From an optimization exercise on the open Yosys and OpenROAD flow, aimed at small area, a short achievable clock period and few clock cycles per item; shortcuts taken in it are not production practice.
The RTL was checked by simulation tests, not by an equivalence proof against the original design.
Not every run is shown, and edits may drop behaviour that the tests do not exercise.
With no activity given, the tool overestimates toggling in this design, so its power and IR-drop figures are unreliable.

### IR drop over the die, run 1

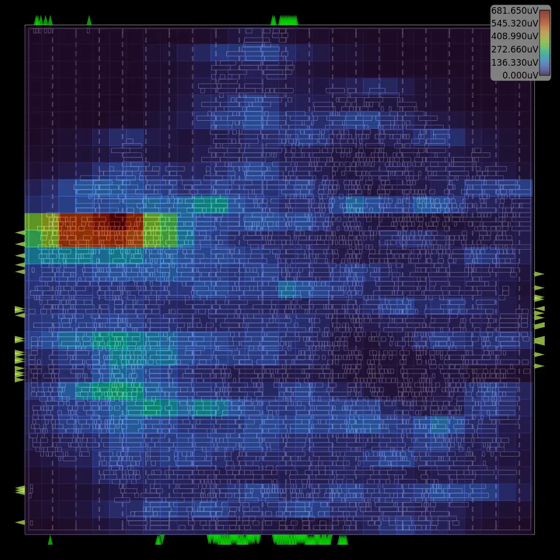
### Sequential cells coloured by netlist name, run 1

Bar = 100 µm. Other sequential cells in the stronger grey, the rest of the logic in the fainter grey.
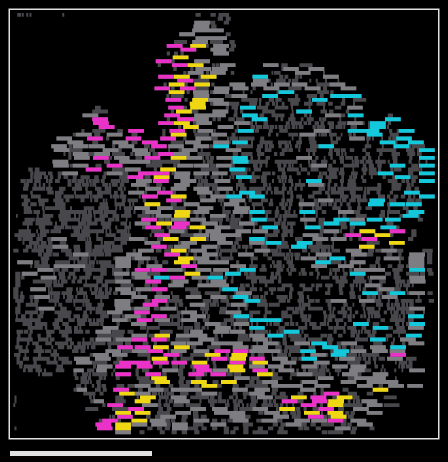
### The whole layout, all layers, run 1

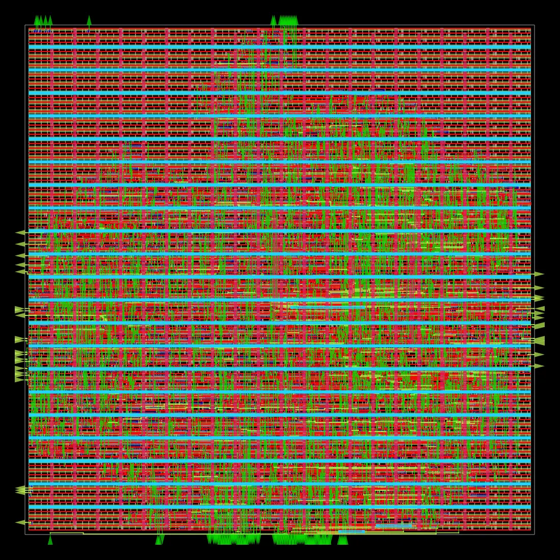
<file path="design/flow/run.sh">
#!/bin/bash
# synth_recipe.tcl (not shown) runs the flow's synth.tcl, then flattens the netlist and writes it again
# the make line also repeats each setting of config.mk as NAME=value (left out here)
make -C /OpenROAD-flow-scripts/flow DESIGN_CONFIG=/design/flow/config.mk WORK_HOME=/design/flow/orfs CLKGATE_MAP_FILE= SYNTH_SCRIPT=/design/flow/synth_recipe.tcl finish
</file>
<file path="design/flow/config.mk">
export PLATFORM = sky130hd
export DESIGN_NAME = si570_math
export DESIGN_NICKNAME = si570_math
export VERILOG_FILES = /design/flow/design.v
export SDC_FILE = /design/flow/constraint.sdc
export NUM_CORES = 4
export LEC_CHECK = 0
export CAP_MARGIN = 20
export CORE_MARGIN = 2
export CORE_UTILIZATION = 40
export SLEW_MARGIN = 20
</file>
<file path="design/flow/constraint.sdc">
create_clock -name core_clock -period 6.5 [get_ports {clk}]
set_input_delay 1.3000 -clock core_clock [delete_from_list [all_inputs] [get_ports {clk}]]
set_output_delay 1.3000 -clock core_clock [all_outputs]
set_load 0.01 [all_outputs]
</file>
<file path="design/flow/design.v">
module uint_div #(parameter WIDTH=32)
( 
    input                  clk, resetn,
    input                  start,     
    output                 idle,       
    output reg             dbz,  
    input      [WIDTH-1:0] A,    
    input      [WIDTH-1:0] B,    
    output reg [WIDTH-1:0] RESULT,  
    output reg [WIDTH-1:0] remainder
);
reg fsm_state;
assign idle = (fsm_state == 0 && start == 0);
reg [WIDTH-1:0]         b1;             
reg [WIDTH-1:0]         quo, quo_next;  
reg [WIDTH:0]           acc, acc_next;    
reg [$clog2(WIDTH)-1:0] i;      
always @* begin
    if (acc >= {1'b0, b1}) begin
        acc_next = acc - b1;
        {acc_next, quo_next} = {acc_next[WIDTH-1:0], quo, 1'b1};
    end else begin
        {acc_next, quo_next} = {acc, quo} << 1;
    end
end
always @(posedge clk) begin
    if (resetn == 0) begin
        fsm_state <= 0;
    end else case(fsm_state)
    0:  if (start) begin
            if (B == 0)
                dbz <= 1;
            else begin
                i          <= 0;
                dbz        <= 0;
                b1         <= B;
                {acc, quo} <= {{WIDTH{1'b0}}, A, 1'b0};  
                fsm_state  <= 1;
            end
        end
    1: if (i < WIDTH-1) begin
            i         <= i + 1;
            acc       <= acc_next;
            quo       <= quo_next;
        end else begin
            RESULT    <= quo_next;
            remainder <= acc_next[WIDTH:1];   
            fsm_state <= 0;
        end 
    endcase
end
endmodule
module si570_math
(
    input             clk, resetn,
    input      [47:0] old_si570_regs,
    output     [47:0] new_si570_regs,
    output reg [31:0] fxtal,
    input             start,
    output            idle
);
localparam IB = 40;
localparam FB = 28;
localparam TB = IB + FB;
localparam DB = IB + FB + FB;
localparam[TB-1:0] OLD_FREQ = 156250000;
localparam[TB-1:0] NEW_FREQ = 322265625;
reg          div_start;
reg [DB-1:0] div_A, div_B;
wire         div_idle;
wire[TB-1:0] div_RESULT;
wire[TB-1:0] div_REMAINDER;
wire         div_ROUND = (div_REMAINDER >= (div_B/2));
uint_div #(.WIDTH(DB)) i_uint_div
( 
    .clk        (clk),
    .resetn     (resetn),
    .start      (div_start),
    .idle       (div_idle),
    .A          (div_A),
    .B          (div_B),
    .RESULT     (div_RESULT),
    .remainder  (div_REMAINDER),
    .dbz        () 
);
reg[2:0] fsm_state;
wire[ 2:0] old_HS_DIV_reg;
wire[ 6:0] old_N1_reg;
wire[37:0] old_RFREQ;
assign {old_HS_DIV_reg, old_N1_reg, old_RFREQ} = old_si570_regs;
wire[ 3:0] old_HS_DIV = old_HS_DIV_reg + 4;
wire[ 7:0] old_N1     = old_N1_reg     + 1;
localparam[3:0] new_HS_DIV = 4;
localparam[7:0] new_N1     = 4;
localparam[2:0] new_HS_DIV_reg = new_HS_DIV - 4;
localparam[6:0] new_N1_reg     = new_N1      -1;
localparam[12:0] new_HS_DIVxN1 = new_HS_DIV * new_N1;
localparam[TB-1:0] new_fdco = (NEW_FREQ * new_HS_DIVxN1) << FB;
reg[TB-1:0] old_fdco;
reg[37:0] new_RFREQ;
reg[12:0] old_HS_DIVxN1;
assign new_si570_regs = {new_HS_DIV_reg, new_N1_reg, new_RFREQ};
assign idle = (fsm_state == 0 && start == 0); 
always @(posedge clk) begin
    div_start <= 0;
    if (resetn == 0) begin
        fsm_state <= 0;
        div_start <= 0;
    end else case (fsm_state)
        0:  if (start) begin
                old_HS_DIVxN1 <= old_HS_DIV * old_N1;
                fsm_state     <= fsm_state + 1;
            end
        1:  begin
                old_fdco  <= (OLD_FREQ * old_HS_DIVxN1) << FB;
                fsm_state <= fsm_state + 1;
            end
        2:  begin
                div_A     <= old_fdco << FB;
                div_B     <= old_RFREQ;
                div_start <= 1;
                fsm_state <= fsm_state + 1;
            end
        3:  if (div_idle) begin
                fxtal     <= (div_RESULT >> FB);
                div_A     <= new_fdco << FB;
                div_B     <= div_RESULT;
                div_start <= 1;
                fsm_state <= fsm_state + 1;
            end
        4:  if (div_idle) begin
                new_RFREQ <= div_RESULT + div_ROUND;
                fsm_state <= 0;
            end
    endcase
end
endmodule
</file>
==> results.tsv, run 1 <==
stage	metric	value	unit
run_status	status	no timing/DRC/antenna violations	
clocking	htreeDepth	3	
critical_path	cp-startpoint	old_HS_DIVxN1[4]$_DFFE_PP_	
finish	design_area	0.0403	mm²
critical_path	worstRegToRegCells	18	
logic_synthesis	synth_edf_count	626	
clocking	cts_buffer_depth	3	
finish	seq-cell-share	47.0	%
finish	largest_reg_flops	97	
finish	final_nets	3498	
sta	relSlewSlack	27.9	%
critical_path	cp.required	6850	ps
logic_synthesis	yosysSeqAreaShare	53.5	%
sta	whs	422	ps
logic_synthesis	synth_most_common_cell	edfxtp_1	
logic_synthesis	ys_warn_count	4	
clocking	cts_num_sinks	631	
logic_synthesis	synth_commonest_cells	edfxtp_1, inv_1, ha_1	
finish	reg_top3	i_uint_div.acc: 97 flops, i_uint_div.quo: 96 flops	
critical_path	crit_end	old_fdco[67]$_DFFE_PP_	
sta	slew_violations	0	
min_path	min_path_cells	0	
sta	worst_slew_pin_slew	1080	ps
detailed_routing	avgViaCountPerCell	5.20	
die	design.core.area	0.0880	mm²
critical_path	crit_type	register to register	
die	fp.dieArea	0.0908	mm²
place	io_buffers	121	
detailed_routing	firstDrtPassIters	5	
place	place_ws	291	ps
detailed_routing	wl_per_cell	19.1	µm
global_route	grt_use_total	18.5	%
logic_synthesis	yosysTopAreaCell	edfxtp_1	
finish	multi_input_area_share	37.0	%
job	cap_violations	0	
clocking	cts_root_buffer	clkbuf_16	
min_path	hold_path_end	fxtal[13]$_DFFE_PP_	
finish	drive_gt1_share	7.95	%
Testbench counts for the RTL of run 1, summed over its fixed seeds: cycles 76,416, items 384.
About 'IR drop over the die':

About 'Sequential cells coloured by netlist name':
[i_uint_div.acc] cyan | flops: 97
[i_uint_div.quo] magenta | flops: 96
[i_uint_div.RESULT] yellow | flops: 68

About 'The whole layout, all layers':
post-layout util: 45.8%
final wirelength: 82800 µm
die span in x: 301 µm
# rows: 109
IO Count: 132

==> run 1: worst max-delay path: stages (launching register included) <==
cell	delay, ps
edfxtp_1	540
fa_1	520
fa_1	520
fa_1	440
fa_1	550
inv_1	60
fa_1	520
inv_1	40
ha_1	370
a21oi_1	170
o21ai_0	130
nand3_1	100
a21bo_2	260
o41ai_2	410
o21ai_0	280
o211ai_1	360
o221ai_1	180
a21oi_1	200
xnor2_1	80
==> run 1: per-layer routing <==
metal / vias to the layer above / track usage, % / routed length, µm
met4: 6 / 5.70 / 2330
li1: 10900 / - / -
met1: 11000 / 25.4 / 38100
met2: 450 / 29.5 / 38100
met3: 132 / 3.54 / 4160
met5: - / 0 / 75
==> run 1: cell families (layout without fill, tap and decap cells) <==
family          after synthesis  in the layout  synth area share (%)
compound gates              513            513                  9.10
fa+ha+maj                   349            349                  13.8
flops                       631            631                  53.5
buf+inv                     421            581                  4.69
xor+xnor                    159            159                  3.94
other cells                   2             10                0.0212
mux                          86             86                  2.71
simple gates                829            829                  12.3
==> run 2, diff against run 1 <==
==> design/flow/design.v (replaced) <==
module uint_div #(parameter WIDTH=38)
(
    input  [WIDTH-1:0] rem_in,      
    input              bit_in,      
    input  [WIDTH-1:0] div,         
    output [WIDTH-1:0] rem_out,     
    output             q            
);
wire [WIDTH:0]   a = {rem_in, bit_in};
wire [WIDTH+1:0] d = {1'b0, a} - {2'b0, div};
assign q       = ~d[WIDTH+1];
assign rem_out = q ? d[WIDTH-1:0] : a[WIDTH-1:0];
endmodule
module si570_math
(
    input             clk, resetn,
    input      [47:0] old_si570_regs,
    output     [47:0] new_si570_regs,
    output     [31:0] fxtal,
    input             start,
    output            idle
);
localparam S1 = 2;
localparam NI = 6;
localparam NF = 32;
localparam NC1 = (NI + NF) / S1;
localparam S2 = 3;
localparam NS2 = 42;
localparam NC2 = NS2 / S2;
wire[ 2:0] in_hs  = old_si570_regs[47:45];
wire[ 6:0] in_n1  = old_si570_regs[44:38];
wire[37:0] in_rf  = old_si570_regs[37:0];
function [27:0] d5p10(input [3:0] d);
    case (d)
        4'd0:  d5p10 = 28'd0;
        4'd1:  d5p10 = 28'd9765625;
        4'd2:  d5p10 = 28'd19531250;
        4'd3:  d5p10 = 28'd29296875;
        4'd4:  d5p10 = 28'd39062500;
        4'd5:  d5p10 = 28'd48828125;
        4'd6:  d5p10 = 28'd58593750;
        4'd7:  d5p10 = 28'd68359375;
        4'd8:  d5p10 = 28'd78125000;
        4'd9:  d5p10 = 28'd87890625;
        4'd10: d5p10 = 28'd97656250;
        4'd11: d5p10 = 28'd107421875;
        4'd12: d5p10 = 28'd117187500;
        4'd13: d5p10 = 28'd126953125;
        4'd14: d5p10 = 28'd136718750;
        default: d5p10 = 28'd146484375;
    endcase
endfunction
localparam ST_IDLE = 2'd0, ST_PREP = 2'd1, ST_HORN = 2'd2, ST_DIV = 2'd3;
reg [1:0]  state;
reg [4:0]  cnt1;         
reg [3:0]  cnt2;         
reg        hlast;        
reg [37:0] rf;           
reg [10:0] k;            
reg [37:0] p1;           
reg [NI-1:0] qi;         
reg [31:0] fq;           
reg [10:0] p2;           
reg [41:0] qd;           
assign fxtal          = fq;
assign new_si570_regs = {3'd0, 7'd3, qd[37:0]};
assign idle           = (state == ST_IDLE) & ~start;
wire [37:0] r1 [0:S1];
wire [S1-1:0] q1;
wire [NI-1:0] qi_sh = qi << S1;
assign r1[0] = p1;
genvar g;
generate for (g = 0; g < S1; g = g + 1) begin : g_div1
    uint_div #(.WIDTH(38)) u_step (
        .rem_in (r1[g]),
        .bit_in (qi[NI-1-g]),
        .div    (rf),
        .rem_out(r1[g+1]),
        .q      (q1[S1-1-g])
    );
end endgenerate
wire [10:0] r2 [0:S2];
wire [S2-1:0] q2;
assign r2[0] = p2;
generate for (g = 0; g < S2; g = g + 1) begin : g_div2
    uint_div #(.WIDTH(11)) u_step (
        .rem_in (r2[g]),
        .bit_in (qd[41-g]),
        .div    (k),
        .rem_out(r2[g+1]),
        .q      (q2[S2-1-g])
    );
end endgenerate
wire [43:0] e = {rf, 5'd0} + {6'd0, rf} + {34'd0, k[10:1]};
wire [3:0]  hdig  = (state == ST_PREP) ? ((k[10:8] != 0) ? {1'b0, k[10:8]} : k[7:4])
                                       : (hlast ? k[3:0] : k[7:4]);
wire [NI+37:0] acc  = {p1, qi};
wire [NI+37:0] hsum = (state == ST_PREP) ? {{(NI+10){1'b0}}, d5p10(hdig)}
                                         : {acc[NI+33:0], 4'd0} + {{(NI+10){1'b0}}, d5p10(hdig)};
always @(posedge clk) begin
    if (resetn == 0) begin
        state <= ST_IDLE;
    end else case (state)
        ST_IDLE: if (start) begin
            rf    <= in_rf;
            k     <= ({1'b0, in_hs} + 4'd4) * ({1'b0, in_n1} + 8'd1);
            state <= ST_PREP;
        end
        ST_PREP: begin
            {p2, qd}   <= {e[43:42], e[41:0]};
            cnt2       <= NC2 - 1;
            {p1, qi}   <= hsum;
            hlast      <= (k[10:8] == 0);
            state      <= ST_HORN;
        end
        ST_HORN: begin
            {p1, qi} <= hsum;
            hlast    <= 1'b1;
            cnt1     <= NC1 - 1;
            if (hlast) state <= ST_DIV;
        end
        ST_DIV: begin
            p1 <= r1[S1];
            qi <= qi_sh;
            fq <= {fq[31-S1:0], q1};
            cnt1 <= cnt1 - 1;
            if (cnt1 == 0) state <= ST_IDLE;
        end
    endcase
    if (resetn != 0 && (state == ST_HORN || state == ST_DIV) && cnt2 != 4'hF) begin
        p2   <= r2[S2];
        qd   <= {qd[41-S2:0], q2};
        cnt2 <= cnt2 - 1;
    end
end
endmodule
==> run 2 against run 1 <==
Compared with the run above:
- sequential share of layout area down 22 points
- via count down 23%
- core utilization increased by 1.6 points
- maximum frequency decreased by 3.8%
- die area decreased by 45%
- global-route usage rose by 4.7 points
- setup slack worse by 240 ps
- critical path depth increased by 11
- flip-flop and latch count down 441
==> results.tsv, run 2 <==
stage	metric	value	unit
run_status	status	no timing/DRC/antenna violations	
finish	largest_reg_flops	42	
finish	design_area	0.0226	mm²
detailed_routing	wirelength	59000	µm
clocking	htreeDepth	4	
global_route	use_met1	32.6	%
global_route	busiest_layer	met2	
critical_path	crit_type	register to register	
finish	reg_top3	qd: 42 flops, p1: 38 flops, rf: 38 flops	
critical_path	path_buf_inv	5	
sta	worst_slew_pin_slew	978	ps
die	io_pins	132	
sta	slew_violations	0	
die	rows	80	
logic_synthesis	yosys.area_share.adder	17.0	%
logic_synthesis	synth-simple-area-share	14.8	%
global_route	grtUsageMet3	3.16	%
logic_synthesis	synth_edf_count	188	
die	fp.dieArea	0.0502	mm²
sta	setup_viol	0	
critical_path	cp.required	6840	ps
finish	multi_input_area_share	56.9	%
clocking	cts_root_buffer	clkbuf_16	
logic_synthesis	yosysTopAreaCell	edfxtp_1	
clocking	cts_num_sinks	190	
global_route	grt_use_total	23.2	%
detailed_routing	routed.top_layer	met4	
detailed_routing	wl_met2	26900	µm
sta	relSlewSlack	33.1	%
place	io_buffers	121	
logic_synthesis	synth_commonest_cells	ha_1, nand2_1, a21oi_1	
logic_synthesis	synth_top_family_by_area	compound AO/OA/AOI/OAI gates	
finish	drive_gt1_share	10.2	%
detailed_routing	wl_met1	27800	µm
die	start_util	40.6	%
die	design.core.area	0.0477	mm²
critical_path	path_delay_family	compound AO/OA/AOI/OAI gates	
finish	utilization	47.4	%
detailed_routing	vias	17300	
logic_synthesis	yosysSeqAreaShare	29.3	%
clocking	cts_buffer_depth	2	
detailed_routing	wl_per_cell	19.7	µm
detailed_routing	routed-wl-met3	3090	µm
critical_path	max_stage_delay	430	ps
global_route	grtUsageMet2	37.3	%
critical_path	crit_slowest_cell	o41ai_2	
finish	final_nets	2672	
sta	whs	439	ps
job	cap_violations	0	
detailed_routing	avgViaCountPerCell	5.77	
logic_synthesis	synth_xor_area_share	7.14	%
logic_synthesis	synth_compound_area_share	22.5	%
logic_synthesis	synth_most_common_cell	ha_1	
logic_synthesis	synthMuxAreaShare	3.34	%
Testbench counts for the RTL of run 2, summed over its fixed seeds: cycles 8,599, items 384.
==> run 2: cell types whose count changed after synthesis, sizes merged, moves of 33 or more <==
cell and delta:
mux2i +37, nand2 +77, fa -49, nand4 -45, mux2 -61, and2 -142
buf +33, ha -47, inv -180, o21ai +77, edfxtp -438
==> run 2: repair_timing <==
item	in CTS	in global routing
setup buffers	0	6
endpoints found under the setup margin	11	48
pin swaps	1	23
gates resized for setup	2	54
==> run 2: worst paths after layout <==
| check | slack, ps | start | depth (start not counted) | endpoint |
|---|---|---|---|---|
| hold / removal | 440 | fq[7]$_DFFE_PP_ | 0 | fq[9]$_DFFE_PP_ |
| setup / recovery | 270 | qd[41]$_DFFE_PP_ | 29 | p2[1]$_DFFE_PP_ |
| hold reg to reg | 440 | fq[7]$_DFFE_PP_ | 0 | fq[9]$_DFFE_PP_ |
| setup reg to reg | 270 | qd[41]$_DFFE_PP_ | 29 | p2[1]$_DFFE_PP_ |
### I/O nets highlighted, run 2

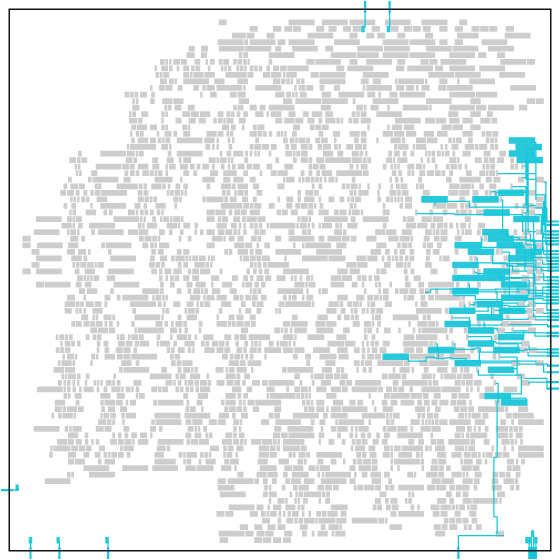
[new_si570_regs] cyan | bits: 48 | direction: output | edge: 37 east, 8 south, 2 north, 1 west | end cells: 48 | buffers: 38 | wire: 1530 µm

### Metal layers overlaid, run 2

Bar = 50 µm.
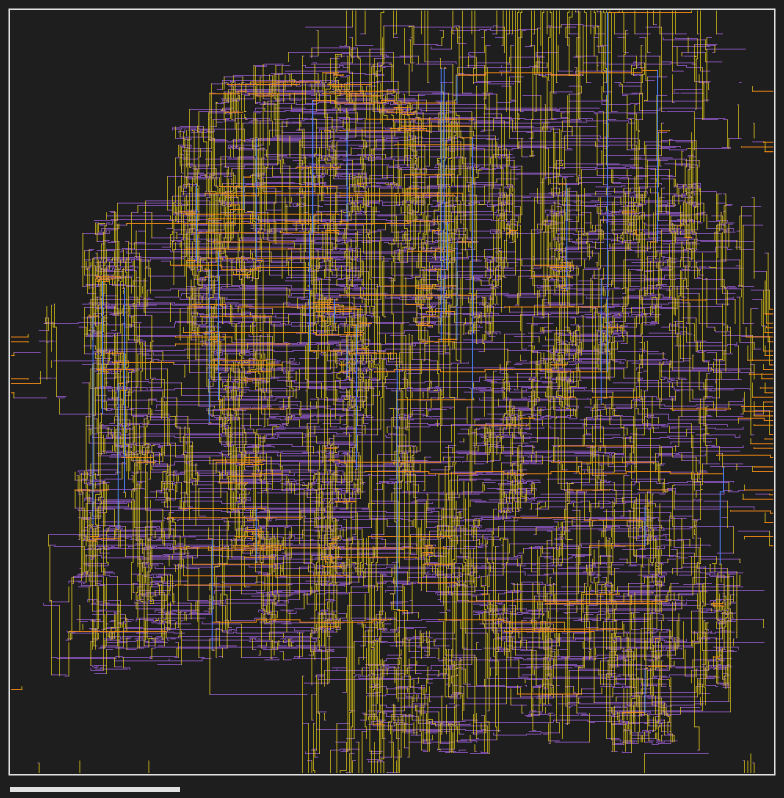
[met3] orange | wire length: 3090 µm
[met2] yellow | wire length: 26.9 mm
[met4] blue | wire length: 1200 µm
[met1] purple | wire length: 27.8 mm

## Run 3: files that changed since run 2, shown whole
==> design/flow/design.v <==
module add_sk #(parameter W=8)
(
    input  [W-1:0] a, b,
    input          ci,
    output [W-1:0] s,
    output         co
);
localparam L = (W > 1) ? $clog2(W) : 1;
wire [W-1:0] g [0:L];
wire [W-1:0] p [0:L];
wire [W-1:0] p0 = a ^ b;
assign g[0] = (a & b) | {{(W-1){1'b0}}, p0[0] & ci};
assign p[0] = p0;
genvar l, i;
generate for (l = 0; l < L; l = l + 1) begin : g_lvl
    for (i = 0; i < W; i = i + 1) begin : g_bit
        if ((i >> l) & 1) begin : g_op
            localparam integer J = ((i >> l) << l) - 1;
            assign g[l+1][i] = g[l][i] | (p[l][i] & g[l][J]);
            assign p[l+1][i] = p[l][i] & p[l][J];
        end else begin : g_pass
            assign g[l+1][i] = g[l][i];
            assign p[l+1][i] = p[l][i];
        end
    end
end endgenerate
assign s  = p0 ^ {g[L][W-2:0], ci};
assign co = g[L][W-1];
endmodule
module csa #(parameter W=8)
(
    input  [W-1:0] x, y, z,
    output [W-1:0] s, c       
);
assign s = x ^ y ^ z;
wire [W-1:0] m = (x & y) | (x & z) | (y & z);
assign c = {m[W-2:0], 1'b0};
endmodule
module uint_div #(parameter WIDTH=38)
(
    input  [WIDTH-1:0] rem_in,      
    input              bit_in,      
    input  [WIDTH-1:0] div,         
    output [WIDTH-1:0] rem_out,     
    output             q            
);
wire [WIDTH:0] a = {rem_in, bit_in};
wire [WIDTH:0] d;
add_sk #(.W(WIDTH+1)) i_sub (.a(a), .b(~{1'b0, div}), .ci(1'b1), .s(d), .co(q));
assign rem_out = q ? d[WIDTH-1:0] : a[WIDTH-1:0];
endmodule
module add_bk #(parameter W=8)
(
    input  [W-1:0] a, b,
    input          ci,
    output [W-1:0] s,
    output         co
);
localparam L = (W > 1) ? $clog2(W) : 1;
localparam NS = 2 * L;                        
wire [W-1:0] g [0:NS];
wire [W-1:0] p [0:NS];
wire [W-1:0] p0 = a ^ b;
assign g[0] = (a & b) | {{(W-1){1'b0}}, p0[0] & ci};
assign p[0] = p0;
genvar l, i;
generate
    for (l = 0; l < L; l = l + 1) begin : g_up
        for (i = 0; i < W; i = i + 1) begin : g_bit
            if (((i + 1) % (2 << l)) == 0) begin : g_op
                assign g[l+1][i] = g[l][i] | (p[l][i] & g[l][i - (1 << l)]);
                assign p[l+1][i] = p[l][i] & p[l][i - (1 << l)];
            end else begin : g_pass
                assign g[l+1][i] = g[l][i];
                assign p[l+1][i] = p[l][i];
            end
        end
    end
    for (l = 0; l < L; l = l + 1) begin : g_dn
        for (i = 0; i < W; i = i + 1) begin : g_bit
            if ((L - 1 - l) >= 0 && i >= (3 << (L - 1 - l)) - 1 &&
                ((i + 1 - (1 << (L - 1 - l))) % (2 << (L - 1 - l))) == 0) begin : g_op
                assign g[L+l+1][i] = g[L+l][i] | (p[L+l][i] & g[L+l][i - (1 << (L - 1 - l))]);
                assign p[L+l+1][i] = p[L+l][i] & p[L+l][i - (1 << (L - 1 - l))];
            end else begin : g_pass
                assign g[L+l+1][i] = g[L+l][i];
                assign p[L+l+1][i] = p[L+l][i];
            end
        end
    end
endgenerate
assign s  = p0 ^ {g[NS][W-2:0], ci};
assign co = g[NS][W-1];
endmodule
module si570_math
(
    input             clk, resetn,
    input      [47:0] old_si570_regs,
    output     [47:0] new_si570_regs,
    output     [31:0] fxtal,
    input             start,
    output            idle
);
localparam S1  = 2;
localparam NI  = 6;
localparam NC1 = (NI + 32) / S1;           
localparam NCS = 32 / S1;                  
localparam S2  = 3;
localparam NC2 = 42 / S2;                  
wire[ 2:0] in_hs  = old_si570_regs[47:45];
wire[ 6:0] in_n1  = old_si570_regs[44:38];
wire[37:0] in_rf  = old_si570_regs[37:0];
reg        busy;
reg        prep;         
reg [4:0]  cnt;          
reg [37:0] rf;           
reg [10:0] k;            
reg [37:0] p1;           
reg [31:0] fq;           
reg [10:0] p2;           
reg [41:0] qd;           
assign fxtal          = fq;
assign new_si570_regs = {3'd0, 7'd3, qd[37:0]};
assign idle           = ~busy & ~start;
wire [33:0] mt0 = {k, 23'd0};
wire [33:0] mt1 = {3'd0, k, 20'd0};
wire [33:0] mt2 = {5'd0, k, 18'd0};
wire [33:0] mt3 = {7'd0, k, 16'd0};
wire [33:0] mt4 = {14'd0, k, 9'd0};
wire [33:0] mt5 = {15'd0, k, 8'd0};
wire [33:0] mt6 = ~{20'd0, k, 3'd0};      
wire [33:0] mt7 = {23'd0, k};
wire [33:0] ms1, mc1, ms2, mc2, ms3, mc3, ms4, mc4, ms5, mc5, ms6, mc6, m;
csa #(34) i_m1 (mt0, mt1, mt2, ms1, mc1);
csa #(34) i_m2 (mt3, mt4, mt5, ms2, mc2);
csa #(34) i_m3 (ms1, mc1, ms2, ms3, mc3);
csa #(34) i_m4 (mc2, mt6, mt7, ms4, mc4);
csa #(34) i_m5 (ms3, mc3, ms4, ms5, mc5);
csa #(34) i_m6 (ms5, mc5, mc4, ms6, mc6);
add_bk #(34) i_m (.a(ms6), .b(mc6), .ci(1'b1), .s(m), .co());
wire skip = (rf[37:34] != 0)
          | ((rf[37:33] != 0) && (k <= 11'd879))
          | ((rf[37:31] != 0) && (k <= 11'd219))
          | ((rf[37:29] != 0) && (k <= 11'd54));
wire [43:0] es, ec, e;
csa #(44) i_e1 ({1'b0, rf, 5'd0}, {6'd0, rf}, {34'd0, k[10:1]}, es, ec);
add_bk #(44) i_e (.a(es), .b(ec), .ci(1'b0), .s(e), .co());
wire int_phase = (cnt > NC1 - 1 - NI / S1);
wire rf_phase = (cnt <= NCS - 1) && (cnt >= NCS - NC2);
wire [37:0] r1 [0:S1];
wire [S1-1:0] q1;
assign r1[0] = p1;
genvar g;
generate for (g = 0; g < S1; g = g + 1) begin : g_div1
    uint_div #(.WIDTH(38)) u_step (
        .rem_in (r1[g]),
        .bit_in (fq[31-g] & int_phase),
        .div    (rf),
        .rem_out(r1[g+1]),
        .q      (q1[S1-1-g])
    );
end endgenerate
wire [10:0] r2 [0:S2];
wire [S2-1:0] q2;
assign r2[0] = p2;
generate for (g = 0; g < S2; g = g + 1) begin : g_div2
    uint_div #(.WIDTH(11)) u_step (
        .rem_in (r2[g]),
        .bit_in (qd[41-g]),
        .div    (k),
        .rem_out(r2[g+1]),
        .q      (q2[S2-1-g])
    );
end endgenerate
always @(posedge clk) begin
    if (resetn == 0) begin
        busy <= 1'b0;
        prep <= 1'b0;
    end else if (!busy) begin
        if (start) begin
            rf   <= in_rf;
            k    <= ({1'b0, in_hs} + 4'd4) * ({1'b0, in_n1} + 8'd1);
            busy <= 1'b1;
            prep <= 1'b1;
        end
    end else if (prep) begin
        if (skip) begin
            p1        <= {4'd0, m};
            fq[31:26] <= 6'd0;
            cnt       <= NCS - 1;
        end else begin
            p1        <= m[33:NI];
            fq[31:26] <= m[NI-1:0];
            cnt       <= NC1 - 1;
        end
        {p2, qd}  <= {9'd0, e};
        prep      <= 1'b0;
    end else begin
        p1  <= r1[S1];
        fq  <= {fq[31-S1:0], q1};
        if (rf_phase) begin
            p2   <= r2[S2];
            qd   <= {qd[41-S2:0], q2};
        end
        cnt <= cnt - 1;
        if (cnt == 0) busy <= 1'b0;
    end
end
endmodule
==> design/flow/config.mk <==
export PLATFORM = sky130hd
export DESIGN_NAME = si570_math
export DESIGN_NICKNAME = si570_math
export VERILOG_FILES = /design/flow/design.v
export SDC_FILE = /design/flow/constraint.sdc
export NUM_CORES = 4
export LEC_CHECK = 0
export CAP_MARGIN = 20
export CORE_MARGIN = 2
export CORE_UTILIZATION = 40
export SETUP_SLACK_MARGIN = 0.2
export SLEW_MARGIN = 20
==> run 3 against run 2 <==
Compared with the run above:
- via count down 15%
- critical endpoint is now p1[13]$_DFFE_PP_
- setup slack lost 190 ps
- largest cell class unchanged
- clock skew is 3.5 ps lower
- die area about the same
- critical path type unchanged
- critical path depth fell by 1
- worst hold slack improved by 14 ps
- final cell count shrank 8.9%
- maximum frequency shrank 3.0%
==> results.tsv, run 3 <==
stage	metric	value	unit
job	cap_violations	0	
finish	largest_reg_flops	42	
clocking	cts_buffer_depth	2	
sta	setup_viol	0	
sta	relSlewSlack	40.7	%
clocking	cts_num_sinks	179	
critical_path	r2r_start	cnt[0]$_DFFE_PP_	
critical_path	crit_slowest_cell	or4_4	
finish	final_nets	2566	
sta	whs	454	ps
detailed_routing	avgViaCountPerCell	5.39	
logic_synthesis	synth_xor_area_share	5.65	%
logic_synthesis	synth_most_common_cell	ha_1	
global_route	use_met1	27.0	%
logic_synthesis	synth_compound_area_share	13.0	%
detailed_routing	vias	14700	
logic_synthesis	synth_top_family_by_area	adder cells	
logic_synthesis	synth_commonest_cells	ha_1, inv_1, edfxtp_1	
logic_synthesis	yosysSeqAreaShare	27.6	%
detailed_routing	wl_met2	24900	µm
run_status	status	no timing/DRC/antenna violations	
logic_synthesis	synthMuxAreaShare	7.17	%
critical_path	path_delay_family	compound AO/OA/AOI/OAI gates	
sta	worst_slew_pin_slew	890	ps
critical_path	cp-startpoint	cnt[0]$_DFFE_PP_	
logic_synthesis	yosysTopAreaCell	edfxtp_1	
die	fp.dieArea	0.0502	mm²
detailed_routing	firstDrtPassIters	5	
finish	design_area	0.0231	mm²
detailed_routing	routed.top_layer	met4	
critical_path	crit_type	register to register	
logic_synthesis	yosys.area_share.adder	30.7	%
place	io_buffers	121	
clocking	cts_root_buffer	clkbuf_16	
logic_synthesis	synth_edf_count	177	
global_route	grtUsageMet3	4.05	%
die	io_pins	132	
critical_path	cp.required	6730	ps
die	die_width	224	µm
Testbench counts for the RTL of run 3, summed over its fixed seeds: cycles 7,188, items 384.
[run 3: cell count changes in the layout (fill, tap and decap cells not counted), sizes merged, moves of 17 or more]
| cell | delta |
|---|---|
| ha | +80 |
| o21ai | -105 |
| mux2i | +25 |
| nand2 | -136 |
| mux2 | +44 |
| nor3 | -17 |
| buf | +22 |
| nor2 | -71 |
| xor2 | -22 |
| inv | +141 |
| a21oi | -110 |
| fa | +82 |
[run 3: cell type report]
cell class              instances  area, µm²  share of cell area (%)
clock inverters                15        161                   0.698
diodes                          1       2.50                  0.0108
flip-flops and latches        179       5360                    23.2
repair buffers                268       2490                    10.8
well taps                     615        769                    3.33
inverters                     262        986                    4.26
multi-input cells            1372      12900                    55.9
clock buffers                  17        425                    1.84
[run 3: final timing paths]
path | endpoint | slack (ps) | cells past startpoint
min reg2reg | fq[8]$_DFFE_PP_ | 450 | 0
min | fq[8]$_DFFE_PP_ | 450 | 0
max | p1[13]$_DFFE_PP_ | 80 | 28
max reg2reg | p1[13]$_DFFE_PP_ | 80 | 28
[run 3: what timing repair did]
action	4_1_cts	5_1_grt
resized for setup	26	52
endpoints found under the setup margin	50	50
cloned	2	1
buffers inserted	27	10
pin swaps	21	27
hold endpoints to repair	0	0
### Metal layers overlaid, run 3

Bar = 50 µm.
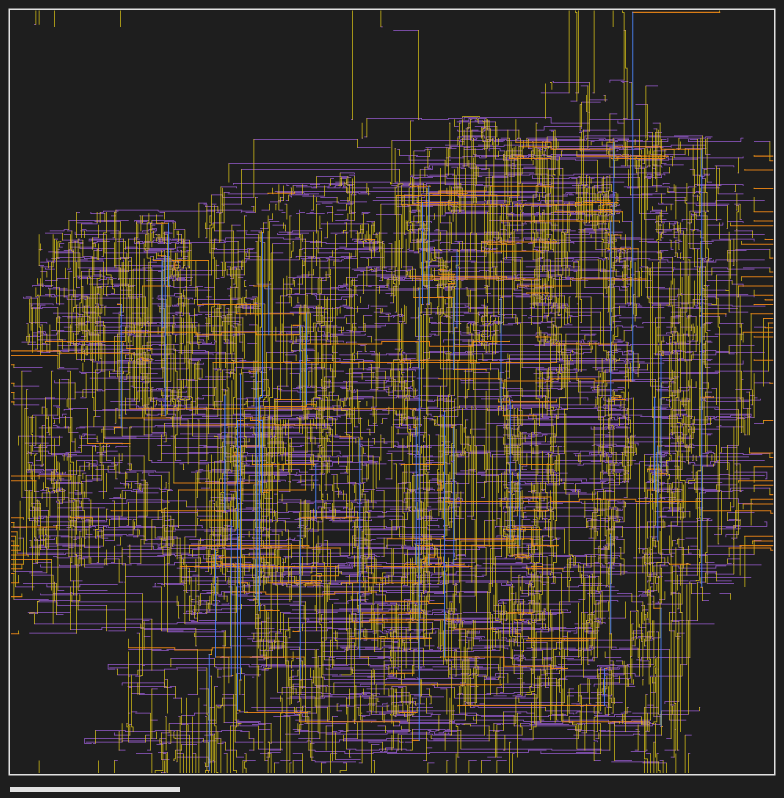
wire per inst: 19.4 µm
final wirelength: 52900 µm

### I/O nets highlighted, run 3

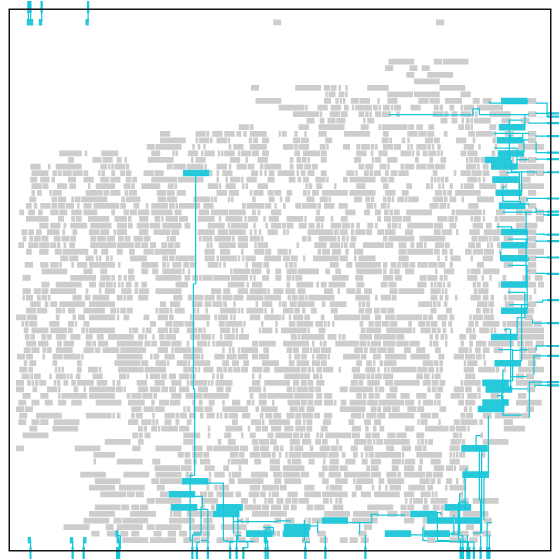
[new_si570_regs] cyan | bits: 48 | direction: output | edge: 24 south, 20 east, 4 north | end cells: 48 | buffers: 38 | wire: 1430 µm

--- run 4 (changed files replaced; the others as in run 3) ---
==> design/flow/design.v <==
module add_sk #(parameter W=8)
(
    input  [W-1:0] a, b,
    input          ci,
    output [W-1:0] s,
    output         co
);
localparam L = (W > 1) ? $clog2(W) : 1;
wire [W-1:0] g [0:L];
wire [W-1:0] p [0:L];
wire [W-1:0] p0 = a ^ b;
assign g[0] = (a & b) | {{(W-1){1'b0}}, p0[0] & ci};
assign p[0] = p0;
genvar l, i;
generate for (l = 0; l < L; l = l + 1) begin : g_lvl
    for (i = 0; i < W; i = i + 1) begin : g_bit
        if ((i >> l) & 1) begin : g_op
            localparam integer J = ((i >> l) << l) - 1;
            assign g[l+1][i] = g[l][i] | (p[l][i] & g[l][J]);
            assign p[l+1][i] = p[l][i] & p[l][J];
        end else begin : g_pass
            assign g[l+1][i] = g[l][i];
            assign p[l+1][i] = p[l][i];
        end
    end
end endgenerate
assign s  = p0 ^ {g[L][W-2:0], ci};
assign co = g[L][W-1];
endmodule
module csa #(parameter W=8)
(
    input  [W-1:0] x, y, z,
    output [W-1:0] s, c       
);
assign s = x ^ y ^ z;
wire [W-1:0] m = (x & y) | (x & z) | (y & z);
assign c = {m[W-2:0], 1'b0};
endmodule
module uint_div #(parameter WIDTH=38)
(
    input  [WIDTH-1:0] rem_in,      
    input              bit_in,      
    input  [WIDTH-1:0] divn,        
    output [WIDTH-1:0] rem_out,     
    output             q,           
    output [WIDTH:0]   sum          
);
wire [WIDTH:0] a = {rem_in, bit_in};
wire [WIDTH:0] d;
add_sk #(.W(WIDTH+1)) i_sub (.a(a), .b({1'b1, divn}), .ci(1'b1), .s(d), .co(q));
assign sum = d;
assign rem_out = q ? d[WIDTH-1:0] : a[WIDTH-1:0];
endmodule
module add_bk #(parameter W=8)
(
    input  [W-1:0] a, b,
    input          ci,
    output [W-1:0] s,
    output         co
);
localparam L = (W > 1) ? $clog2(W) : 1;
localparam NS = 2 * L;                        
wire [W-1:0] g [0:NS];
wire [W-1:0] p [0:NS];
wire [W-1:0] p0 = a ^ b;
assign g[0] = (a & b) | {{(W-1){1'b0}}, p0[0] & ci};
assign p[0] = p0;
genvar l, i;
generate
    for (l = 0; l < L; l = l + 1) begin : g_up
        for (i = 0; i < W; i = i + 1) begin : g_bit
            if (((i + 1) % (2 << l)) == 0) begin : g_op
                assign g[l+1][i] = g[l][i] | (p[l][i] & g[l][i - (1 << l)]);
                assign p[l+1][i] = p[l][i] & p[l][i - (1 << l)];
            end else begin : g_pass
                assign g[l+1][i] = g[l][i];
                assign p[l+1][i] = p[l][i];
            end
        end
    end
    for (l = 0; l < L; l = l + 1) begin : g_dn
        for (i = 0; i < W; i = i + 1) begin : g_bit
            if ((L - 1 - l) >= 0 && i >= (3 << (L - 1 - l)) - 1 &&
                ((i + 1 - (1 << (L - 1 - l))) % (2 << (L - 1 - l))) == 0) begin : g_op
                assign g[L+l+1][i] = g[L+l][i] | (p[L+l][i] & g[L+l][i - (1 << (L - 1 - l))]);
                assign p[L+l+1][i] = p[L+l][i] & p[L+l][i - (1 << (L - 1 - l))];
            end else begin : g_pass
                assign g[L+l+1][i] = g[L+l][i];
                assign p[L+l+1][i] = p[L+l][i];
            end
        end
    end
endgenerate
assign s  = p0 ^ {g[NS][W-2:0], ci};
assign co = g[NS][W-1];
endmodule
module si570_math
(
    input             clk, resetn,
    input      [47:0] old_si570_regs,
    output     [47:0] new_si570_regs,
    output     [31:0] fxtal,
    input             start,
    output            idle
);
localparam S1  = 2;
localparam NI  = 6;
localparam NC1 = (NI + 32) / S1;           
localparam NCS = 32 / S1;                  
localparam S2  = 3;
localparam NC2 = 42 / S2;                  
wire[ 2:0] in_hs  = old_si570_regs[47:45];
wire[ 6:0] in_n1  = old_si570_regs[44:38];
wire[37:0] in_rf  = old_si570_regs[37:0];
reg        busy;
reg        prep;         
reg [4:0]  cnt;          
reg [37:0] rfn;          
reg [10:0] kn;           
wire [10:0] k = ~kn;
reg [37:0] p1;           
reg [31:0] fq;           
reg [10:0] p2;           
reg [41:0] qd;           
assign fxtal          = fq;
assign new_si570_regs = {3'd0, 7'd3, qd[37:0]};
assign idle           = ~busy & ~start;
wire [10:0] in_k = ({1'b0, in_hs} + 4'd4) * ({1'b0, in_n1} + 8'd1);
wire [33:0] mt0 = {in_k, 23'd0};
wire [33:0] mt1 = {3'd0, in_k, 20'd0};
wire [33:0] mt2 = {5'd0, in_k, 18'd0};
wire [33:0] mt3 = {7'd0, in_k, 16'd0};
wire [33:0] mt4 = {14'd0, in_k, 9'd0};
wire [33:0] mt5 = {15'd0, in_k, 8'd0};
wire [33:0] mt6 = ~{20'd0, in_k, 3'd0};      
wire [33:0] mt7 = {23'd0, in_k};
wire [33:0] ms1, mc1, ms2, mc2, ms3, mc3, ms4, mc4, ms5, mc5, ms, mc;
csa #(34) i_m1 (mt0, mt1, mt2, ms1, mc1);
csa #(34) i_m2 (mt3, mt4, mt5, ms2, mc2);
csa #(34) i_m3 (ms1, mc1, ms2, ms3, mc3);
csa #(34) i_m4 (mc2, mt6, mt7, ms4, mc4);
csa #(34) i_m5 (ms3, mc3, ms4, ms5, mc5);
csa #(34) i_m6 (ms5, mc5, mc4, ms, mc);
wire [43:0] es, ec, e;
csa #(44) i_e1 ({1'b0, in_rf, 5'd0}, {6'd0, in_rf}, {34'd0, k[10:1]}, es, ec);
add_bk #(44) i_e (.a(es), .b(ec), .ci(1'b0), .s(e), .co());
wire int_phase = (cnt > NC1 - 1 - NI / S1);
wire [37:0] r1 [0:S1];
wire [S1-1:0] q1;
wire [38:0] sum1;        
assign r1[0] = p1;
genvar g;
generate for (g = 0; g < S1; g = g + 1) begin : g_div1
    wire [38:0] sum;
    uint_div #(.WIDTH(38)) u_step (
        .rem_in (r1[g]),
        .bit_in (fq[31-g] & int_phase),
        .divn   (rfn),
        .rem_out(r1[g+1]),
        .q      (q1[S1-1-g]),
        .sum    (sum)
    );
end endgenerate
assign sum1 = g_div1[0].sum;
wire [33:0] m = sum1[33:0];
wire skip = (in_rf[37:34] != 0)
          | ((in_rf[37:33] != 0) && (k <= 11'd879))
          | ((in_rf[37:31] != 0) && (k <= 11'd219))
          | ((in_rf[37:29] != 0) && (k <= 11'd54));
wire [10:0] r2 [0:S2];
wire [S2-1:0] q2;
assign r2[0] = p2;
generate for (g = 0; g < S2; g = g + 1) begin : g_div2
    uint_div #(.WIDTH(11)) u_step (
        .rem_in (r2[g]),
        .bit_in (qd[41-g]),
        .divn   (kn),
        .rem_out(r2[g+1]),
        .q      (q2[S2-1-g]),
        .sum    ()
    );
end endgenerate
wire rf_phase = (cnt <= NCS - 1) && (cnt >= NCS - NC2);
always @(posedge clk) begin
    if (resetn == 0) begin
        busy <= 1'b0;
        prep <= 1'b0;
    end else if (!busy) begin
        if (start) begin
            kn       <= ~in_k;
            p1       <= {5'd0, ms[33:1]};
            fq[31]   <= ms[0];
            rfn      <= {4'd0, mc};
            cnt      <= NC1 - 1;
            busy     <= 1'b1;
            prep     <= 1'b1;
        end
    end else if (prep) begin
        if (skip) begin
            p1        <= {4'd0, m};
            fq[31:26] <= 6'd0;
            cnt       <= NCS - 1;
        end else begin
            p1        <= m[33:NI];
            fq[31:26] <= m[NI-1:0];
            cnt       <= NC1 - 1;
        end
        rfn  <= ~in_rf;
        {p2, qd} <= {9'd0, e};
        prep <= 1'b0;
    end else begin
        p1  <= r1[S1];
        fq  <= {fq[31-S1:0], q1};
        if (rf_phase) begin
            p2   <= r2[S2];
            qd   <= {qd[41-S2:0], q2};
        end
        cnt <= cnt - 1;
        if (cnt == 0) busy <= 1'b0;
    end
end
endmodule
==> design/flow/config.mk <==
export PLATFORM = sky130hd
export DESIGN_NAME = si570_math
export DESIGN_NICKNAME = si570_math
export VERILOG_FILES = /design/flow/design.v
export SDC_FILE = /design/flow/constraint.sdc
export NUM_CORES = 4
export LEC_CHECK = 0
export CAP_MARGIN = 20
export CORE_MARGIN = 2
export CORE_UTILIZATION = 65
export SETUP_SLACK_MARGIN = 0.1
export SLEW_MARGIN = 20
==> run 4 against run 3 <==
Compared with the run above:
- the layout now fails its checks (negative setup slack)
- via count up 6.9%
- non-clock buffer count up 93
- core utilization up 34 points
- setup slack worse by 170 ps
- final area down 0.34%
- critical endpoint is now p2[1]$_DFFE_PP_
- largest cell class unchanged
==> results.tsv, run 4 <==
stage	metric	value	unit
run_status	status	complete, but fails checks	
run_status	violations	negative setup slack	
sta	setup_ws	-87.0	ps
sta	slew_violations	0	
global_route	use_met1	45.3	%
logic_synthesis	ys_warn_count	4	
detailed_routing	wirelength	56700	µm
clocking	post_cts_buffers	30	
global_route	grtUsageMet2	60.9	%
logic_synthesis	yosysSeqAreaShare	29.0	%
finish	reg_top3	qd: 42 flops, p1: 38 flops, rfn: 38 flops	
sta	setup_viol	16	
critical_path	cp.required	6700	ps
logic_synthesis	synth_commonest_cells	ha_1, inv_1, edfxtp_1	
finish	utilization	82.8	%
die	fp.dieArea	0.0298	mm²
finish	largest_reg_flops	42	
min_path	min_path_cells	0	
logic_synthesis	synth_edf_count	177	
die	start_util	66.3	%
logic_synthesis	yosysTopAreaCell	edfxtp_1	
sta	relSlewSlack	32.8	%
finish	final_nets	2553	
finish	drive_gt1_share	21.9	%
die	die_width	173	µm
Testbench counts for the RTL of run 4, summed over its fixed seeds: cycles 7,188, items 384.
-- run 4: cell count changes after synthesis, moves of 21 or more --
cell and delta:
nand2_1 +31, inv_1 -47, nor2_1 +41, ha_1 -35, a21oi_1 +21
-- run 4: worst paths after layout --
check / start / endpoint / slack [ps]
worst max-delay path: kn[0]$_DFFE_PP_ / p2[1]$_DFFE_PP_ / -90
worst min-delay path: fq[5]$_DFFE_PP_ / fq[7]$_DFFE_PP_ / 460
worst max register to register: kn[0]$_DFFE_PP_ / p2[1]$_DFFE_PP_ / -90
worst min register to register: fq[5]$_DFFE_PP_ / fq[7]$_DFFE_PP_ / 460
-- run 4: layout make-up --
cell class | count | area (µm²)
clock buffer | 18 | 429
clock inverter | 14 | 186
fill | 1629 | 4800
inverter | 218 | 823
multi-input combinational | 1360 | 12500
sequential | 179 | 5360
tap | 378 | 473
timing repair buffer | 361 | 3250
-- run 4: cells by family (layout without fill, tap and decap cells) --
kind of cell | Yosys count | count (layout)
AO/OA/AOI/OAI | 390 | 391
XOR/XNOR | 101 | 101
adder cells (fa/ha/maj) | 365 | 365
buffers and inverters | 318 | 611
flip-flops | 179 | 179
multiplexers | 126 | 126
other | 2 | 10
AND/OR/NAND/NOR | 367 | 367
### The whole layout, all layers, run 4

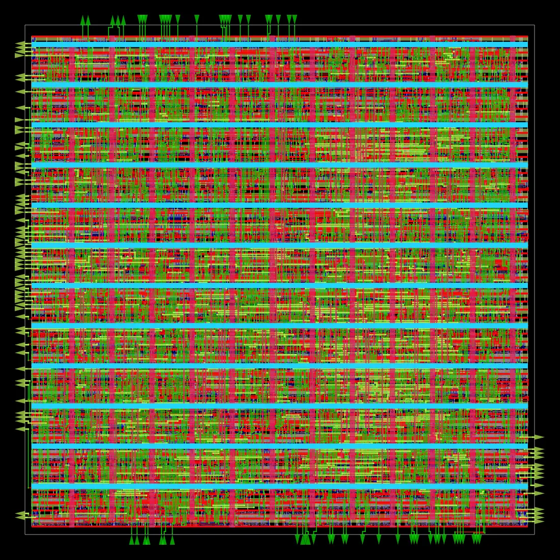
Non-Filler Cell Area, Final: 0.0231 mm²
die height: 173 µm

### Sequential cells coloured by netlist name, run 4

Bar = 50 µm. Other sequential cells in the stronger grey, the rest of the logic in the fainter grey.
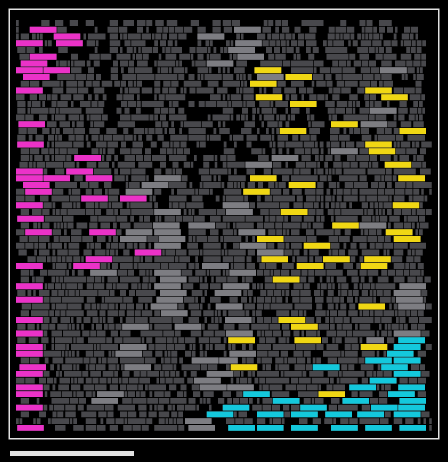
[qd] magenta | flops: 42 | where: a column on the left
[p1] yellow | flops: 38
[fq] cyan | flops: 32 | where: south-east

==> run 5, diff against run 4 <==
--- a/design/flow/design.v
+++ b/design/flow/design.v
@@ -181,5 +181,6 @@
     );
 end endgenerate
-wire rf_phase = (cnt <= NCS - 1) && (cnt >= NCS - NC2);
+reg sk;                  
+wire rf_phase = sk ? (cnt >= NCS - NC2) : (cnt >= NC1 - NC2);
 always @(posedge clk) begin
     if (resetn == 0) begin
@@ -188,35 +189,40 @@
     end else if (!busy) begin
         if (start) begin
-            kn       <= ~in_k;
-            p1       <= {5'd0, ms[33:1]};
-            fq[31]   <= ms[0];
-            rfn      <= {4'd0, mc};
-            cnt      <= NC1 - 1;
-            busy     <= 1'b1;
-            prep     <= 1'b1;
+            busy <= 1'b1;
+            prep <= 1'b1;
         end
     end else if (prep) begin
-        if (skip) begin
-            p1        <= {4'd0, m};
-            fq[31:26] <= 6'd0;
-            cnt       <= NCS - 1;
-        end else begin
-            p1        <= m[33:NI];
-            fq[31:26] <= m[NI-1:0];
-            cnt       <= NC1 - 1;
-        end
-        rfn  <= ~in_rf;
-        {p2, qd} <= {9'd0, e};
         prep <= 1'b0;
+    end else if (cnt == 0) begin
+        busy <= 1'b0;
+    end
+end
+always @(posedge clk) begin
+    if (!busy) begin
+        p1  <= {5'd0, ms[33:1]};
+        cnt <= NC1 - 1;
+        kn  <= ~in_k;
+        rfn <= {4'd0, mc};
+    end else if (prep) begin
+        p1  <= skip ? {4'd0, m} : m[33:NI];
+        cnt <= skip ? NCS - 1 : NC1 - 1;
+        sk  <= skip;
+        rfn <= ~in_rf;
     end else begin
         p1  <= r1[S1];
-        fq  <= {fq[31-S1:0], q1};
-        if (rf_phase) begin
-            p2   <= r2[S2];
-            qd   <= {qd[41-S2:0], q2};
-        end
         cnt <= cnt - 1;
-        if (cnt == 0) busy <= 1'b0;
-    end
+    end
+    p2 <= prep ? {9'd0, e[43:42]} : r2[S2];
 end
-endmodule
+always @(posedge clk) begin
+    if (!busy) begin
+        if (start) fq[31] <= ms[0];
+    end else if (prep) begin
+        fq[31:26] <= skip ? 6'd0 : m[NI-1:0];
+        qd        <= e[41:0];
+    end else begin
+        fq <= {fq[31-S1:0], q1};
+        if (rf_phase) qd <= {qd[41-S2:0], q2};
+    end
+end
+endmodule
--- a/design/flow/config.mk
+++ b/design/flow/config.mk
@@ -8,5 +8,5 @@
 export CAP_MARGIN = 20
 export CORE_MARGIN = 2
-export CORE_UTILIZATION = 65
-export SETUP_SLACK_MARGIN = 0.1
+export CORE_UTILIZATION = 50
+export SETUP_SLACK_MARGIN = 0.2
 export SLEW_MARGIN = 20
==> run 5 against run 4 <==
Compared with the run above:
- the run now finishes clean
- core utilization shrank 23 points
- routed wire length shrank 5.5%
- worst hold slack lost 4.2 ps
- synthesized area shrank 1.9%
- final cell count shrank 0.44%
- register-to-register slack gained 390 ps
- clock skew grew 6.9 ps
- global-route usage shrank 7.4 points
- critical endpoint is now p2[7]$_SDFF_PP0_
==> results.tsv, run 5 <==
stage	metric	value	unit
run_status	status	no timing/DRC/antenna violations	
detailed_routing	routed.top_layer	met4	
detailed_routing	wirelength	53600	µm
sta	setup_viol	0	
die	start_util	50.8	%
finish	seq-cell-share	22.4	%
finish	reg_top3	qd: 42 flops, p1: 38 flops, rfn: 38 flops	
global_route	busiest_layer	met2	
finish	inv_count	213	
logic_synthesis	yosysSeqAreaShare	26.5	%
clocking	htreeDepth	4	
detailed_routing	firstDrtPassIters	19	
finish	final-clk-cell-share	2.98	%
detailed_routing	wl_per_cell	21.3	µm
logic_synthesis	synth_commonest_cells	ha_1, inv_1, nand2_1	
job	cap_violations	0	
finish	design_area	0.0214	mm²
global_route	grt_use_total	28.7	%
place	place_ws	-363	ps
die	design.core.area	0.0357	mm²
clocking	cts_root_buffer	clkbuf_16	
detailed_routing	routed-wl-met3	2810	µm
critical_path	path_delay_family	compound AO/OA/AOI/OAI gates	
sta	setup_ws	305	ps
critical_path	crit_slowest_cell	or4_4	
finish	utilization	60.1	%
Testbench counts for the RTL of run 5, summed over its fixed seeds: cycles 7,188, items 384.
==> run 5: changes by cell type in the layout (fill, tap and decap cells not counted), moves of 12 or more <==
cell	before	now
buf_4	209	112
edfxtp_1	177	119
o2bb2ai_1	2	26
o221ai_1	4	19
mux2_2	58	45
dfxtp_1	1	56
nor2_1	120	96
xor2_1	30	18
nand2_1	110	126
==> run 5: cells by family (layout without fill, tap and decap cells) <==
logic type / Yosys count / after routing / synth area share, %
adders and majority gates: 366 / 366 / 28.8
AOI/OAI and AO/OA: 428 / 428 / 16.1
DFF: 180 / 180 / 26.5
and+or+nand+nor: 384 / 384 / 10.2
xor gates and xnor gates: 96 / 96 / 4.64
muxes: 101 / 101 / 5.92
other: 2 / 10 / 0.0414
buffers and inverters: 318 / 491 / 7.79
==> run 5: worst paths after layout <==
check                                 startpoint               end  slack, ps  cells after the start
worst max-delay path            qd[41]$_DFFE_PP_  p2[7]$_SDFF_PP0_        300                     30
worst min register to register   fq[5]$_DFFE_PP_   fq[7]$_DFFE_PP_        450                      0
worst max register to register  qd[41]$_DFFE_PP_  p2[7]$_SDFF_PP0_        300                     30
worst min-delay path             fq[5]$_DFFE_PP_   fq[7]$_DFFE_PP_        450                      0
### Metal layers overlaid, run 5

Bar = 50 µm.
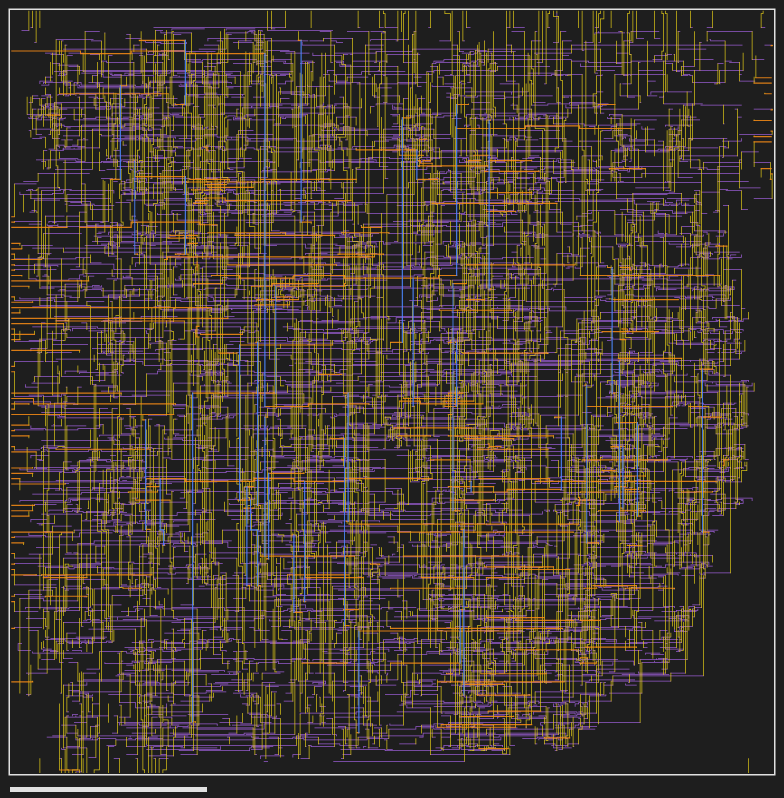
[met3] orange | wire length: 2810 µm
[met4] blue | wire length: 1250 µm
[met2] yellow | wire length: 25.6 mm
[met1] purple | wire length: 23.9 mm

### Pin map, run 5

Pins as bars across the die edge, other pins in grey.
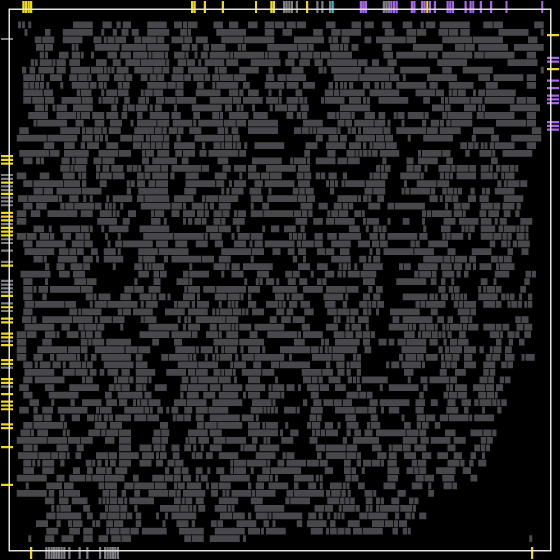
[idle] cyan | pins: 1 | direction: output | edge: north
[new_si570_regs] yellow | pins: 48 | direction: output | edge: 31 west, 13 north, 2 east, 2 south
[fxtal] purple | pins: 32 | direction: output | edge: 22 north, 10 east

==> run 6, diff against run 5 <==
--- a/design/flow/config.mk
+++ b/design/flow/config.mk
@@ -9,4 +9,4 @@
 export CORE_MARGIN = 2
 export CORE_UTILIZATION = 50
-export SETUP_SLACK_MARGIN = 0.2
+export SETUP_SLACK_MARGIN = 1.0
 export SLEW_MARGIN = 20
==> run 6 against run 5 <==
Compared with the run above:
- via count grew 3.2%
- sequential share of layout area shrank 1.9 points
- register-to-register slack better by 50 ps
- final area increased by 9.4%
- flip-flop and latch count did not move
- non-clock buffer count increased by 87
- first-iteration DRC count shrank 8.3%
==> results.tsv, run 6 <==
stage	metric	value	unit
run_status	status	no timing/DRC/antenna violations	
logic_synthesis	synth_top_family_by_area	adder cells	
sta	whs	452	ps
min_path	hold_path_end	fq[13]$_DFFE_PP_	
finish	seq-cell-share	20.5	%
finish	dominant_cells	multi-input gates	
critical_path	crit_slowest_cell	or4_4	
finish	multi_input_area_share	57.7	%
die	start_util	50.8	%
logic_synthesis	ys_warn_count	4	
logic_synthesis	synth-simple-area-share	10.2	%
finish	multi_input_cells	1385	
global_route	grtUsageMet2	51.1	%
global_route	grt_use_total	29.5	%
critical_path	crit_cells	28	
finish	final-clk-cell-share	2.49	%
finish	final_nets	2547	
sta	setup_viol	0	
place	place_ws	-174	ps
min_path	min_path_cells	0	
critical_path	path_delay_family	compound AO/OA/AOI/OAI gates	
logic_synthesis	synth_compound_area_share	16.1	%
finish	utilization	65.7	%
critical_path	cp.required	6860	ps
clocking	htreeDepth	4	
die	die_h	194	µm
global_route	grtUsageMet3	4.46	%
detailed_routing	vias	15100	
global_route	busiest_layer	met2	
global_route	use_met1	37.7	%
critical_path	r2r_setup_slack	350	ps
die	fp.dieArea	0.0378	mm²
finish	bufAreaShareNonClock	13.3	%
critical_path	crit_type	register to register	
clocking	cts_root_buffer	clkbuf_16	
detailed_routing	wl_per_cell	21.4	µm
sta	slew_violations	0	
die	io_pins	132	
finish	fill_cells	2868	
clocking	cts_num_sinks	180	
logic_synthesis	yosysTopAreaCell	edfxtp_1	
detailed_routing	wirelength	55800	µm
critical_path	path_buf_inv	3	
critical_path	r2r_start	kn[0]$_DFFE_PN_	
critical_path	worst_r2r_endpoint	p2[0]$_DFF_P_	
logic_synthesis	yosysSeqAreaShare	26.5	%
detailed_routing	avgViaCountPerCell	5.81	
finish	inv_count	213	
sta	relSlewSlack	31.8	%
finish	num-nonclk-buffers	333	
-- run 6: changes by cell type in the layout (fill, tap and decap cells not counted), moves of 11 or more --
cell	delta
buf_4	+42
ha_1	-37
buf_6	+34
ha_4	+34
inv_1	-34
inv_2	+34
a21oi_1	-16
o21ai_0	-12
a21oi_2	+11
fa_1	-11
fa_2	+11
-- run 6: layer usage --
metal,up-vias,wire length [µm]
met3,128,2840
met4,0,1970
met2,420,27300
met1,7429,23700
li1,7151,-
met5,-,0
-- run 6: what timing repair did --
item	CTS	global route
cloned	4	0
gates resized for setup	206	143
pin swaps	86	79
endpoints found under the setup margin	76	74
setup buffers	72	27
-- run 6: worst max-delay path by stage --
stage	start	endpoint
final	kn[0]$_DFFE_PN_	p2[0]$_DFF_P_
after global routing	qd[41]$_DFFE_PP_	p2[2]$_SDFF_PP0_
after CTS	kn[0]$_DFFE_PN_	p2[0]$_DFF_P_
after detailed placement	old_si570_regs[38]	p1[18]$_DFF_P_
after global placement	old_si570_regs[38]	p1[18]$_DFF_P_
after floorplan	kn[0]$_DFFE_PN_	p2[9]$_SDFF_PP0_
### The whole layout, all layers, run 6

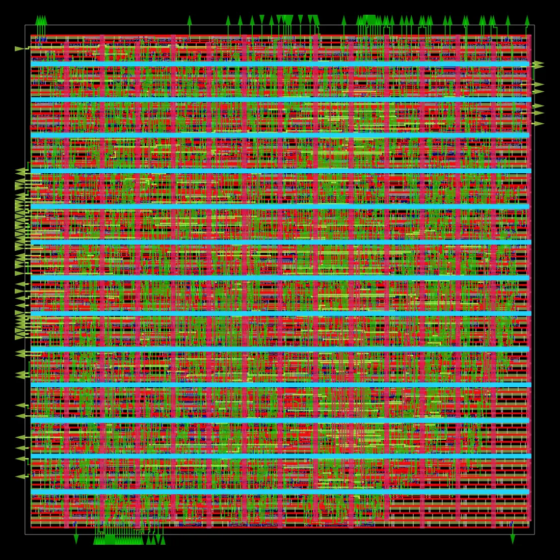
final std cells w/o fill: 2604
# rows: 69
Non-Filler Cell Area, Final: 0.0234 mm²

### IR drop over the die, run 6

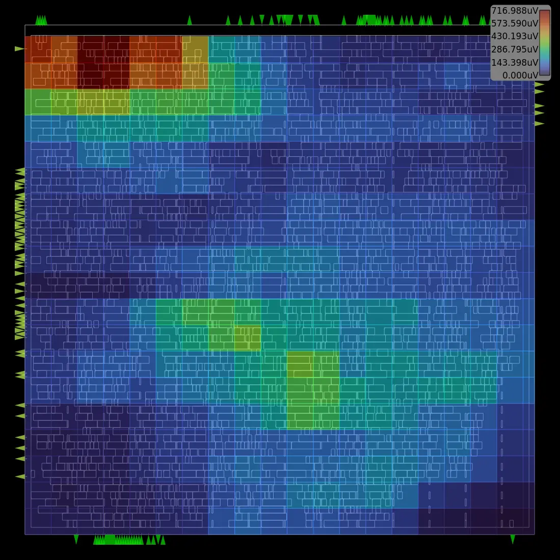

==> run 7: a larger rewrite; changed files in full <==
==> design/flow/design.v <==
module add_sk #(parameter W=8)
(
    input  [W-1:0] a, b,
    input          ci,
    output [W-1:0] s,
    output         co
);
localparam L = (W > 1) ? $clog2(W) : 1;
wire [W-1:0] g [0:L];
wire [W-1:0] p [0:L];
wire [W-1:0] p0 = a ^ b;
assign g[0] = (a & b) | {{(W-1){1'b0}}, p0[0] & ci};
assign p[0] = p0;
genvar l, i;
generate for (l = 0; l < L; l = l + 1) begin : g_lvl
    for (i = 0; i < W; i = i + 1) begin : g_bit
        if ((i >> l) & 1) begin : g_op
            localparam integer J = ((i >> l) << l) - 1;
            assign g[l+1][i] = g[l][i] | (p[l][i] & g[l][J]);
            assign p[l+1][i] = p[l][i] & p[l][J];
        end else begin : g_pass
            assign g[l+1][i] = g[l][i];
            assign p[l+1][i] = p[l][i];
        end
    end
end endgenerate
assign s  = p0 ^ {g[L][W-2:0], ci};
assign co = g[L][W-1];
endmodule
module csa #(parameter W=8)
(
    input  [W-1:0] x, y, z,
    output [W-1:0] s, c       
);
assign s = x ^ y ^ z;
wire [W-1:0] m = (x & y) | (x & z) | (y & z);
assign c = {m[W-2:0], 1'b0};
endmodule
module uint_div #(parameter WIDTH=38)
(
    input  [WIDTH-1:0] rem_in,      
    input              bit_in,      
    input  [WIDTH-1:0] divn,        
    output [WIDTH-1:0] rem_out,     
    output             q,           
    output [WIDTH:0]   sum          
);
wire [WIDTH:0] a = {rem_in, bit_in};
wire [WIDTH:0] d;
add_sk #(.W(WIDTH+1)) i_sub (.a(a), .b({1'b1, divn}), .ci(1'b1), .s(d), .co(q));
assign sum = d;
assign rem_out = q ? d[WIDTH-1:0] : a[WIDTH-1:0];
endmodule
module add_bk #(parameter W=8)
(
    input  [W-1:0] a, b,
    input          ci,
    output [W-1:0] s,
    output         co
);
localparam L = (W > 1) ? $clog2(W) : 1;
localparam NS = 2 * L;                        
wire [W-1:0] g [0:NS];
wire [W-1:0] p [0:NS];
wire [W-1:0] p0 = a ^ b;
assign g[0] = (a & b) | {{(W-1){1'b0}}, p0[0] & ci};
assign p[0] = p0;
genvar l, i;
generate
    for (l = 0; l < L; l = l + 1) begin : g_up
        for (i = 0; i < W; i = i + 1) begin : g_bit
            if (((i + 1) % (2 << l)) == 0) begin : g_op
                assign g[l+1][i] = g[l][i] | (p[l][i] & g[l][i - (1 << l)]);
                assign p[l+1][i] = p[l][i] & p[l][i - (1 << l)];
            end else begin : g_pass
                assign g[l+1][i] = g[l][i];
                assign p[l+1][i] = p[l][i];
            end
        end
    end
    for (l = 0; l < L; l = l + 1) begin : g_dn
        for (i = 0; i < W; i = i + 1) begin : g_bit
            if ((L - 1 - l) >= 0 && i >= (3 << (L - 1 - l)) - 1 &&
                ((i + 1 - (1 << (L - 1 - l))) % (2 << (L - 1 - l))) == 0) begin : g_op
                assign g[L+l+1][i] = g[L+l][i] | (p[L+l][i] & g[L+l][i - (1 << (L - 1 - l))]);
                assign p[L+l+1][i] = p[L+l][i] & p[L+l][i - (1 << (L - 1 - l))];
            end else begin : g_pass
                assign g[L+l+1][i] = g[L+l][i];
                assign p[L+l+1][i] = p[L+l][i];
            end
        end
    end
endgenerate
assign s  = p0 ^ {g[NS][W-2:0], ci};
assign co = g[NS][W-1];
endmodule
module div4_step #(parameter WIDTH=38)
(
    input  [WIDTH-1:0] rem_in,      
    input  [1:0]       bits_in,     
    input  [WIDTH-1:0] divn,        
    input  [WIDTH+1:0] div3n,       
    output [WIDTH-1:0] rem_out,     
    output [1:0]       q,           
    output [WIDTH+1:0] sum1         
);
wire [WIDTH+1:0] x = {rem_in, bits_in};
wire [WIDTH+1:0] s1, s2, s3;
wire             c1, c2, c3;        
add_sk #(.W(WIDTH+2)) i_s1 (.a(x), .b({2'b11, divn}),       .ci(1'b1), .s(s1), .co(c1));
add_sk #(.W(WIDTH+2)) i_s2 (.a(x), .b({1'b1, divn, 1'b1}),  .ci(1'b1), .s(s2), .co(c2));
add_sk #(.W(WIDTH+2)) i_s3 (.a(x), .b(div3n),               .ci(1'b1), .s(s3), .co(c3));
assign rem_out = c3 ? s3[WIDTH-1:0] :
                 c2 ? s2[WIDTH-1:0] :
                 c1 ? s1[WIDTH-1:0] : x[WIDTH-1:0];
assign q       = {c2, c3 | (c1 & ~c2)};
assign sum1    = s1;
endmodule
module div8_step #(parameter WIDTH=11)
(
    input  [WIDTH-1:0] rem_in,      
    input  [2:0]       bits_in,     
    input  [WIDTH+2:0] d1n, d3n, d5n, d7n,
    output [WIDTH-1:0] rem_out,     
    output [2:0]       q            
);
wire [WIDTH+2:0] x = {rem_in, bits_in};
wire [WIDTH+2:0] mn [1:7];          
assign mn[1] = d1n;
assign mn[2] = {d1n[WIDTH+1:0], 1'b1};
assign mn[3] = d3n;
assign mn[4] = {d1n[WIDTH:0], 2'b11};
assign mn[5] = d5n;
assign mn[6] = {d3n[WIDTH+1:0], 1'b1};
assign mn[7] = d7n;
wire [WIDTH+2:0] s [1:7];
wire [7:1]       c;                 
genvar j;
generate for (j = 1; j <= 7; j = j + 1) begin : g_sub
    add_sk #(.W(WIDTH+3)) i_s (.a(x), .b(mn[j]), .ci(1'b1), .s(s[j]), .co(c[j]));
end endgenerate
assign q = {c[4], c[6] | (c[2] & ~c[4]),
            c[7] | (c[5] & ~c[6]) | (c[3] & ~c[4]) | (c[1] & ~c[2])};
assign rem_out = c[7]          ? s[7][WIDTH-1:0] :
                 c[6]          ? s[6][WIDTH-1:0] :
                 c[5]          ? s[5][WIDTH-1:0] :
                 c[4]          ? s[4][WIDTH-1:0] :
                 c[3]          ? s[3][WIDTH-1:0] :
                 c[2]          ? s[2][WIDTH-1:0] :
                 c[1]          ? s[1][WIDTH-1:0] : x[WIDTH-1:0];
endmodule
module si570_math
(
    input             clk, resetn,
    input      [47:0] old_si570_regs,
    output     [47:0] new_si570_regs,
    output     [31:0] fxtal,
    input             start,
    output            idle
);
localparam NI  = 6;
localparam NC1 = (NI + 32) / 2;            
localparam NCS = 32 / 2;                   
localparam NC2 = 42 / 3;                   
wire[ 2:0] in_hs  = old_si570_regs[47:45];
wire[ 6:0] in_n1  = old_si570_regs[44:38];
wire[37:0] in_rf  = old_si570_regs[37:0];
reg        busy;
reg        prep1;        
reg        prep2;        
reg        sk;           
reg [4:0]  cnt;          
reg [3:0]  cnt2;         
reg [37:0] rfn;          
reg [39:0] r3n;          
reg [10:0] k;            
reg [13:0] k3n, k5n, k7n;   
reg [37:0] p1;           
reg [31:0] fq;           
reg [10:0] p2;           
reg [41:0] qd;           
assign fxtal          = fq;
assign new_si570_regs = {3'd0, 7'd3, qd[37:0]};
assign idle           = ~busy & ~start;
wire [7:0]  in_n  = {1'b0, in_n1} + 8'd1;
wire [10:0] in_k  = {1'b0, in_n, 2'b0} + (in_hs[0] ? {3'd0, in_n} : 11'd0)
                  + (in_hs[1] ? {2'd0, in_n, 1'b0} : 11'd0) + (in_hs[2] ? {1'b0, in_n, 2'b0} : 11'd0);
wire [33:0] mt0 = {k, 23'd0};
wire [33:0] mt1 = {3'd0, k, 20'd0};
wire [33:0] mt2 = {5'd0, k, 18'd0};
wire [33:0] mt3 = {7'd0, k, 16'd0};
wire [33:0] mt4 = {14'd0, k, 9'd0};
wire [33:0] mt5 = {15'd0, k, 8'd0};
wire [33:0] mt6 = ~{20'd0, k, 3'd0};      
wire [33:0] mt7 = {23'd0, k};
wire [33:0] ms1, mc1, ms2, mc2, ms3, mc3, ms4, mc4, ms5, mc5, ms, mc;
csa #(34) i_m1 (mt0, mt1, mt2, ms1, mc1);
csa #(34) i_m2 (mt3, mt4, mt5, ms2, mc2);
csa #(34) i_m3 (ms1, mc1, ms2, ms3, mc3);
csa #(34) i_m4 (mc2, mt6, mt7, ms4, mc4);
csa #(34) i_m5 (ms3, mc3, ms4, ms5, mc5);
csa #(34) i_m6 (ms5, mc5, mc4, ms, mc);
wire [39:0] in_r3;
add_sk #(40) i_r3 (.a({1'b0, in_rf, 1'b0}), .b({2'd0, in_rf}), .ci(1'b0), .s(in_r3), .co());
wire [13:0] k3 = {2'd0, k, 1'b0} + {3'd0, k};
wire [13:0] k5 = {1'b0, k, 2'b0} + {3'd0, k};
wire [13:0] k7 = {k, 3'b0} - {3'd0, k};
wire [43:0] es, ec, e;
csa #(44) i_e1 ({1'b0, ~rfn, 5'd0}, {6'd0, ~rfn}, {34'd0, k[10:1]}, es, ec);
add_sk #(44) i_e (.a(es), .b(ec), .ci(1'b0), .s(e), .co());
wire int_phase = (cnt > NC1 - 1 - NI / 2);
wire [37:0] r1;
wire [1:0]  q1;
wire [39:0] sum1;        
div4_step #(.WIDTH(38)) u_div1 (
    .rem_in (p1),
    .bits_in(fq[31:30] & {2{int_phase}}),
    .divn   (rfn),
    .div3n  (r3n),
    .rem_out(r1),
    .q      (q1),
    .sum1   (sum1)
);
wire [33:0] m = sum1[33:0];
wire skip = (in_rf[37:34] != 0)
          | ((in_rf[37:33] != 0) && (k <= 11'd879))
          | ((in_rf[37:31] != 0) && (k <= 11'd219))
          | ((in_rf[37:29] != 0) && (k <= 11'd54));
wire [10:0] r2;
wire [2:0]  q2;
div8_step #(.WIDTH(11)) u_div2 (
    .rem_in (p2),
    .bits_in(qd[41:39]),
    .d1n    (~{3'd0, k}),
    .d3n    (k3n),
    .d5n    (k5n),
    .d7n    (k7n),
    .rem_out(r2),
    .q      (q2)
);
wire rf_phase = (cnt2 != 4'hF);
always @(posedge clk) begin
    if (resetn == 0) begin
        busy  <= 1'b0;
        prep1 <= 1'b0;
        prep2 <= 1'b0;
    end else if (!busy) begin
        if (start) begin
            busy  <= 1'b1;
            prep1 <= 1'b1;
        end
    end else if (prep1) begin
        prep1 <= 1'b0;
        prep2 <= 1'b1;
    end else if (prep2) begin
        prep2 <= 1'b0;
    end else if (cnt == 0) begin
        busy  <= 1'b0;
    end
end
always @(posedge clk) begin
    r3n <= ~in_r3;
    k3n <= ~k3;
    k5n <= ~k5;
    k7n <= ~k7;
    if (!busy) k <= in_k;
    if (prep1) begin
        p1  <= {6'd0, ms[33:2]};
        rfn <= {4'd0, mc};
        cnt <= NC1 - 1;
    end else begin
        rfn <= ~in_rf;
        if (prep2) begin
            p1  <= skip ? {4'd0, m} : m[33:NI];
            cnt <= skip ? NCS - 1 : NC1 - 1;
        end else begin
            p1  <= r1;
            cnt <= cnt - 1;
        end
    end
    if (prep1) begin
        p2   <= {9'd0, e[43:42]};
        cnt2 <= NC2 - 1;
    end else begin
        p2   <= r2;
        if (rf_phase) cnt2 <= cnt2 - 1;
    end
end
always @(posedge clk) begin
    if (prep1) begin
        fq[31:30] <= ms[1:0];
        qd        <= e[41:0];
    end else if (prep2) begin
        fq[31:26] <= skip ? 6'd0 : m[NI-1:0];
        if (rf_phase) qd <= {qd[38:0], q2};
    end else if (busy) begin
        fq <= {fq[29:0], q1};
        if (rf_phase) qd <= {qd[38:0], q2};
    end
end
endmodule
==> design/flow/config.mk <==
export PLATFORM = sky130hd
export DESIGN_NAME = si570_math
export DESIGN_NICKNAME = si570_math
export VERILOG_FILES = /design/flow/design.v
export SDC_FILE = /design/flow/constraint.sdc
export NUM_CORES = 4
export LEC_CHECK = 0
export CAP_MARGIN = 20
export CORE_MARGIN = 2
export CORE_UTILIZATION = 60
export SLEW_MARGIN = 20
==> run 7 against run 6 <==
Compared with the run above:
- still clean on timing, DRC and antenna
- setup slack better by 1100 ps
- final area up 24%
- die area up 20%
- critical endpoint is now p1[5]$_DFF_P_
- largest cell class unchanged
- highest routed layer unchanged
==> results.tsv, run 7 <==
stage	metric	value	unit
place	io_buffers	121	
die	rows	76	
logic_synthesis	synth_top_family_by_area	adder cells	
critical_path	crit_slowest_cell	a21oi_4	
die	die_width	213	µm
logic_synthesis	synth_edf_count	85	
logic_synthesis	synth_most_common_cell	ha_1	
finish	design_area	0.0291	mm²
critical_path	crit_type	register to register	
clocking	htreeDepth	2	
logic_synthesis	ys_warn_count	5	
critical_path	cp.required	6910	ps
die	die_h	213	µm
clocking	cts_root_buffer	clkbuf_16	
critical_path	path_delay_family	compound AO/OA/AOI/OAI gates	
detailed_routing	wirelength	83300	µm
job	cap_violations	0	
logic_synthesis	synth_commonest_cells	ha_1, inv_1, nand2_1	
clocking	post_cts_buffers	0	
critical_path	max_stage_delay	890	ps
finish	reg_top3	qd: 42 flops, r3n: 40 flops	
global_route	grtUsageMet2	58.8	%
finish	utilization	67.5	%
global_route	use_met1	46.8	%
sta	setup_viol	0	
sta	slew_violations	0	
global_route	grt_use_total	37.0	%
detailed_routing	routed.top_layer	met4	
finish	final_nets	3569	
logic_synthesis	yosys.area_share.adder	28.7	%
global_route	grtUsageMet3	7.03	%
run_status	status	no timing/DRC/antenna violations	
clocking	cts_resized	0	
Testbench counts for the RTL of run 7, summed over its fixed seeds: cycles 7,572, items 384.
run 7: cell count changes after synthesis, sizes merged, moves of 31 or more:
cell / before / now
ha: 281 / 436
xor2: 20 / 82
o211ai: 10 / 46
inv: 211 / 269
nor3: 24 / 57
nand2: 130 / 192
nand3: 19 / 50
o21ai: 81 / 160
nor2: 97 / 129
a21o: 43 / 89
a21oi: 113 / 177
dfxtp: 61 / 177
edfxtp: 119 / 85
xnor2: 76 / 123
run 7: area by class of cell:
class                           count  area [µm²]  area share, %
Tap cell                          585         732           2.51
Clock buffer                       50        1080           3.70
Clock inverter                     12        97.6          0.335
Timing Repair Buffer              155        1470           5.03
Multi-Input combinational cell   2255       18700           64.0
Sequential cell                   262        6100           20.9
Inverter                          269        1010           3.47
run 7: final timing paths:
| path | startpoint | endpoint | slack, ps | cells past startpoint |
|---|---|---|---|---|
| max | cnt[0]$_SDFF_PP0_ | p1[5]$_DFF_P_ | 1480 | 14 |
| max reg2reg | cnt[0]$_SDFF_PP0_ | p1[5]$_DFF_P_ | 1480 | 14 |
| min | fq[22]$_DFFE_PP_ | fq[24]$_DFFE_PP_ | 450 | 0 |
| min reg2reg | fq[22]$_DFFE_PP_ | fq[24]$_DFFE_PP_ | 450 | 0 |
### Metal layers overlaid, run 7

Bar = 50 µm.
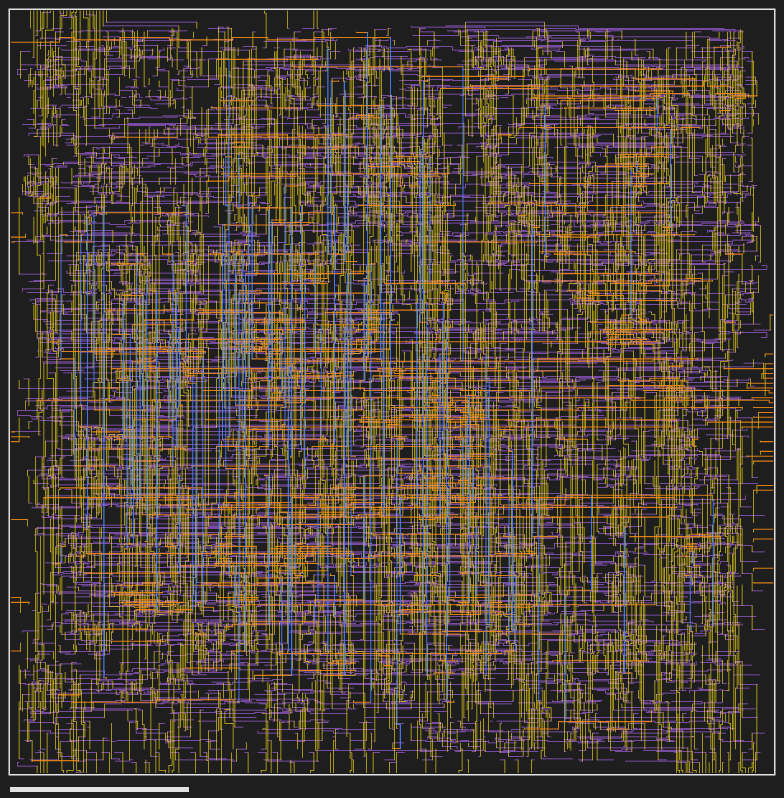
[met3] orange | wire length: 6680 µm
[met1] purple | wire length: 34.6 mm
[met2] yellow | wire length: 36.7 mm
[met4] blue | wire length: 5290 µm

### Sequential cells coloured by netlist name, run 7

Bar = 50 µm. Other sequential cells in the stronger grey, the rest of the logic in the fainter grey.
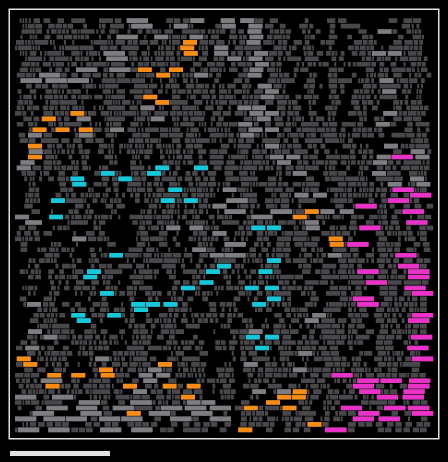
[qd] magenta | flops: 42
[r3n] orange | flops: 40 | where: spread over the die
[p1] cyan | flops: 38

==> run 8, diff against run 7 <==
--- a/design/flow/design.v
+++ b/design/flow/design.v
@@ -103,5 +103,6 @@
     output [WIDTH-1:0] rem_out,     
     output [1:0]       q,           
-    output [WIDTH+1:0] sum1         
+    output [WIDTH+1:0] sum1,        
+    output [WIDTH+1:0] sum2         
 );
 wire [WIDTH+1:0] x = {rem_in, bits_in};
@@ -116,4 +117,5 @@
 assign q       = {c2, c3 | (c1 & ~c2)};
 assign sum1    = s1;
+assign sum2    = s2;
 endmodule
 module div8_step #(parameter WIDTH=11)
@@ -174,4 +176,5 @@
 reg [37:0] rfn;          
 reg [39:0] r3n;          
+reg        int_ph;       
 reg [10:0] k;            
 reg [13:0] k3n, k5n, k7n;   
@@ -201,6 +204,4 @@
 csa #(34) i_m5 (ms3, mc3, ms4, ms5, mc5);
 csa #(34) i_m6 (ms5, mc5, mc4, ms, mc);
-wire [39:0] in_r3;
-add_sk #(40) i_r3 (.a({1'b0, in_rf, 1'b0}), .b({2'd0, in_rf}), .ci(1'b0), .s(in_r3), .co());
 wire [13:0] k3 = {2'd0, k, 1'b0} + {3'd0, k};
 wire [13:0] k5 = {1'b0, k, 2'b0} + {3'd0, k};
@@ -209,16 +210,17 @@
 csa #(44) i_e1 ({1'b0, ~rfn, 5'd0}, {6'd0, ~rfn}, {34'd0, k[10:1]}, es, ec);
 add_sk #(44) i_e (.a(es), .b(ec), .ci(1'b0), .s(e), .co());
-wire int_phase = (cnt > NC1 - 1 - NI / 2);
 wire [37:0] r1;
 wire [1:0]  q1;
 wire [39:0] sum1;        
+wire [39:0] sum2;        
 div4_step #(.WIDTH(38)) u_div1 (
     .rem_in (p1),
-    .bits_in(fq[31:30] & {2{int_phase}}),
+    .bits_in(fq[31:30] & {2{int_ph}}),
     .divn   (rfn),
     .div3n  (r3n),
     .rem_out(r1),
     .q      (q1),
-    .sum1   (sum1)
+    .sum1   (sum1),
+    .sum2   (sum2)
 );
 wire [33:0] m = sum1[33:0];
@@ -260,9 +262,17 @@
 end
 always @(posedge clk) begin
-    r3n <= ~in_r3;
     k3n <= ~k3;
     k5n <= ~k5;
     k7n <= ~k7;
-    if (!busy) k <= in_k;
+    if (!busy) begin
+        k      <= in_k;
+        p1     <= {2'b11, ~in_rf[37:2]};
+        int_ph <= 1'b1;
+    end else if (prep1 | prep2) begin
+        int_ph <= 1'b1;
+    end else begin
+        int_ph <= (cnt > NC1 - NI / 2);
+    end
+    if (prep1) r3n <= sum2;
     if (prep1) begin
         p1  <= {6'd0, ms[33:2]};
@@ -275,5 +285,5 @@
             cnt <= skip ? NCS - 1 : NC1 - 1;
         end else begin
-            p1  <= r1;
+            if (busy) p1 <= r1;
             cnt <= cnt - 1;
         end
@@ -288,5 +298,7 @@
 end
 always @(posedge clk) begin
-    if (prep1) begin
+    if (!busy) begin
+        if (start) fq[31:30] <= ~in_rf[1:0];
+    end else if (prep1) begin
         fq[31:30] <= ms[1:0];
         qd        <= e[41:0];
--- a/design/flow/config.mk
+++ b/design/flow/config.mk
@@ -8,4 +8,5 @@
 export CAP_MARGIN = 20
 export CORE_MARGIN = 2
-export CORE_UTILIZATION = 60
+export CORE_UTILIZATION = 55
+export SETUP_SLACK_MARGIN = 2.0
 export SLEW_MARGIN = 20
==> run 8 against run 7 <==
Compared with the run above:
- global-route usage down 3.2 points
- first-iteration DRC count down 11%
- final cell count down 6.5%
- synthesized area shrank 6.3%
- largest cell class unchanged
- highest routed layer unchanged
- clock skew fell by 1.9 ps
- flip-flop and latch count is 1 higher
- non-clock buffer count up 9
- sequential share of layout area rose by 2.6 points
- routed wire length shrank 4.5%
- core utilization down 4.9 points
==> results.tsv, run 8 <==
stage	metric	value	unit
finish	utilization	62.6	%
sta	relSlewSlack	27.8	%
critical_path	r2r_start	rfn[10]$_DFF_P_	
logic_synthesis	synth_commonest_cells	ha_1, inv_1, nand2_1	
finish	drive_gt1_share	6.91	%
logic_synthesis	yosysSeqAreaShare	26.4	%
run_status	status	no timing/DRC/antenna violations	
logic_synthesis	synthMuxAreaShare	2.91	%
min_path	holdCritStartpoint	fq[9]$_DFFE_PP_	
logic_synthesis	yosysTopAreaCell	ha_1	
logic_synthesis	synth_edf_count	125	
detailed_routing	routed-wl-met3	6450	µm
clocking	cts_resized	8	
die	die_width	216	µm
detailed_routing	firstDrtPassIters	6	
logic_synthesis	synth_top_family_by_area	adder cells	
sta	slew_violations	0	
clocking	cts_num_sinks	263	
global_route	busiest_layer	met2	
place	io_buffers	121	
clocking	cts_root_buffer	clkbuf_16	
job	cap_violations	0	
global_route	use_met1	47.0	%
logic_synthesis	synth_most_common_cell	ha_1	
detailed_routing	avgViaCountPerCell	6.16	
finish	largest_reg_flops	42	
detailed_routing	wl_met2	35100	µm
min_path	hold_path_end	fq[11]$_DFFE_PP_	
die	rows	77	
place	place_ws	1140	ps
detailed_routing	routed.top_layer	met4	
die	start_util	55.8	%
sta	setup_viol	0	
die	fp.dieArea	0.0465	mm²
logic_synthesis	synth_compound_area_share	18.3	%
die	design.core.area	0.0442	mm²
logic_synthesis	yosys.area_share.adder	27.9	%
clocking	post_cts_buffers	3	
finish	design_area	0.0277	mm²
critical_path	r2r_setup_slack	1940	ps
critical_path	worstRegToRegCells	14	
sta	worst_slew_pin_slew	1080	ps
finish	fill_cells	3805	
die	io_pins	132	
critical_path	cp.required	6940	ps
critical_path	worst_r2r_endpoint	p1[26]$_DFF_P_	
global_route	grtUsageMet2	52.6	%
sta	setup_ws	1940	ps
Testbench counts for the RTL of run 8, summed over its fixed seeds: cycles 7,572, items 384.
==> run 8: worst max-delay path, stage by stage (launching register included) <==
cell and delay (ps):
dfxtp_1 520, ha_1 370, a21o_1 220, o21bai_1 180, a221o_1 420, o2111ai_1 380
a21boi_1 240, o31ai_2 380, a21o_1 160, and2_1 200, clkinvlp_4 480, buf_4 390
a21oi_1 120, a21oi_1 90, a221o_1 310
==> run 8: metrics by stage <==
stage	hold slack [ps]	std cells
6_report	442	3356
5_1_grt	456	3355
4_1_cts	448	3349
3_5_place_dp	435	3283
3_3_place_gp	429	3283
2_1_floorplan	435	2652
==> run 8: cell type report <==
cell class              instances  area [µm²]  share of cell area, %
clock buffers                  45        1010                   3.64
well taps                     592         741                   2.68
multi-input cells            2031       16800                   60.5
flip-flops and latches        263        6520                   23.6
repair buffers                164        1570                   5.66
inverters                     242         916                   3.31
diodes                          1        2.50                0.00904
clock inverters                18         169                  0.610
### Metal layers overlaid, run 8

Bar = 50 µm.
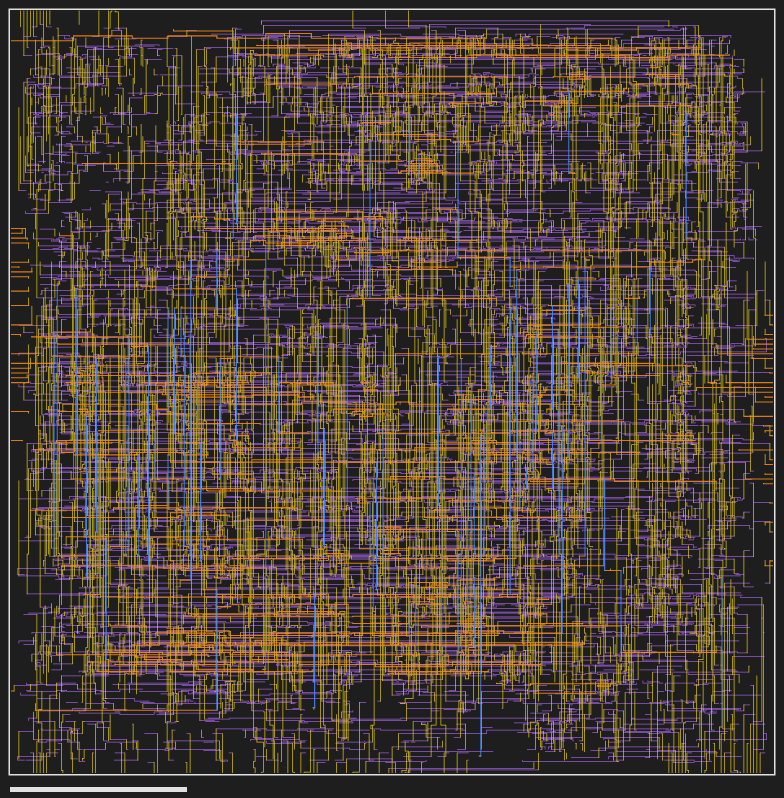
total track usage: 33.8%
wire per inst: 23.7 µm
final wirelength: 79600 µm
via count: 20700

### IR drop over the die, run 8

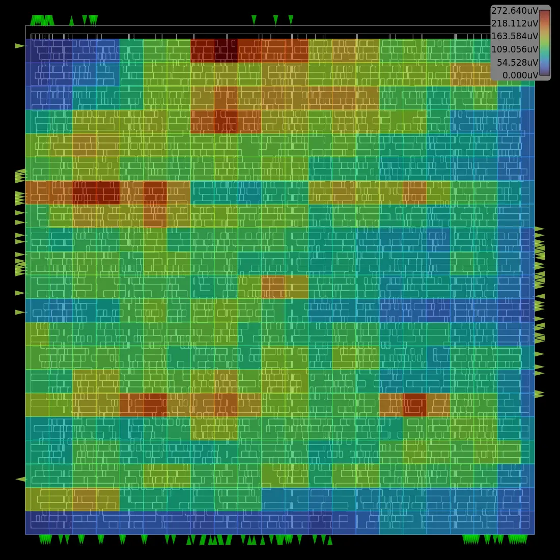

==> run 9, diff against run 8 <==
--- a/design/flow/design.v
+++ b/design/flow/design.v
@@ -178,5 +178,5 @@
 reg        int_ph;       
 reg [10:0] k;            
-reg [13:0] k3n, k5n, k7n;   
+wire [13:0] k3n, k5n, k7n;  
 reg [37:0] p1;           
 reg [31:0] fq;           
@@ -207,4 +207,7 @@
 wire [13:0] k5 = {1'b0, k, 2'b0} + {3'd0, k};
 wire [13:0] k7 = {k, 3'b0} - {3'd0, k};
+assign k3n = ~k3;
+assign k5n = ~k5;
+assign k7n = ~k7;
 wire [43:0] es, ec, e;
 csa #(44) i_e1 ({1'b0, ~rfn, 5'd0}, {6'd0, ~rfn}, {34'd0, k[10:1]}, es, ec);
@@ -262,7 +265,4 @@
 end
 always @(posedge clk) begin
-    k3n <= ~k3;
-    k5n <= ~k5;
-    k7n <= ~k7;
     if (!busy) begin
         k      <= in_k;
==> run 9 against run 8 <==
Compared with the run above:
- synthesized area decreased by 2.0%
- clock skew is 4.8 ps higher
- critical path depth grew 5
- critical path type unchanged
- via count is 0.80% lower
- first-iteration DRC count increased by 7.1%
- die area down 2.0%
- clock-buffer cell count shrank 12
==> results.tsv, run 9 <==
stage	metric	value	unit
logic_synthesis	yosys.area_share.adder	27.9	%
run_status	status	no timing/DRC/antenna violations	
critical_path	worstRegToRegCells	19	
die	fp.dieArea	0.0456	mm²
logic_synthesis	synth_xor_area_share	7.47	%
clocking	htreeDepth	1	
clocking	cts_resized	53	
sta	relSlewSlack	36.9	%
logic_synthesis	synth_top_family_by_area	adder cells	
logic_synthesis	synth_most_common_cell	ha_1	
job	cap_violations	0	
detailed_routing	avgViaCountPerCell	6.10	
critical_path	r2r_setup_slack	1950	ps
finish	utilization	64.9	%
logic_synthesis	synth_commonest_cells	ha_1, inv_1, a21oi_1	
die	die_h	214	µm
clocking	cts_buffer_depth	3	
detailed_routing	wirelength	79700	µm
finish	final_nets	3283	
die	rows	76	
sta	whs	448	ps
detailed_routing	vias	20500	
clocking	post_cts_buffers	32	
critical_path	r2r_start	k[1]$_DFFE_PN_	
clocking	cts_root_buffer	clkbuf_16	
finish	reg_top3	qd: 42 flops, r3n: 40 flops	
place	place_ws	1090	ps
Testbench counts for the RTL of run 9, summed over its fixed seeds: cycles 7,572, items 384.
## run 9: worst max-delay path: stages (launching register included)
cell        delay [ps]
edfxtp_1           440
buf_6              140
clkinvlp_4         130
fa_2               460
nor2_4             140
nor2_1              50
nor2_1              90
nor2_1              80
xnor2_2            170
ha_2               200
or3_4              350
o2111ai_4          220
o211ai_1           150
a221oi_2           360
o32ai_1            160
or4_4              470
buf_12             170
a211o_1            250
a311oi_2           290
o32ai_2            120
## run 9: layout make-up
cell class	count	area, µm²
clock inverter	23	350
fill	3647	15100
timing repair buffer	216	2030
clock buffer	33	783
tap	585	732
inverter	243	938
multi-input combinational	2037	17400
sequential	225	5760
## run 9: routing by layer
| metal | share of wire [%] | track usage (%) |
|---|---|---|
| met5 | 0.016 | 0 |
| met4 | 4.9 | 14.9 |
| met3 | 7.5 | 5.99 |
| met2 | 45 | 55.5 |
| met1 | 43 | 47.0 |
### I/O nets highlighted, run 9

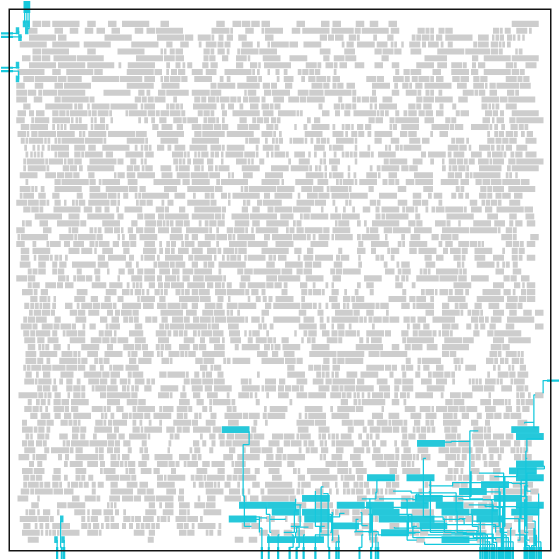
port buffer count: 121

### Metal layers overlaid, run 9

Bar = 50 µm.
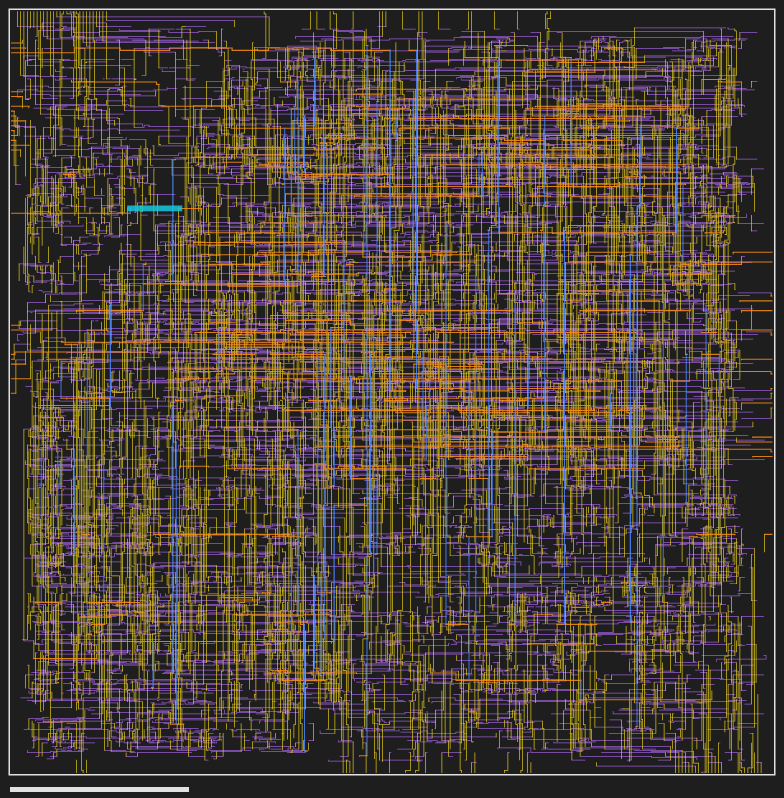
[met2] yellow | wire length: 35.5 mm
[met1] purple | wire length: 34.3 mm
[met5] cyan | wire length: 13.8 µm
[met3] orange | wire length: 5970 µm
[met4] blue | wire length: 3870 µm

==> run 10, diff against run 9 <==
--- a/design/flow/config.mk
+++ b/design/flow/config.mk
@@ -9,4 +9,7 @@
 export CORE_MARGIN = 2
 export CORE_UTILIZATION = 55
+export CTS_BUF_LIST = sky130_fd_sc_hd__clkbuf_8
+export CTS_CLUSTER_DIAMETER = 60
+export CTS_CLUSTER_SIZE = 24
 export SETUP_SLACK_MARGIN = 2.0
 export SLEW_MARGIN = 20
==> run 10 against run 9 <==
Compared with the run above:
- still clean on timing, DRC and antenna
- critical path type unchanged
- sequential share of layout area hardly changed
- critical endpoint is now p2[8]$_SDFF_PP0_
- final area is 0.19% lower
- register-to-register slack better by 60 ps
- critical path depth is 2 higher
- synthesized cell count stayed put
==> results.tsv, run 10 <==
stage	metric	value	unit
place	dp_cells	3244	
logic_synthesis	ys_warn_count	5	
die	start_util	56.0	%
critical_path	crit_chain	buf_6 > ha_4 > inv_4 > fa_2 > nor2_4 > nor2_1 > nor2_1 > nor2_1 > xnor2_2 > ha_2 > or3_4 > o2111ai_4 > o211ai_1 > a221oi_2 > nor4b_2 > or4_4 > buf_6 > nor2_4 > o21ai_1 > o21ai_1 > nor2_1	
global_route	grt_use_total	35.0	%
logic_synthesis	synth-simple-area-share	10.9	%
sta	setup_viol	0	
sta	slew_violations	0	
sta	worst_slew_pin_slew	965	ps
critical_path	crit_slowest_cell	or4_4	
logic_synthesis	synthMuxAreaShare	4.69	%
logic_synthesis	synth_edf_count	125	
critical_path	r2r_start	k[1]$_DFFE_PN_	
logic_synthesis	synth_commonest_cells	ha_1, inv_1, a21oi_1	
die	die_h	214	µm
critical_path	worst_r2r_endpoint	p2[8]$_SDFF_PP0_	
critical_path	r2r_setup_slack	2010	ps
finish	design_area	0.0280	mm²
critical_path	max_stage_delay	580	ps
critical_path	crit_type	register to register	
logic_synthesis	synth_top_family_by_area	adder cells	
global_route	use_met1	46.9	%
job	cap_violations	0	
global_route	busiest_layer	met2	
critical_path	crit_cells	21	
logic_synthesis	synth_xor_area_share	7.47	%
run_status	status	no timing/DRC/antenna violations	
critical_path	cp.required	6990	ps
critical_path	crit_end	p2[8]$_SDFF_PP0_	
detailed_routing	wl_met2	35500	µm
place	io_buffers	121	
logic_synthesis	yosysTopAreaCell	ha_1	
detailed_routing	wl_per_cell	23.7	µm
global_route	grtUsageMet2	54.6	%
die	die_width	214	µm
critical_path	cp-startpoint	k[1]$_DFFE_PN_	
clocking	htreeDepth	2	
clocking	cts_buffer_depth	3	
finish	final_nets	3306	
critical_path	crit_top_cell	nor2_1	
detailed_routing	wl_met1	34400	µm
logic_synthesis	synth_most_common_cell	ha_1	
finish	insertedDiodeCount	0	
detailed_routing	wirelength	80500	µm
[run 10: repair_timing]
action | CTS | global route
setup endpoints to repair | 53 | 48
gates resized for setup | 57 | 107
setup buffers | 36 | 40
gates cloned | 3 | 1
pin swaps | 14 | 47
[run 10: worst min-delay path by stage]
stage | from | to | slack (ps) | depth (start not counted)
finish | fq[7]$_DFFE_PP_ | fq[9]$_DFFE_PP_ | 470 | 0
floorplan | cnt[4]$_SDFF_PP1_ | int_ph$_SDFF_PN1_ | 450 | 2
detailed placement | fq[14]$_DFFE_PP_ | fq[16]$_DFFE_PP_ | 440 | 0
global placement | fq[9]$_DFFE_PP_ | fq[11]$_DFFE_PP_ | 430 | 0
global route | fq[9]$_DFFE_PP_ | fq[11]$_DFFE_PP_ | 480 | 0
CTS | fq[7]$_DFFE_PP_ | fq[9]$_DFFE_PP_ | 470 | 0
[run 10: cell type report]
class	instances	area [µm²]
clock buffers	36	495
clock inverters	28	332
fillers	3652	15200
inverters	243	943
multi-input cells	2039	17600
flip-flops and latches	225	5760
well taps	585	732
repair buffers	232	2170
### Sequential cells coloured by netlist name, run 10

Bar = 50 µm. Other sequential cells in the stronger grey, the rest of the logic in the fainter grey.
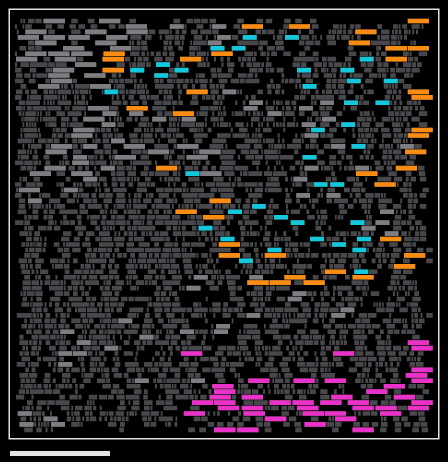
[p1] cyan | flops: 38
[r3n] orange | flops: 40
[qd] magenta | flops: 42
not coloured: 105

### I/O nets highlighted, run 10

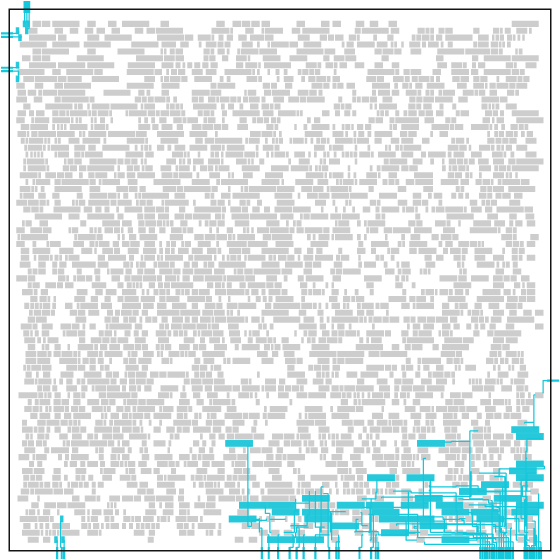

==> run 11, diff against run 10 <==
--- a/design/flow/design.v
+++ b/design/flow/design.v
@@ -178,5 +178,5 @@
 reg        int_ph;       
 reg [10:0] k;            
-wire [13:0] k3n, k5n, k7n;  
+reg [12:0] k3n;          
 reg [37:0] p1;           
 reg [31:0] fq;           
@@ -204,10 +204,5 @@
 csa #(34) i_m5 (ms3, mc3, ms4, ms5, mc5);
 csa #(34) i_m6 (ms5, mc5, mc4, ms, mc);
-wire [13:0] k3 = {2'd0, k, 1'b0} + {3'd0, k};
-wire [13:0] k5 = {1'b0, k, 2'b0} + {3'd0, k};
-wire [13:0] k7 = {k, 3'b0} - {3'd0, k};
-assign k3n = ~k3;
-assign k5n = ~k5;
-assign k7n = ~k7;
+wire [12:0] k3 = {1'b0, k, 1'b0} + {2'd0, k};
 wire [43:0] es, ec, e;
 csa #(44) i_e1 ({1'b0, ~rfn, 5'd0}, {6'd0, ~rfn}, {34'd0, k[10:1]}, es, ec);
@@ -232,15 +227,25 @@
           | ((in_rf[37:31] != 0) && (k <= 11'd219))
           | ((in_rf[37:29] != 0) && (k <= 11'd54));
-wire [10:0] r2;
-wire [2:0]  q2;
-div8_step #(.WIDTH(11)) u_div2 (
+wire [10:0] r2a, r2;
+wire [1:0]  q2a;
+wire        q2b;
+wire [2:0]  q2 = {q2a, q2b};
+div4_step #(.WIDTH(11)) u_div2a (
     .rem_in (p2),
-    .bits_in(qd[41:39]),
-    .d1n    (~{3'd0, k}),
-    .d3n    (k3n),
-    .d5n    (k5n),
-    .d7n    (k7n),
+    .bits_in(qd[41:40]),
+    .divn   (~k),
+    .div3n  (k3n),
+    .rem_out(r2a),
+    .q      (q2a),
+    .sum1   (),
+    .sum2   ()
+);
+uint_div #(.WIDTH(11)) u_div2b (
+    .rem_in (r2a),
+    .bit_in (qd[39]),
+    .divn   (~k),
     .rem_out(r2),
-    .q      (q2)
+    .q      (q2b),
+    .sum    ()
 );
 wire rf_phase = (cnt2 != 4'hF);
@@ -265,4 +270,5 @@
 end
 always @(posedge clk) begin
+    k3n <= ~k3;
     if (!busy) begin
         k      <= in_k;
--- a/design/flow/config.mk
+++ b/design/flow/config.mk
@@ -9,7 +9,4 @@
 export CORE_MARGIN = 2
 export CORE_UTILIZATION = 55
-export CTS_BUF_LIST = sky130_fd_sc_hd__clkbuf_8
-export CTS_CLUSTER_DIAMETER = 60
-export CTS_CLUSTER_SIZE = 24
 export SETUP_SLACK_MARGIN = 2.0
 export SLEW_MARGIN = 20
==> run 11 against run 10 <==
Compared with the run above:
- clock skew down 34 ps
- flip-flop and latch count up 13
- core utilization shrank 0.89 points
- worst hold slack lost 23 ps
- die area is 6.7% lower
- critical path depth unchanged
- first-iteration DRC count shrank 20%
- final cell count decreased by 9.5%
- routed wire length fell by 9.2%
- register-to-register slack got worse by 180 ps
- critical path type unchanged
==> results.tsv, run 11 <==
stage	metric	value	unit
run_status	status	no timing/DRC/antenna violations	
detailed_routing	wl_per_cell	23.8	µm
finish	seq_area	0.00602	mm²
clocking	cts_root_buffer	clkbuf_16	
place	dp_cells	2949	
place	place_ws	825	ps
detailed_routing	firstDrtPassIters	7	
critical_path	crit_chain	ha_4 > inv_2 > fa_2 > a21o_1 > a21o_1 > a21oi_2 > o31ai_2 > a21boi_2 > buf_6 > mux2_4 > mux2i_2 > mux2i_2 > ha_1 > a21o_1 > a21o_1 > a21oi_2 > o21ai_2 > nand4_1 > nand4b_1 > a221o_2 > mux2_4	
detailed_routing	routed.top_layer	met4	
place	io_buffers	121	
sta	relSlewSlack	26.4	%
logic_synthesis	yosysTopAreaCell	ha_1	
critical_path	crit_top_cell	a21o_1	
global_route	use_met1	45.6	%
critical_path	path_buf_inv	2	
finish	seq_cells	238	
detailed_routing	wl_met2	33300	µm
finish	dominant_cells	multi-input gates	
clocking	cts_num_sinks	238	
die	fp.dieArea	0.0426	mm²
die	die_width	206	µm
finish	drive_gt1_share	11.5	%
finish	reg_top3	qd: 42 flops, r3n: 40 flops	
die	die_h	206	µm
finish	layoutNonFillerInstCount	3065	
min_path	min_path_cells	0	
job	cap_violations	0	
detailed_routing	avgViaCountPerCell	6.13	
finish	bufAreaShareNonClock	7.79	%
critical_path	crit_cells	21	
sta	worst_slew_pin_slew	1100	ps
finish	largest_reg_flops	42	
critical_path	r2r_setup_slack	1830	ps
die	design.core.area	0.0406	mm²
detailed_routing	wl_met1	31000	µm
Testbench counts for the RTL of run 11, summed over its fixed seeds: cycles 7,572, items 384.
==> run 11: changes by cell type after synthesis, sizes merged, moves of 14 or more <==
cell	before	now
ha	381	336
o21ai	145	106
nand2	166	138
nor2	161	116
a21oi	173	140
a21o	83	69
nor2b	39	21
xnor2	148	104
==> run 11: cells by family after synthesis <==
logic type,after synthesis,share of synthesized area (%)
AO/OA/AOI/OAI,580,17.6
XOR/XNOR,165,6.42
adder cells (fa/ha/maj),426,26.7
buffers and inverters,355,6.93
flip-flops,238,26.7
multiplexers,110,5.13
other,2,0.0334
AND/OR/NAND/NOR,488,10.4
==> run 11: what timing repair did <==
action / 4_1_cts / 5_1_grt
setup endpoints to repair: 42 / 37
cloned: 1 / 0
hold endpoints to repair: 0 / 0
buffers inserted: 40 / 17
pin swaps: 26 / 20
resized for setup: 49 / 31
hold buffers: 0 / 0
==> run 11: final timing paths <==
kind	startpoint	endpoint
hold / removal	fq[22]$_DFFE_PP_	fq[24]$_DFFE_PP_
setup reg to reg	k[0]$_DFFE_PN_	qd[0]$_DFFE_PP_
setup / recovery	k[0]$_DFFE_PN_	qd[0]$_DFFE_PP_
hold reg to reg	fq[22]$_DFFE_PP_	fq[24]$_DFFE_PP_
### Pin map, run 11

Pins as bars across the die edge, other pins in grey.
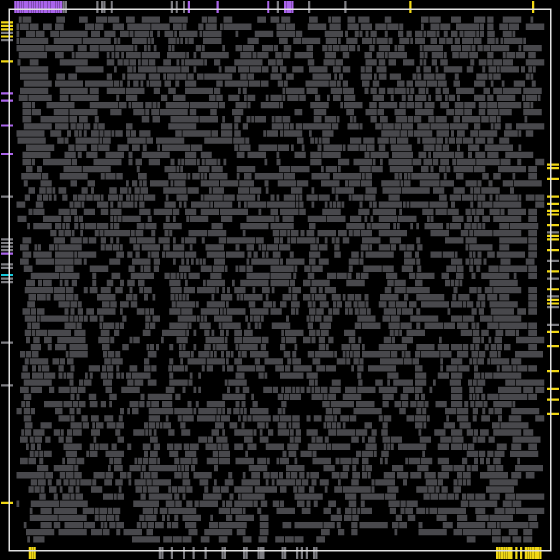
[idle] cyan | pins: 1 | direction: output | edge: west
[fxtal] purple | pins: 32 | direction: output | edge: 27 north, 5 west
[new_si570_regs] yellow | pins: 48 | direction: output | edge: 21 east, 19 south, 6 west, 2 north

### IR drop over the die, run 11

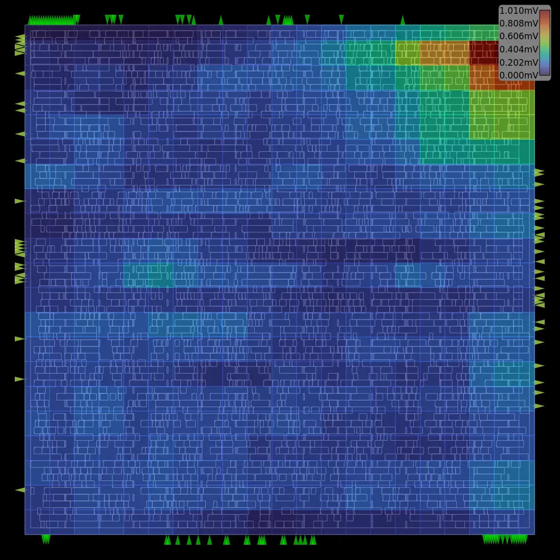

==> run 12, diff against run 11 <==
--- a/design/flow/config.mk
+++ b/design/flow/config.mk
@@ -9,4 +9,4 @@
 export CORE_MARGIN = 2
 export CORE_UTILIZATION = 55
-export SETUP_SLACK_MARGIN = 2.0
+export SETUP_SLACK_MARGIN = 2.5
 export SLEW_MARGIN = 20
==> run 12 against run 11 <==
Compared with the run above:
- first-iteration DRC count rose by 12%
- largest cell class unchanged
- still clean on timing, DRC and antenna
- final area rose by 2.0%
==> results.tsv, run 12 <==
stage	metric	value	unit
sta	slew_violations	0	
critical_path	crit_top_cell	buf_4	
finish	n_clock_buffer	35	
clocking	htreeDepth	1	
min_path	holdCritStartpoint	fq[13]$_DFFE_PP_	
clocking	cts_buffer_depth	3	
sta	setup_viol	0	
finish	final-clk-cell-share	4.09	%
global_route	grtUsageMet3	4.70	%
critical_path	crit_type	register to register	
global_route	busiest_layer	met2	
global_route	use_met1	45.6	%
global_route	grtUsageMet2	56.0	%
die	design.core.area	0.0406	mm²
logic_synthesis	yosysTopAreaCell	ha_1	
detailed_routing	avgViaCountPerCell	6.14	
run_status	status	no timing/DRC/antenna violations	
sta	whs	452	ps
detailed_routing	wl_per_cell	23.6	µm
finish	largest_reg_flops	42	
detailed_routing	vias	19000	
finish	utilization	65.2	%
critical_path	cp-startpoint	k[0]$_DFFE_PN_	
die	rows	74	
finish	seq-cell-share	22.7	%
critical_path	cp.required	6930	ps
sta	relSlewSlack	40.2	%
sta	worst_slew_pin_slew	897	ps
clocking	cts_root_buffer	clkbuf_16	
logic_synthesis	ys_warn_count	5	
die	start_util	55.4	%
place	dp_cells	2947	
logic_synthesis	synth_most_common_cell	ha_1	
logic_synthesis	synth_commonest_cells	ha_1, inv_1, a21oi_1	
finish	multi_input_area_share	58.2	%
finish	drive_gt1_share	13.6	%
finish	inv_count	242	
logic_synthesis	yosysSeqAreaShare	26.7	%
finish	seq_cells	238	
detailed_routing	firstDrtPassIters	5	
critical_path	path_buf_inv	17	
finish	bufAreaShareNonClock	8.88	%
finish	seq_area	0.00603	mm²
job	cap_violations	0	
detailed_routing	wirelength	73200	µm
finish	final_nets	3019	
finish	fill_cells	3405	
die	tap-cell-count	532	
finish	dominant_cells	multi-input gates	
critical_path	path_delay_family	buffers and inverters	
global_route	grt_use_total	34.4	%
==> run 12: cell counts after synthesis <==
Identical to the previous run, type by type.
==> run 12: per-layer routing <==
layer	routed length (µm)	share of wire, %
met1	30600	42
met2	33500	46
met3	5530	7.6
met4	3500	4.8
met5	109	0.15
==> run 12: what timing repair did <==
action                                 4_1_cts  5_1_grt
endpoints found under the hold margin        0        0
pin swaps                                   31       21
setup buffers                               80       12
hold buffers                                 0        0
gates resized for setup                     88       51
cloned                                       1        1
setup endpoints to repair                   60       44
==> run 12: cell families after synthesis <==
kind of cell | count (synthesis) | share of synthesized area (%)
adders and majority gates | 426 | 26.7
and+or+nand+nor | 488 | 10.4
muxes | 110 | 5.13
xor gates and xnor gates | 165 | 6.42
DFF | 238 | 26.7
buffers and inverters | 355 | 6.93
other | 2 | 0.0334
AOI/OAI and AO/OA | 580 | 17.6
==> run 12: path summary, 6_finish.rpt <==
kind                                    endpoint  slack (ps)  depth (start not counted)
worst min-delay path            fq[15]$_DFFE_PP_         450                          0
worst max-delay path            p2[3]$_SDFF_PP0_        1800                         28
worst max register to register  p2[3]$_SDFF_PP0_        1800                         28
worst min register to register  fq[15]$_DFFE_PP_         450                          0
### IR drop over the die, run 12

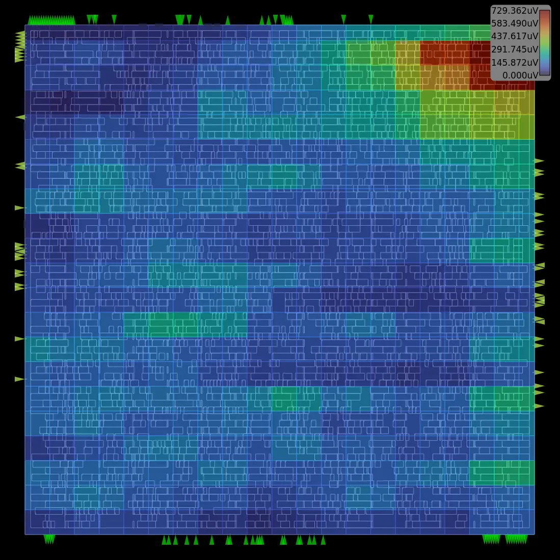

### The whole layout, all layers, run 12

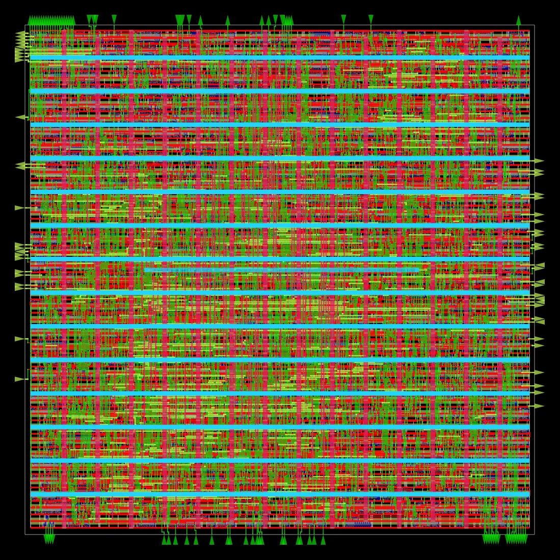
die height: 206 µm
final std cells w/o fill: 3099

==> run 13, diff against run 12 <==
--- a/design/flow/config.mk
+++ b/design/flow/config.mk
@@ -9,4 +9,4 @@
 export CORE_MARGIN = 2
 export CORE_UTILIZATION = 55
-export SETUP_SLACK_MARGIN = 2.5
+export SETUP_SLACK_MARGIN = 1.5
 export SLEW_MARGIN = 20
==> run 13 against run 12 <==
Compared with the run above:
- register-to-register slack lost 180 ps
- largest cell class unchanged
- global-route usage shrank 1.2 points
- clock skew grew 1.0 ps
- non-clock buffer count shrank 48
- highest routed layer is now met4
- synthesized area is the same
- final area shrank 3.0%
- clock-buffer cell count grew 3
- setup slack lost 180 ps
- die area is the same
- still clean on timing, DRC and antenna
==> results.tsv, run 13 <==
stage	metric	value	unit
clocking	cts_buffer_depth	3	
die	fp.dieArea	0.0426	mm²
die	io_pins	132	
logic_synthesis	ys_warn_count	5	
finish	final_nets	2971	
die	die_width	206	µm
run_status	status	no timing/DRC/antenna violations	
detailed_routing	wirelength	71400	µm
die	design.core.area	0.0406	mm²
die	rows	74	
logic_synthesis	yosys.area_share.adder	26.7	%
critical_path	path_buf_inv	3	
logic_synthesis	synth_commonest_cells	ha_1, inv_1, a21oi_1	
clocking	htreeDepth	1	
detailed_routing	routed.top_layer	met4	
clocking	cts_num_sinks	238	
critical_path	path_delay_family	compound AO/OA/AOI/OAI gates	
logic_synthesis	synthMuxAreaShare	5.13	%
critical_path	crit_type	register to register	
finish	reg_top3	qd: 42 flops, r3n: 40 flops	
detailed_routing	wl_met2	33500	µm
global_route	use_met1	44.3	%
finish	fill_cells	3389	
critical_path	cp.required	6840	ps
global_route	grt_use_total	33.2	%
die	die_h	206	µm
place	io_buffers	121	
==> run 13: worst paths after layout <==
| path | start | end | slack, ps | cells past startpoint |
|---|---|---|---|---|
| setup reg to reg | k[4]$_DFFE_PN_ | qd[0]$_DFFE_PP_ | 1620 | 20 |
| hold / removal | fq[23]$_DFFE_PP_ | fq[25]$_DFFE_PP_ | 450 | 0 |
| hold reg to reg | fq[23]$_DFFE_PP_ | fq[25]$_DFFE_PP_ | 450 | 0 |
| setup / recovery | k[4]$_DFFE_PN_ | qd[0]$_DFFE_PP_ | 1620 | 20 |
==> run 13: cell type report <==
cell class / instances / area [µm²] / share of cell area, %
repair buffers: 202 / 1890 / 7.33
well taps: 532 / 666 / 2.59
clock inverters: 18 / 249 / 0.968
inverters: 242 / 927 / 3.60
flip-flops and latches: 238 / 6020 / 23.4
multi-input cells: 1780 / 15100 / 58.9
clock buffers: 38 / 830 / 3.23
==> run 13: timing repair <==
action,CTS,global route
endpoints found under the setup margin,12,15
setup buffers,13,29
gates cloned,0,2
pin swaps,1,12
resized for setup,13,25
### Sequential cells coloured by netlist name, run 13

Bar = 50 µm. Other sequential cells in the stronger grey, the rest of the logic in the fainter grey.
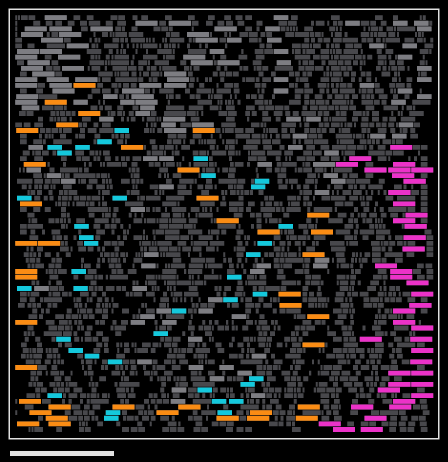
[qd] magenta | flops: 42
[r3n] orange | flops: 40 | where: spread over the die
[p1] cyan | flops: 38
not coloured: 118

### Metal layers overlaid, run 13

Bar = 50 µm.
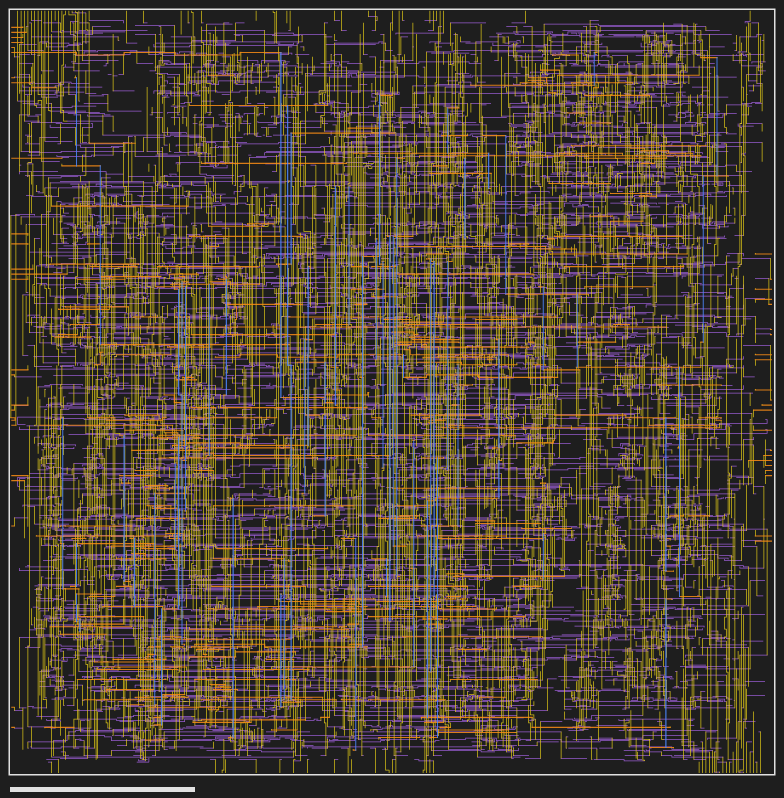
[met4] blue | wire length: 2770 µm
[met1] purple | wire length: 30.3 mm
[met2] yellow | wire length: 33.5 mm
[met3] orange | wire length: 4740 µm


==> gallery <==
I/O nets highlighted.
image #1
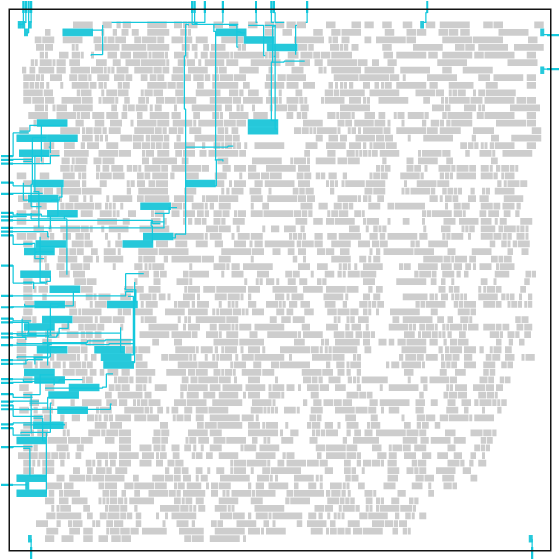
image #2
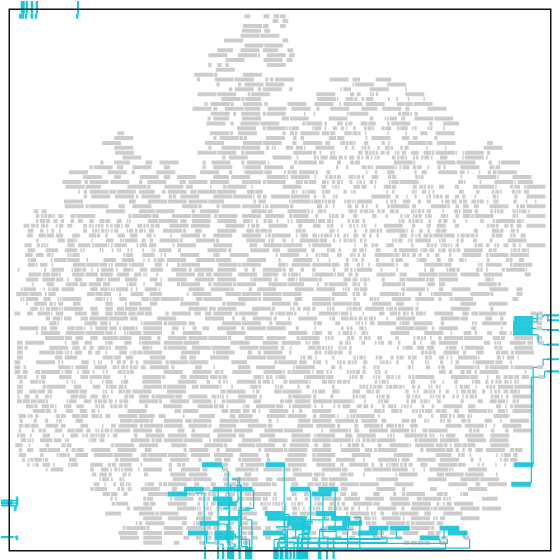
image #3
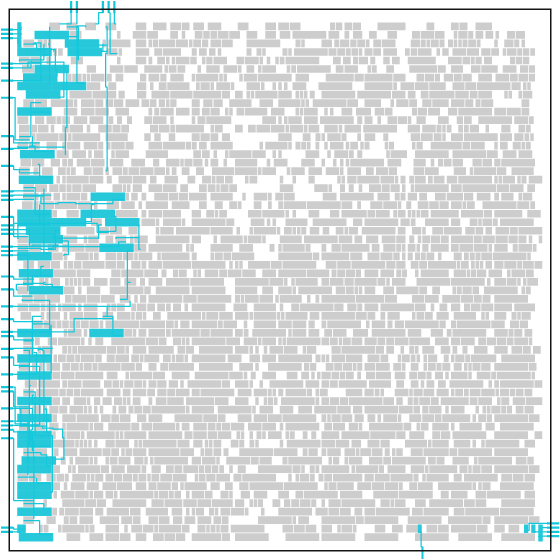
image #4
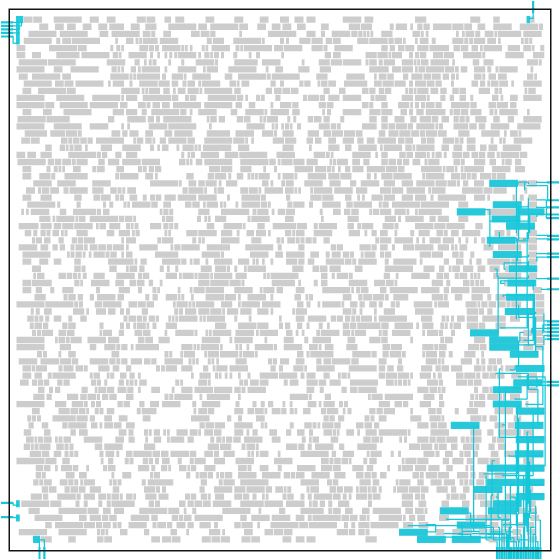
Image #1 is run 5.
Image #4 is run 13.
Image #2 is run 1.
Image #3 is run 4.
- most cells: image #2


==> layout pictures side by side <==
The whole layout, all layers.
(a)
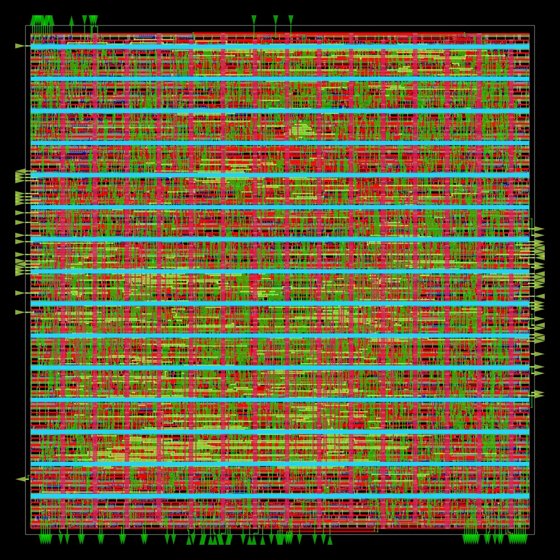
(b)
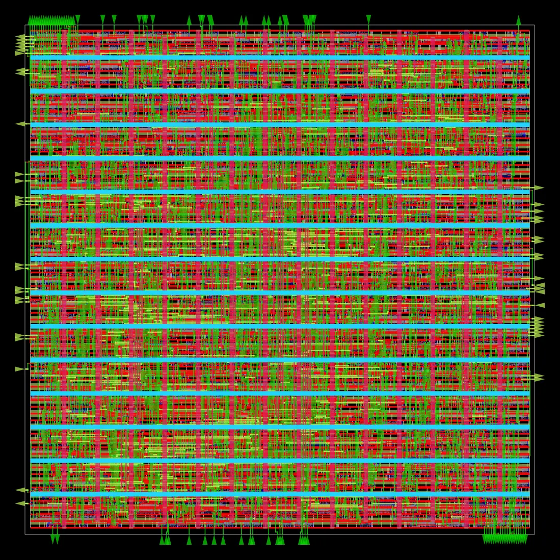
(c)
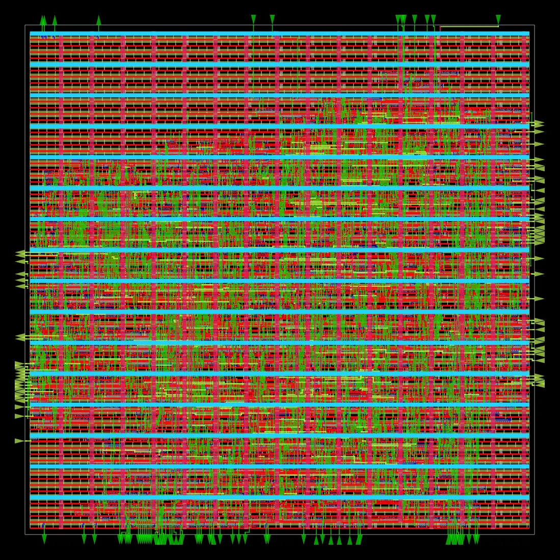
(d)
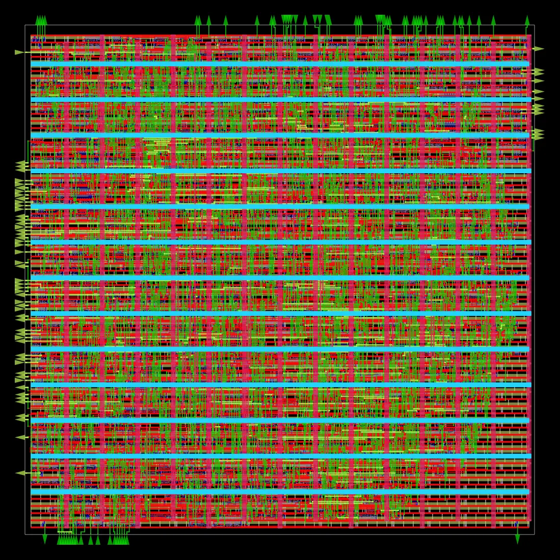
(e)
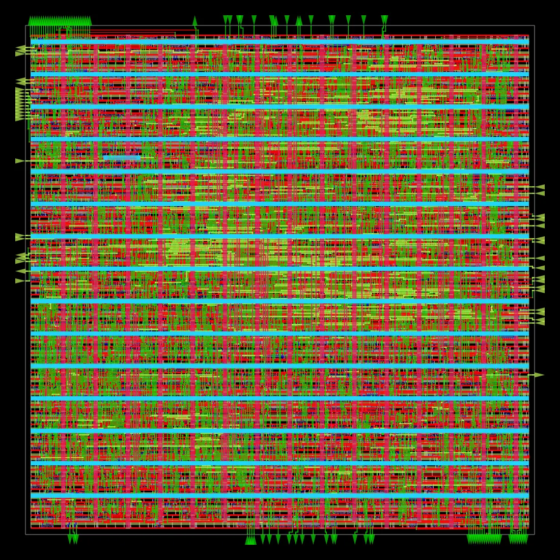
(f)
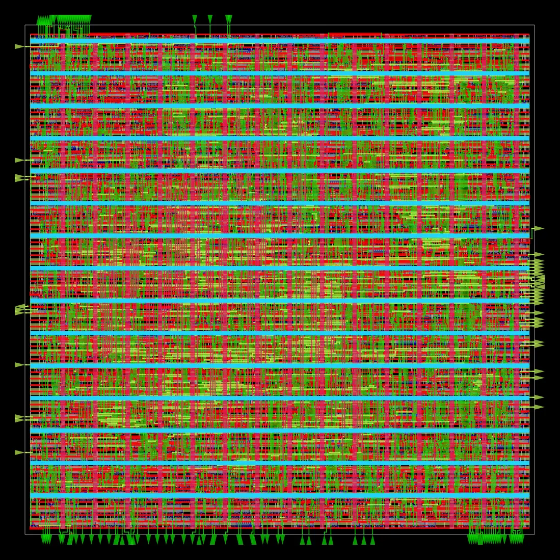
Of these, lowest utilization: (c)
(d) is run 5.
(f) is run 7.
(a) is run 8.
(b) is run 13.
(e) is run 9.
(c) is run 3.

-- port drivers added, routing unchanged --
How much do the figures lean on ideal ports? The routed layouts below were timed once more, with nothing changed but the port constraints.
Step 1 assumes that a clkbuf_16 drives the clock port and a buf_2 every other input.
Step 2, shift: input delay + t, output delay - t, t = (earliest + latest rising clock arrival at the registers) / 2. This alone moves slack from input paths to output paths.
a / b / c = ideal / step 1 / step 2; a / b = the first two.
run | t (ns) | slack for setup (ns) | hold slack, ns | worst setup path at the end | worst register clock-pin slew, ns
run 1 | 0.669 | 0.510 / 0.510 / 0.510 | 0.422 / 0.422 / 0.422 | register to register | 0.07 / 0.07
run 2 | 0.554 | 0.274 / 0.274 / 0.274 | 0.439 / 0.439 / 0.439 | register to register | 0.09 / 0.09
run 3 | 0.557 | 0.083 / 0.083 / 0.083 | 0.454 / 0.454 / 0.454 | register to register | 0.08 / 0.08
run 4 | 0.507 | -0.087 / -0.087 / -0.122 | 0.457 / 0.457 / 0.457 | input to register | 0.09 / 0.09
run 5 | 0.520 | 0.305 / 0.305 / 0.002 | 0.453 / 0.453 / 0.453 | input to register | 0.09 / 0.09
run 6 | 0.512 | 0.353 / 0.353 / 0.204 | 0.452 / 0.452 / 0.452 | input to register | 0.09 / 0.09
run 7 | 0.611 | 1.482 / 1.482 / 0.964 | 0.445 / 0.445 / 0.445 | input to register | 0.07 / 0.07
run 8 | 0.602 | 1.936 / 1.936 / 1.703 | 0.442 / 0.442 / 0.442 | input to register | 0.06 / 0.06
run 9 | 0.641 | 1.948 / 1.948 / 1.495 | 0.448 / 0.448 / 0.448 | input to register | 0.07 / 0.07
run 10 | 0.682 | 2.007 / 2.007 / 1.521 | 0.469 / 0.469 / 0.469 | input to register | 0.12 / 0.12
run 11 | 0.639 | 1.831 / 1.831 / 1.529 | 0.445 / 0.445 / 0.445 | input to register | 0.07 / 0.07
run 12 | 0.634 | 1.802 / 1.802 / 1.802 | 0.452 / 0.452 / 0.452 | register to register | 0.06 / 0.06
run 13 | 0.645 | 1.617 / 1.617 / 1.162 | 0.447 / 0.447 / 0.447 | input to register | 0.07 / 0.07
For run 7, which loses most, drivers alone change the setup slack by 0.000 ns; drivers and shift together by -0.518 ns.
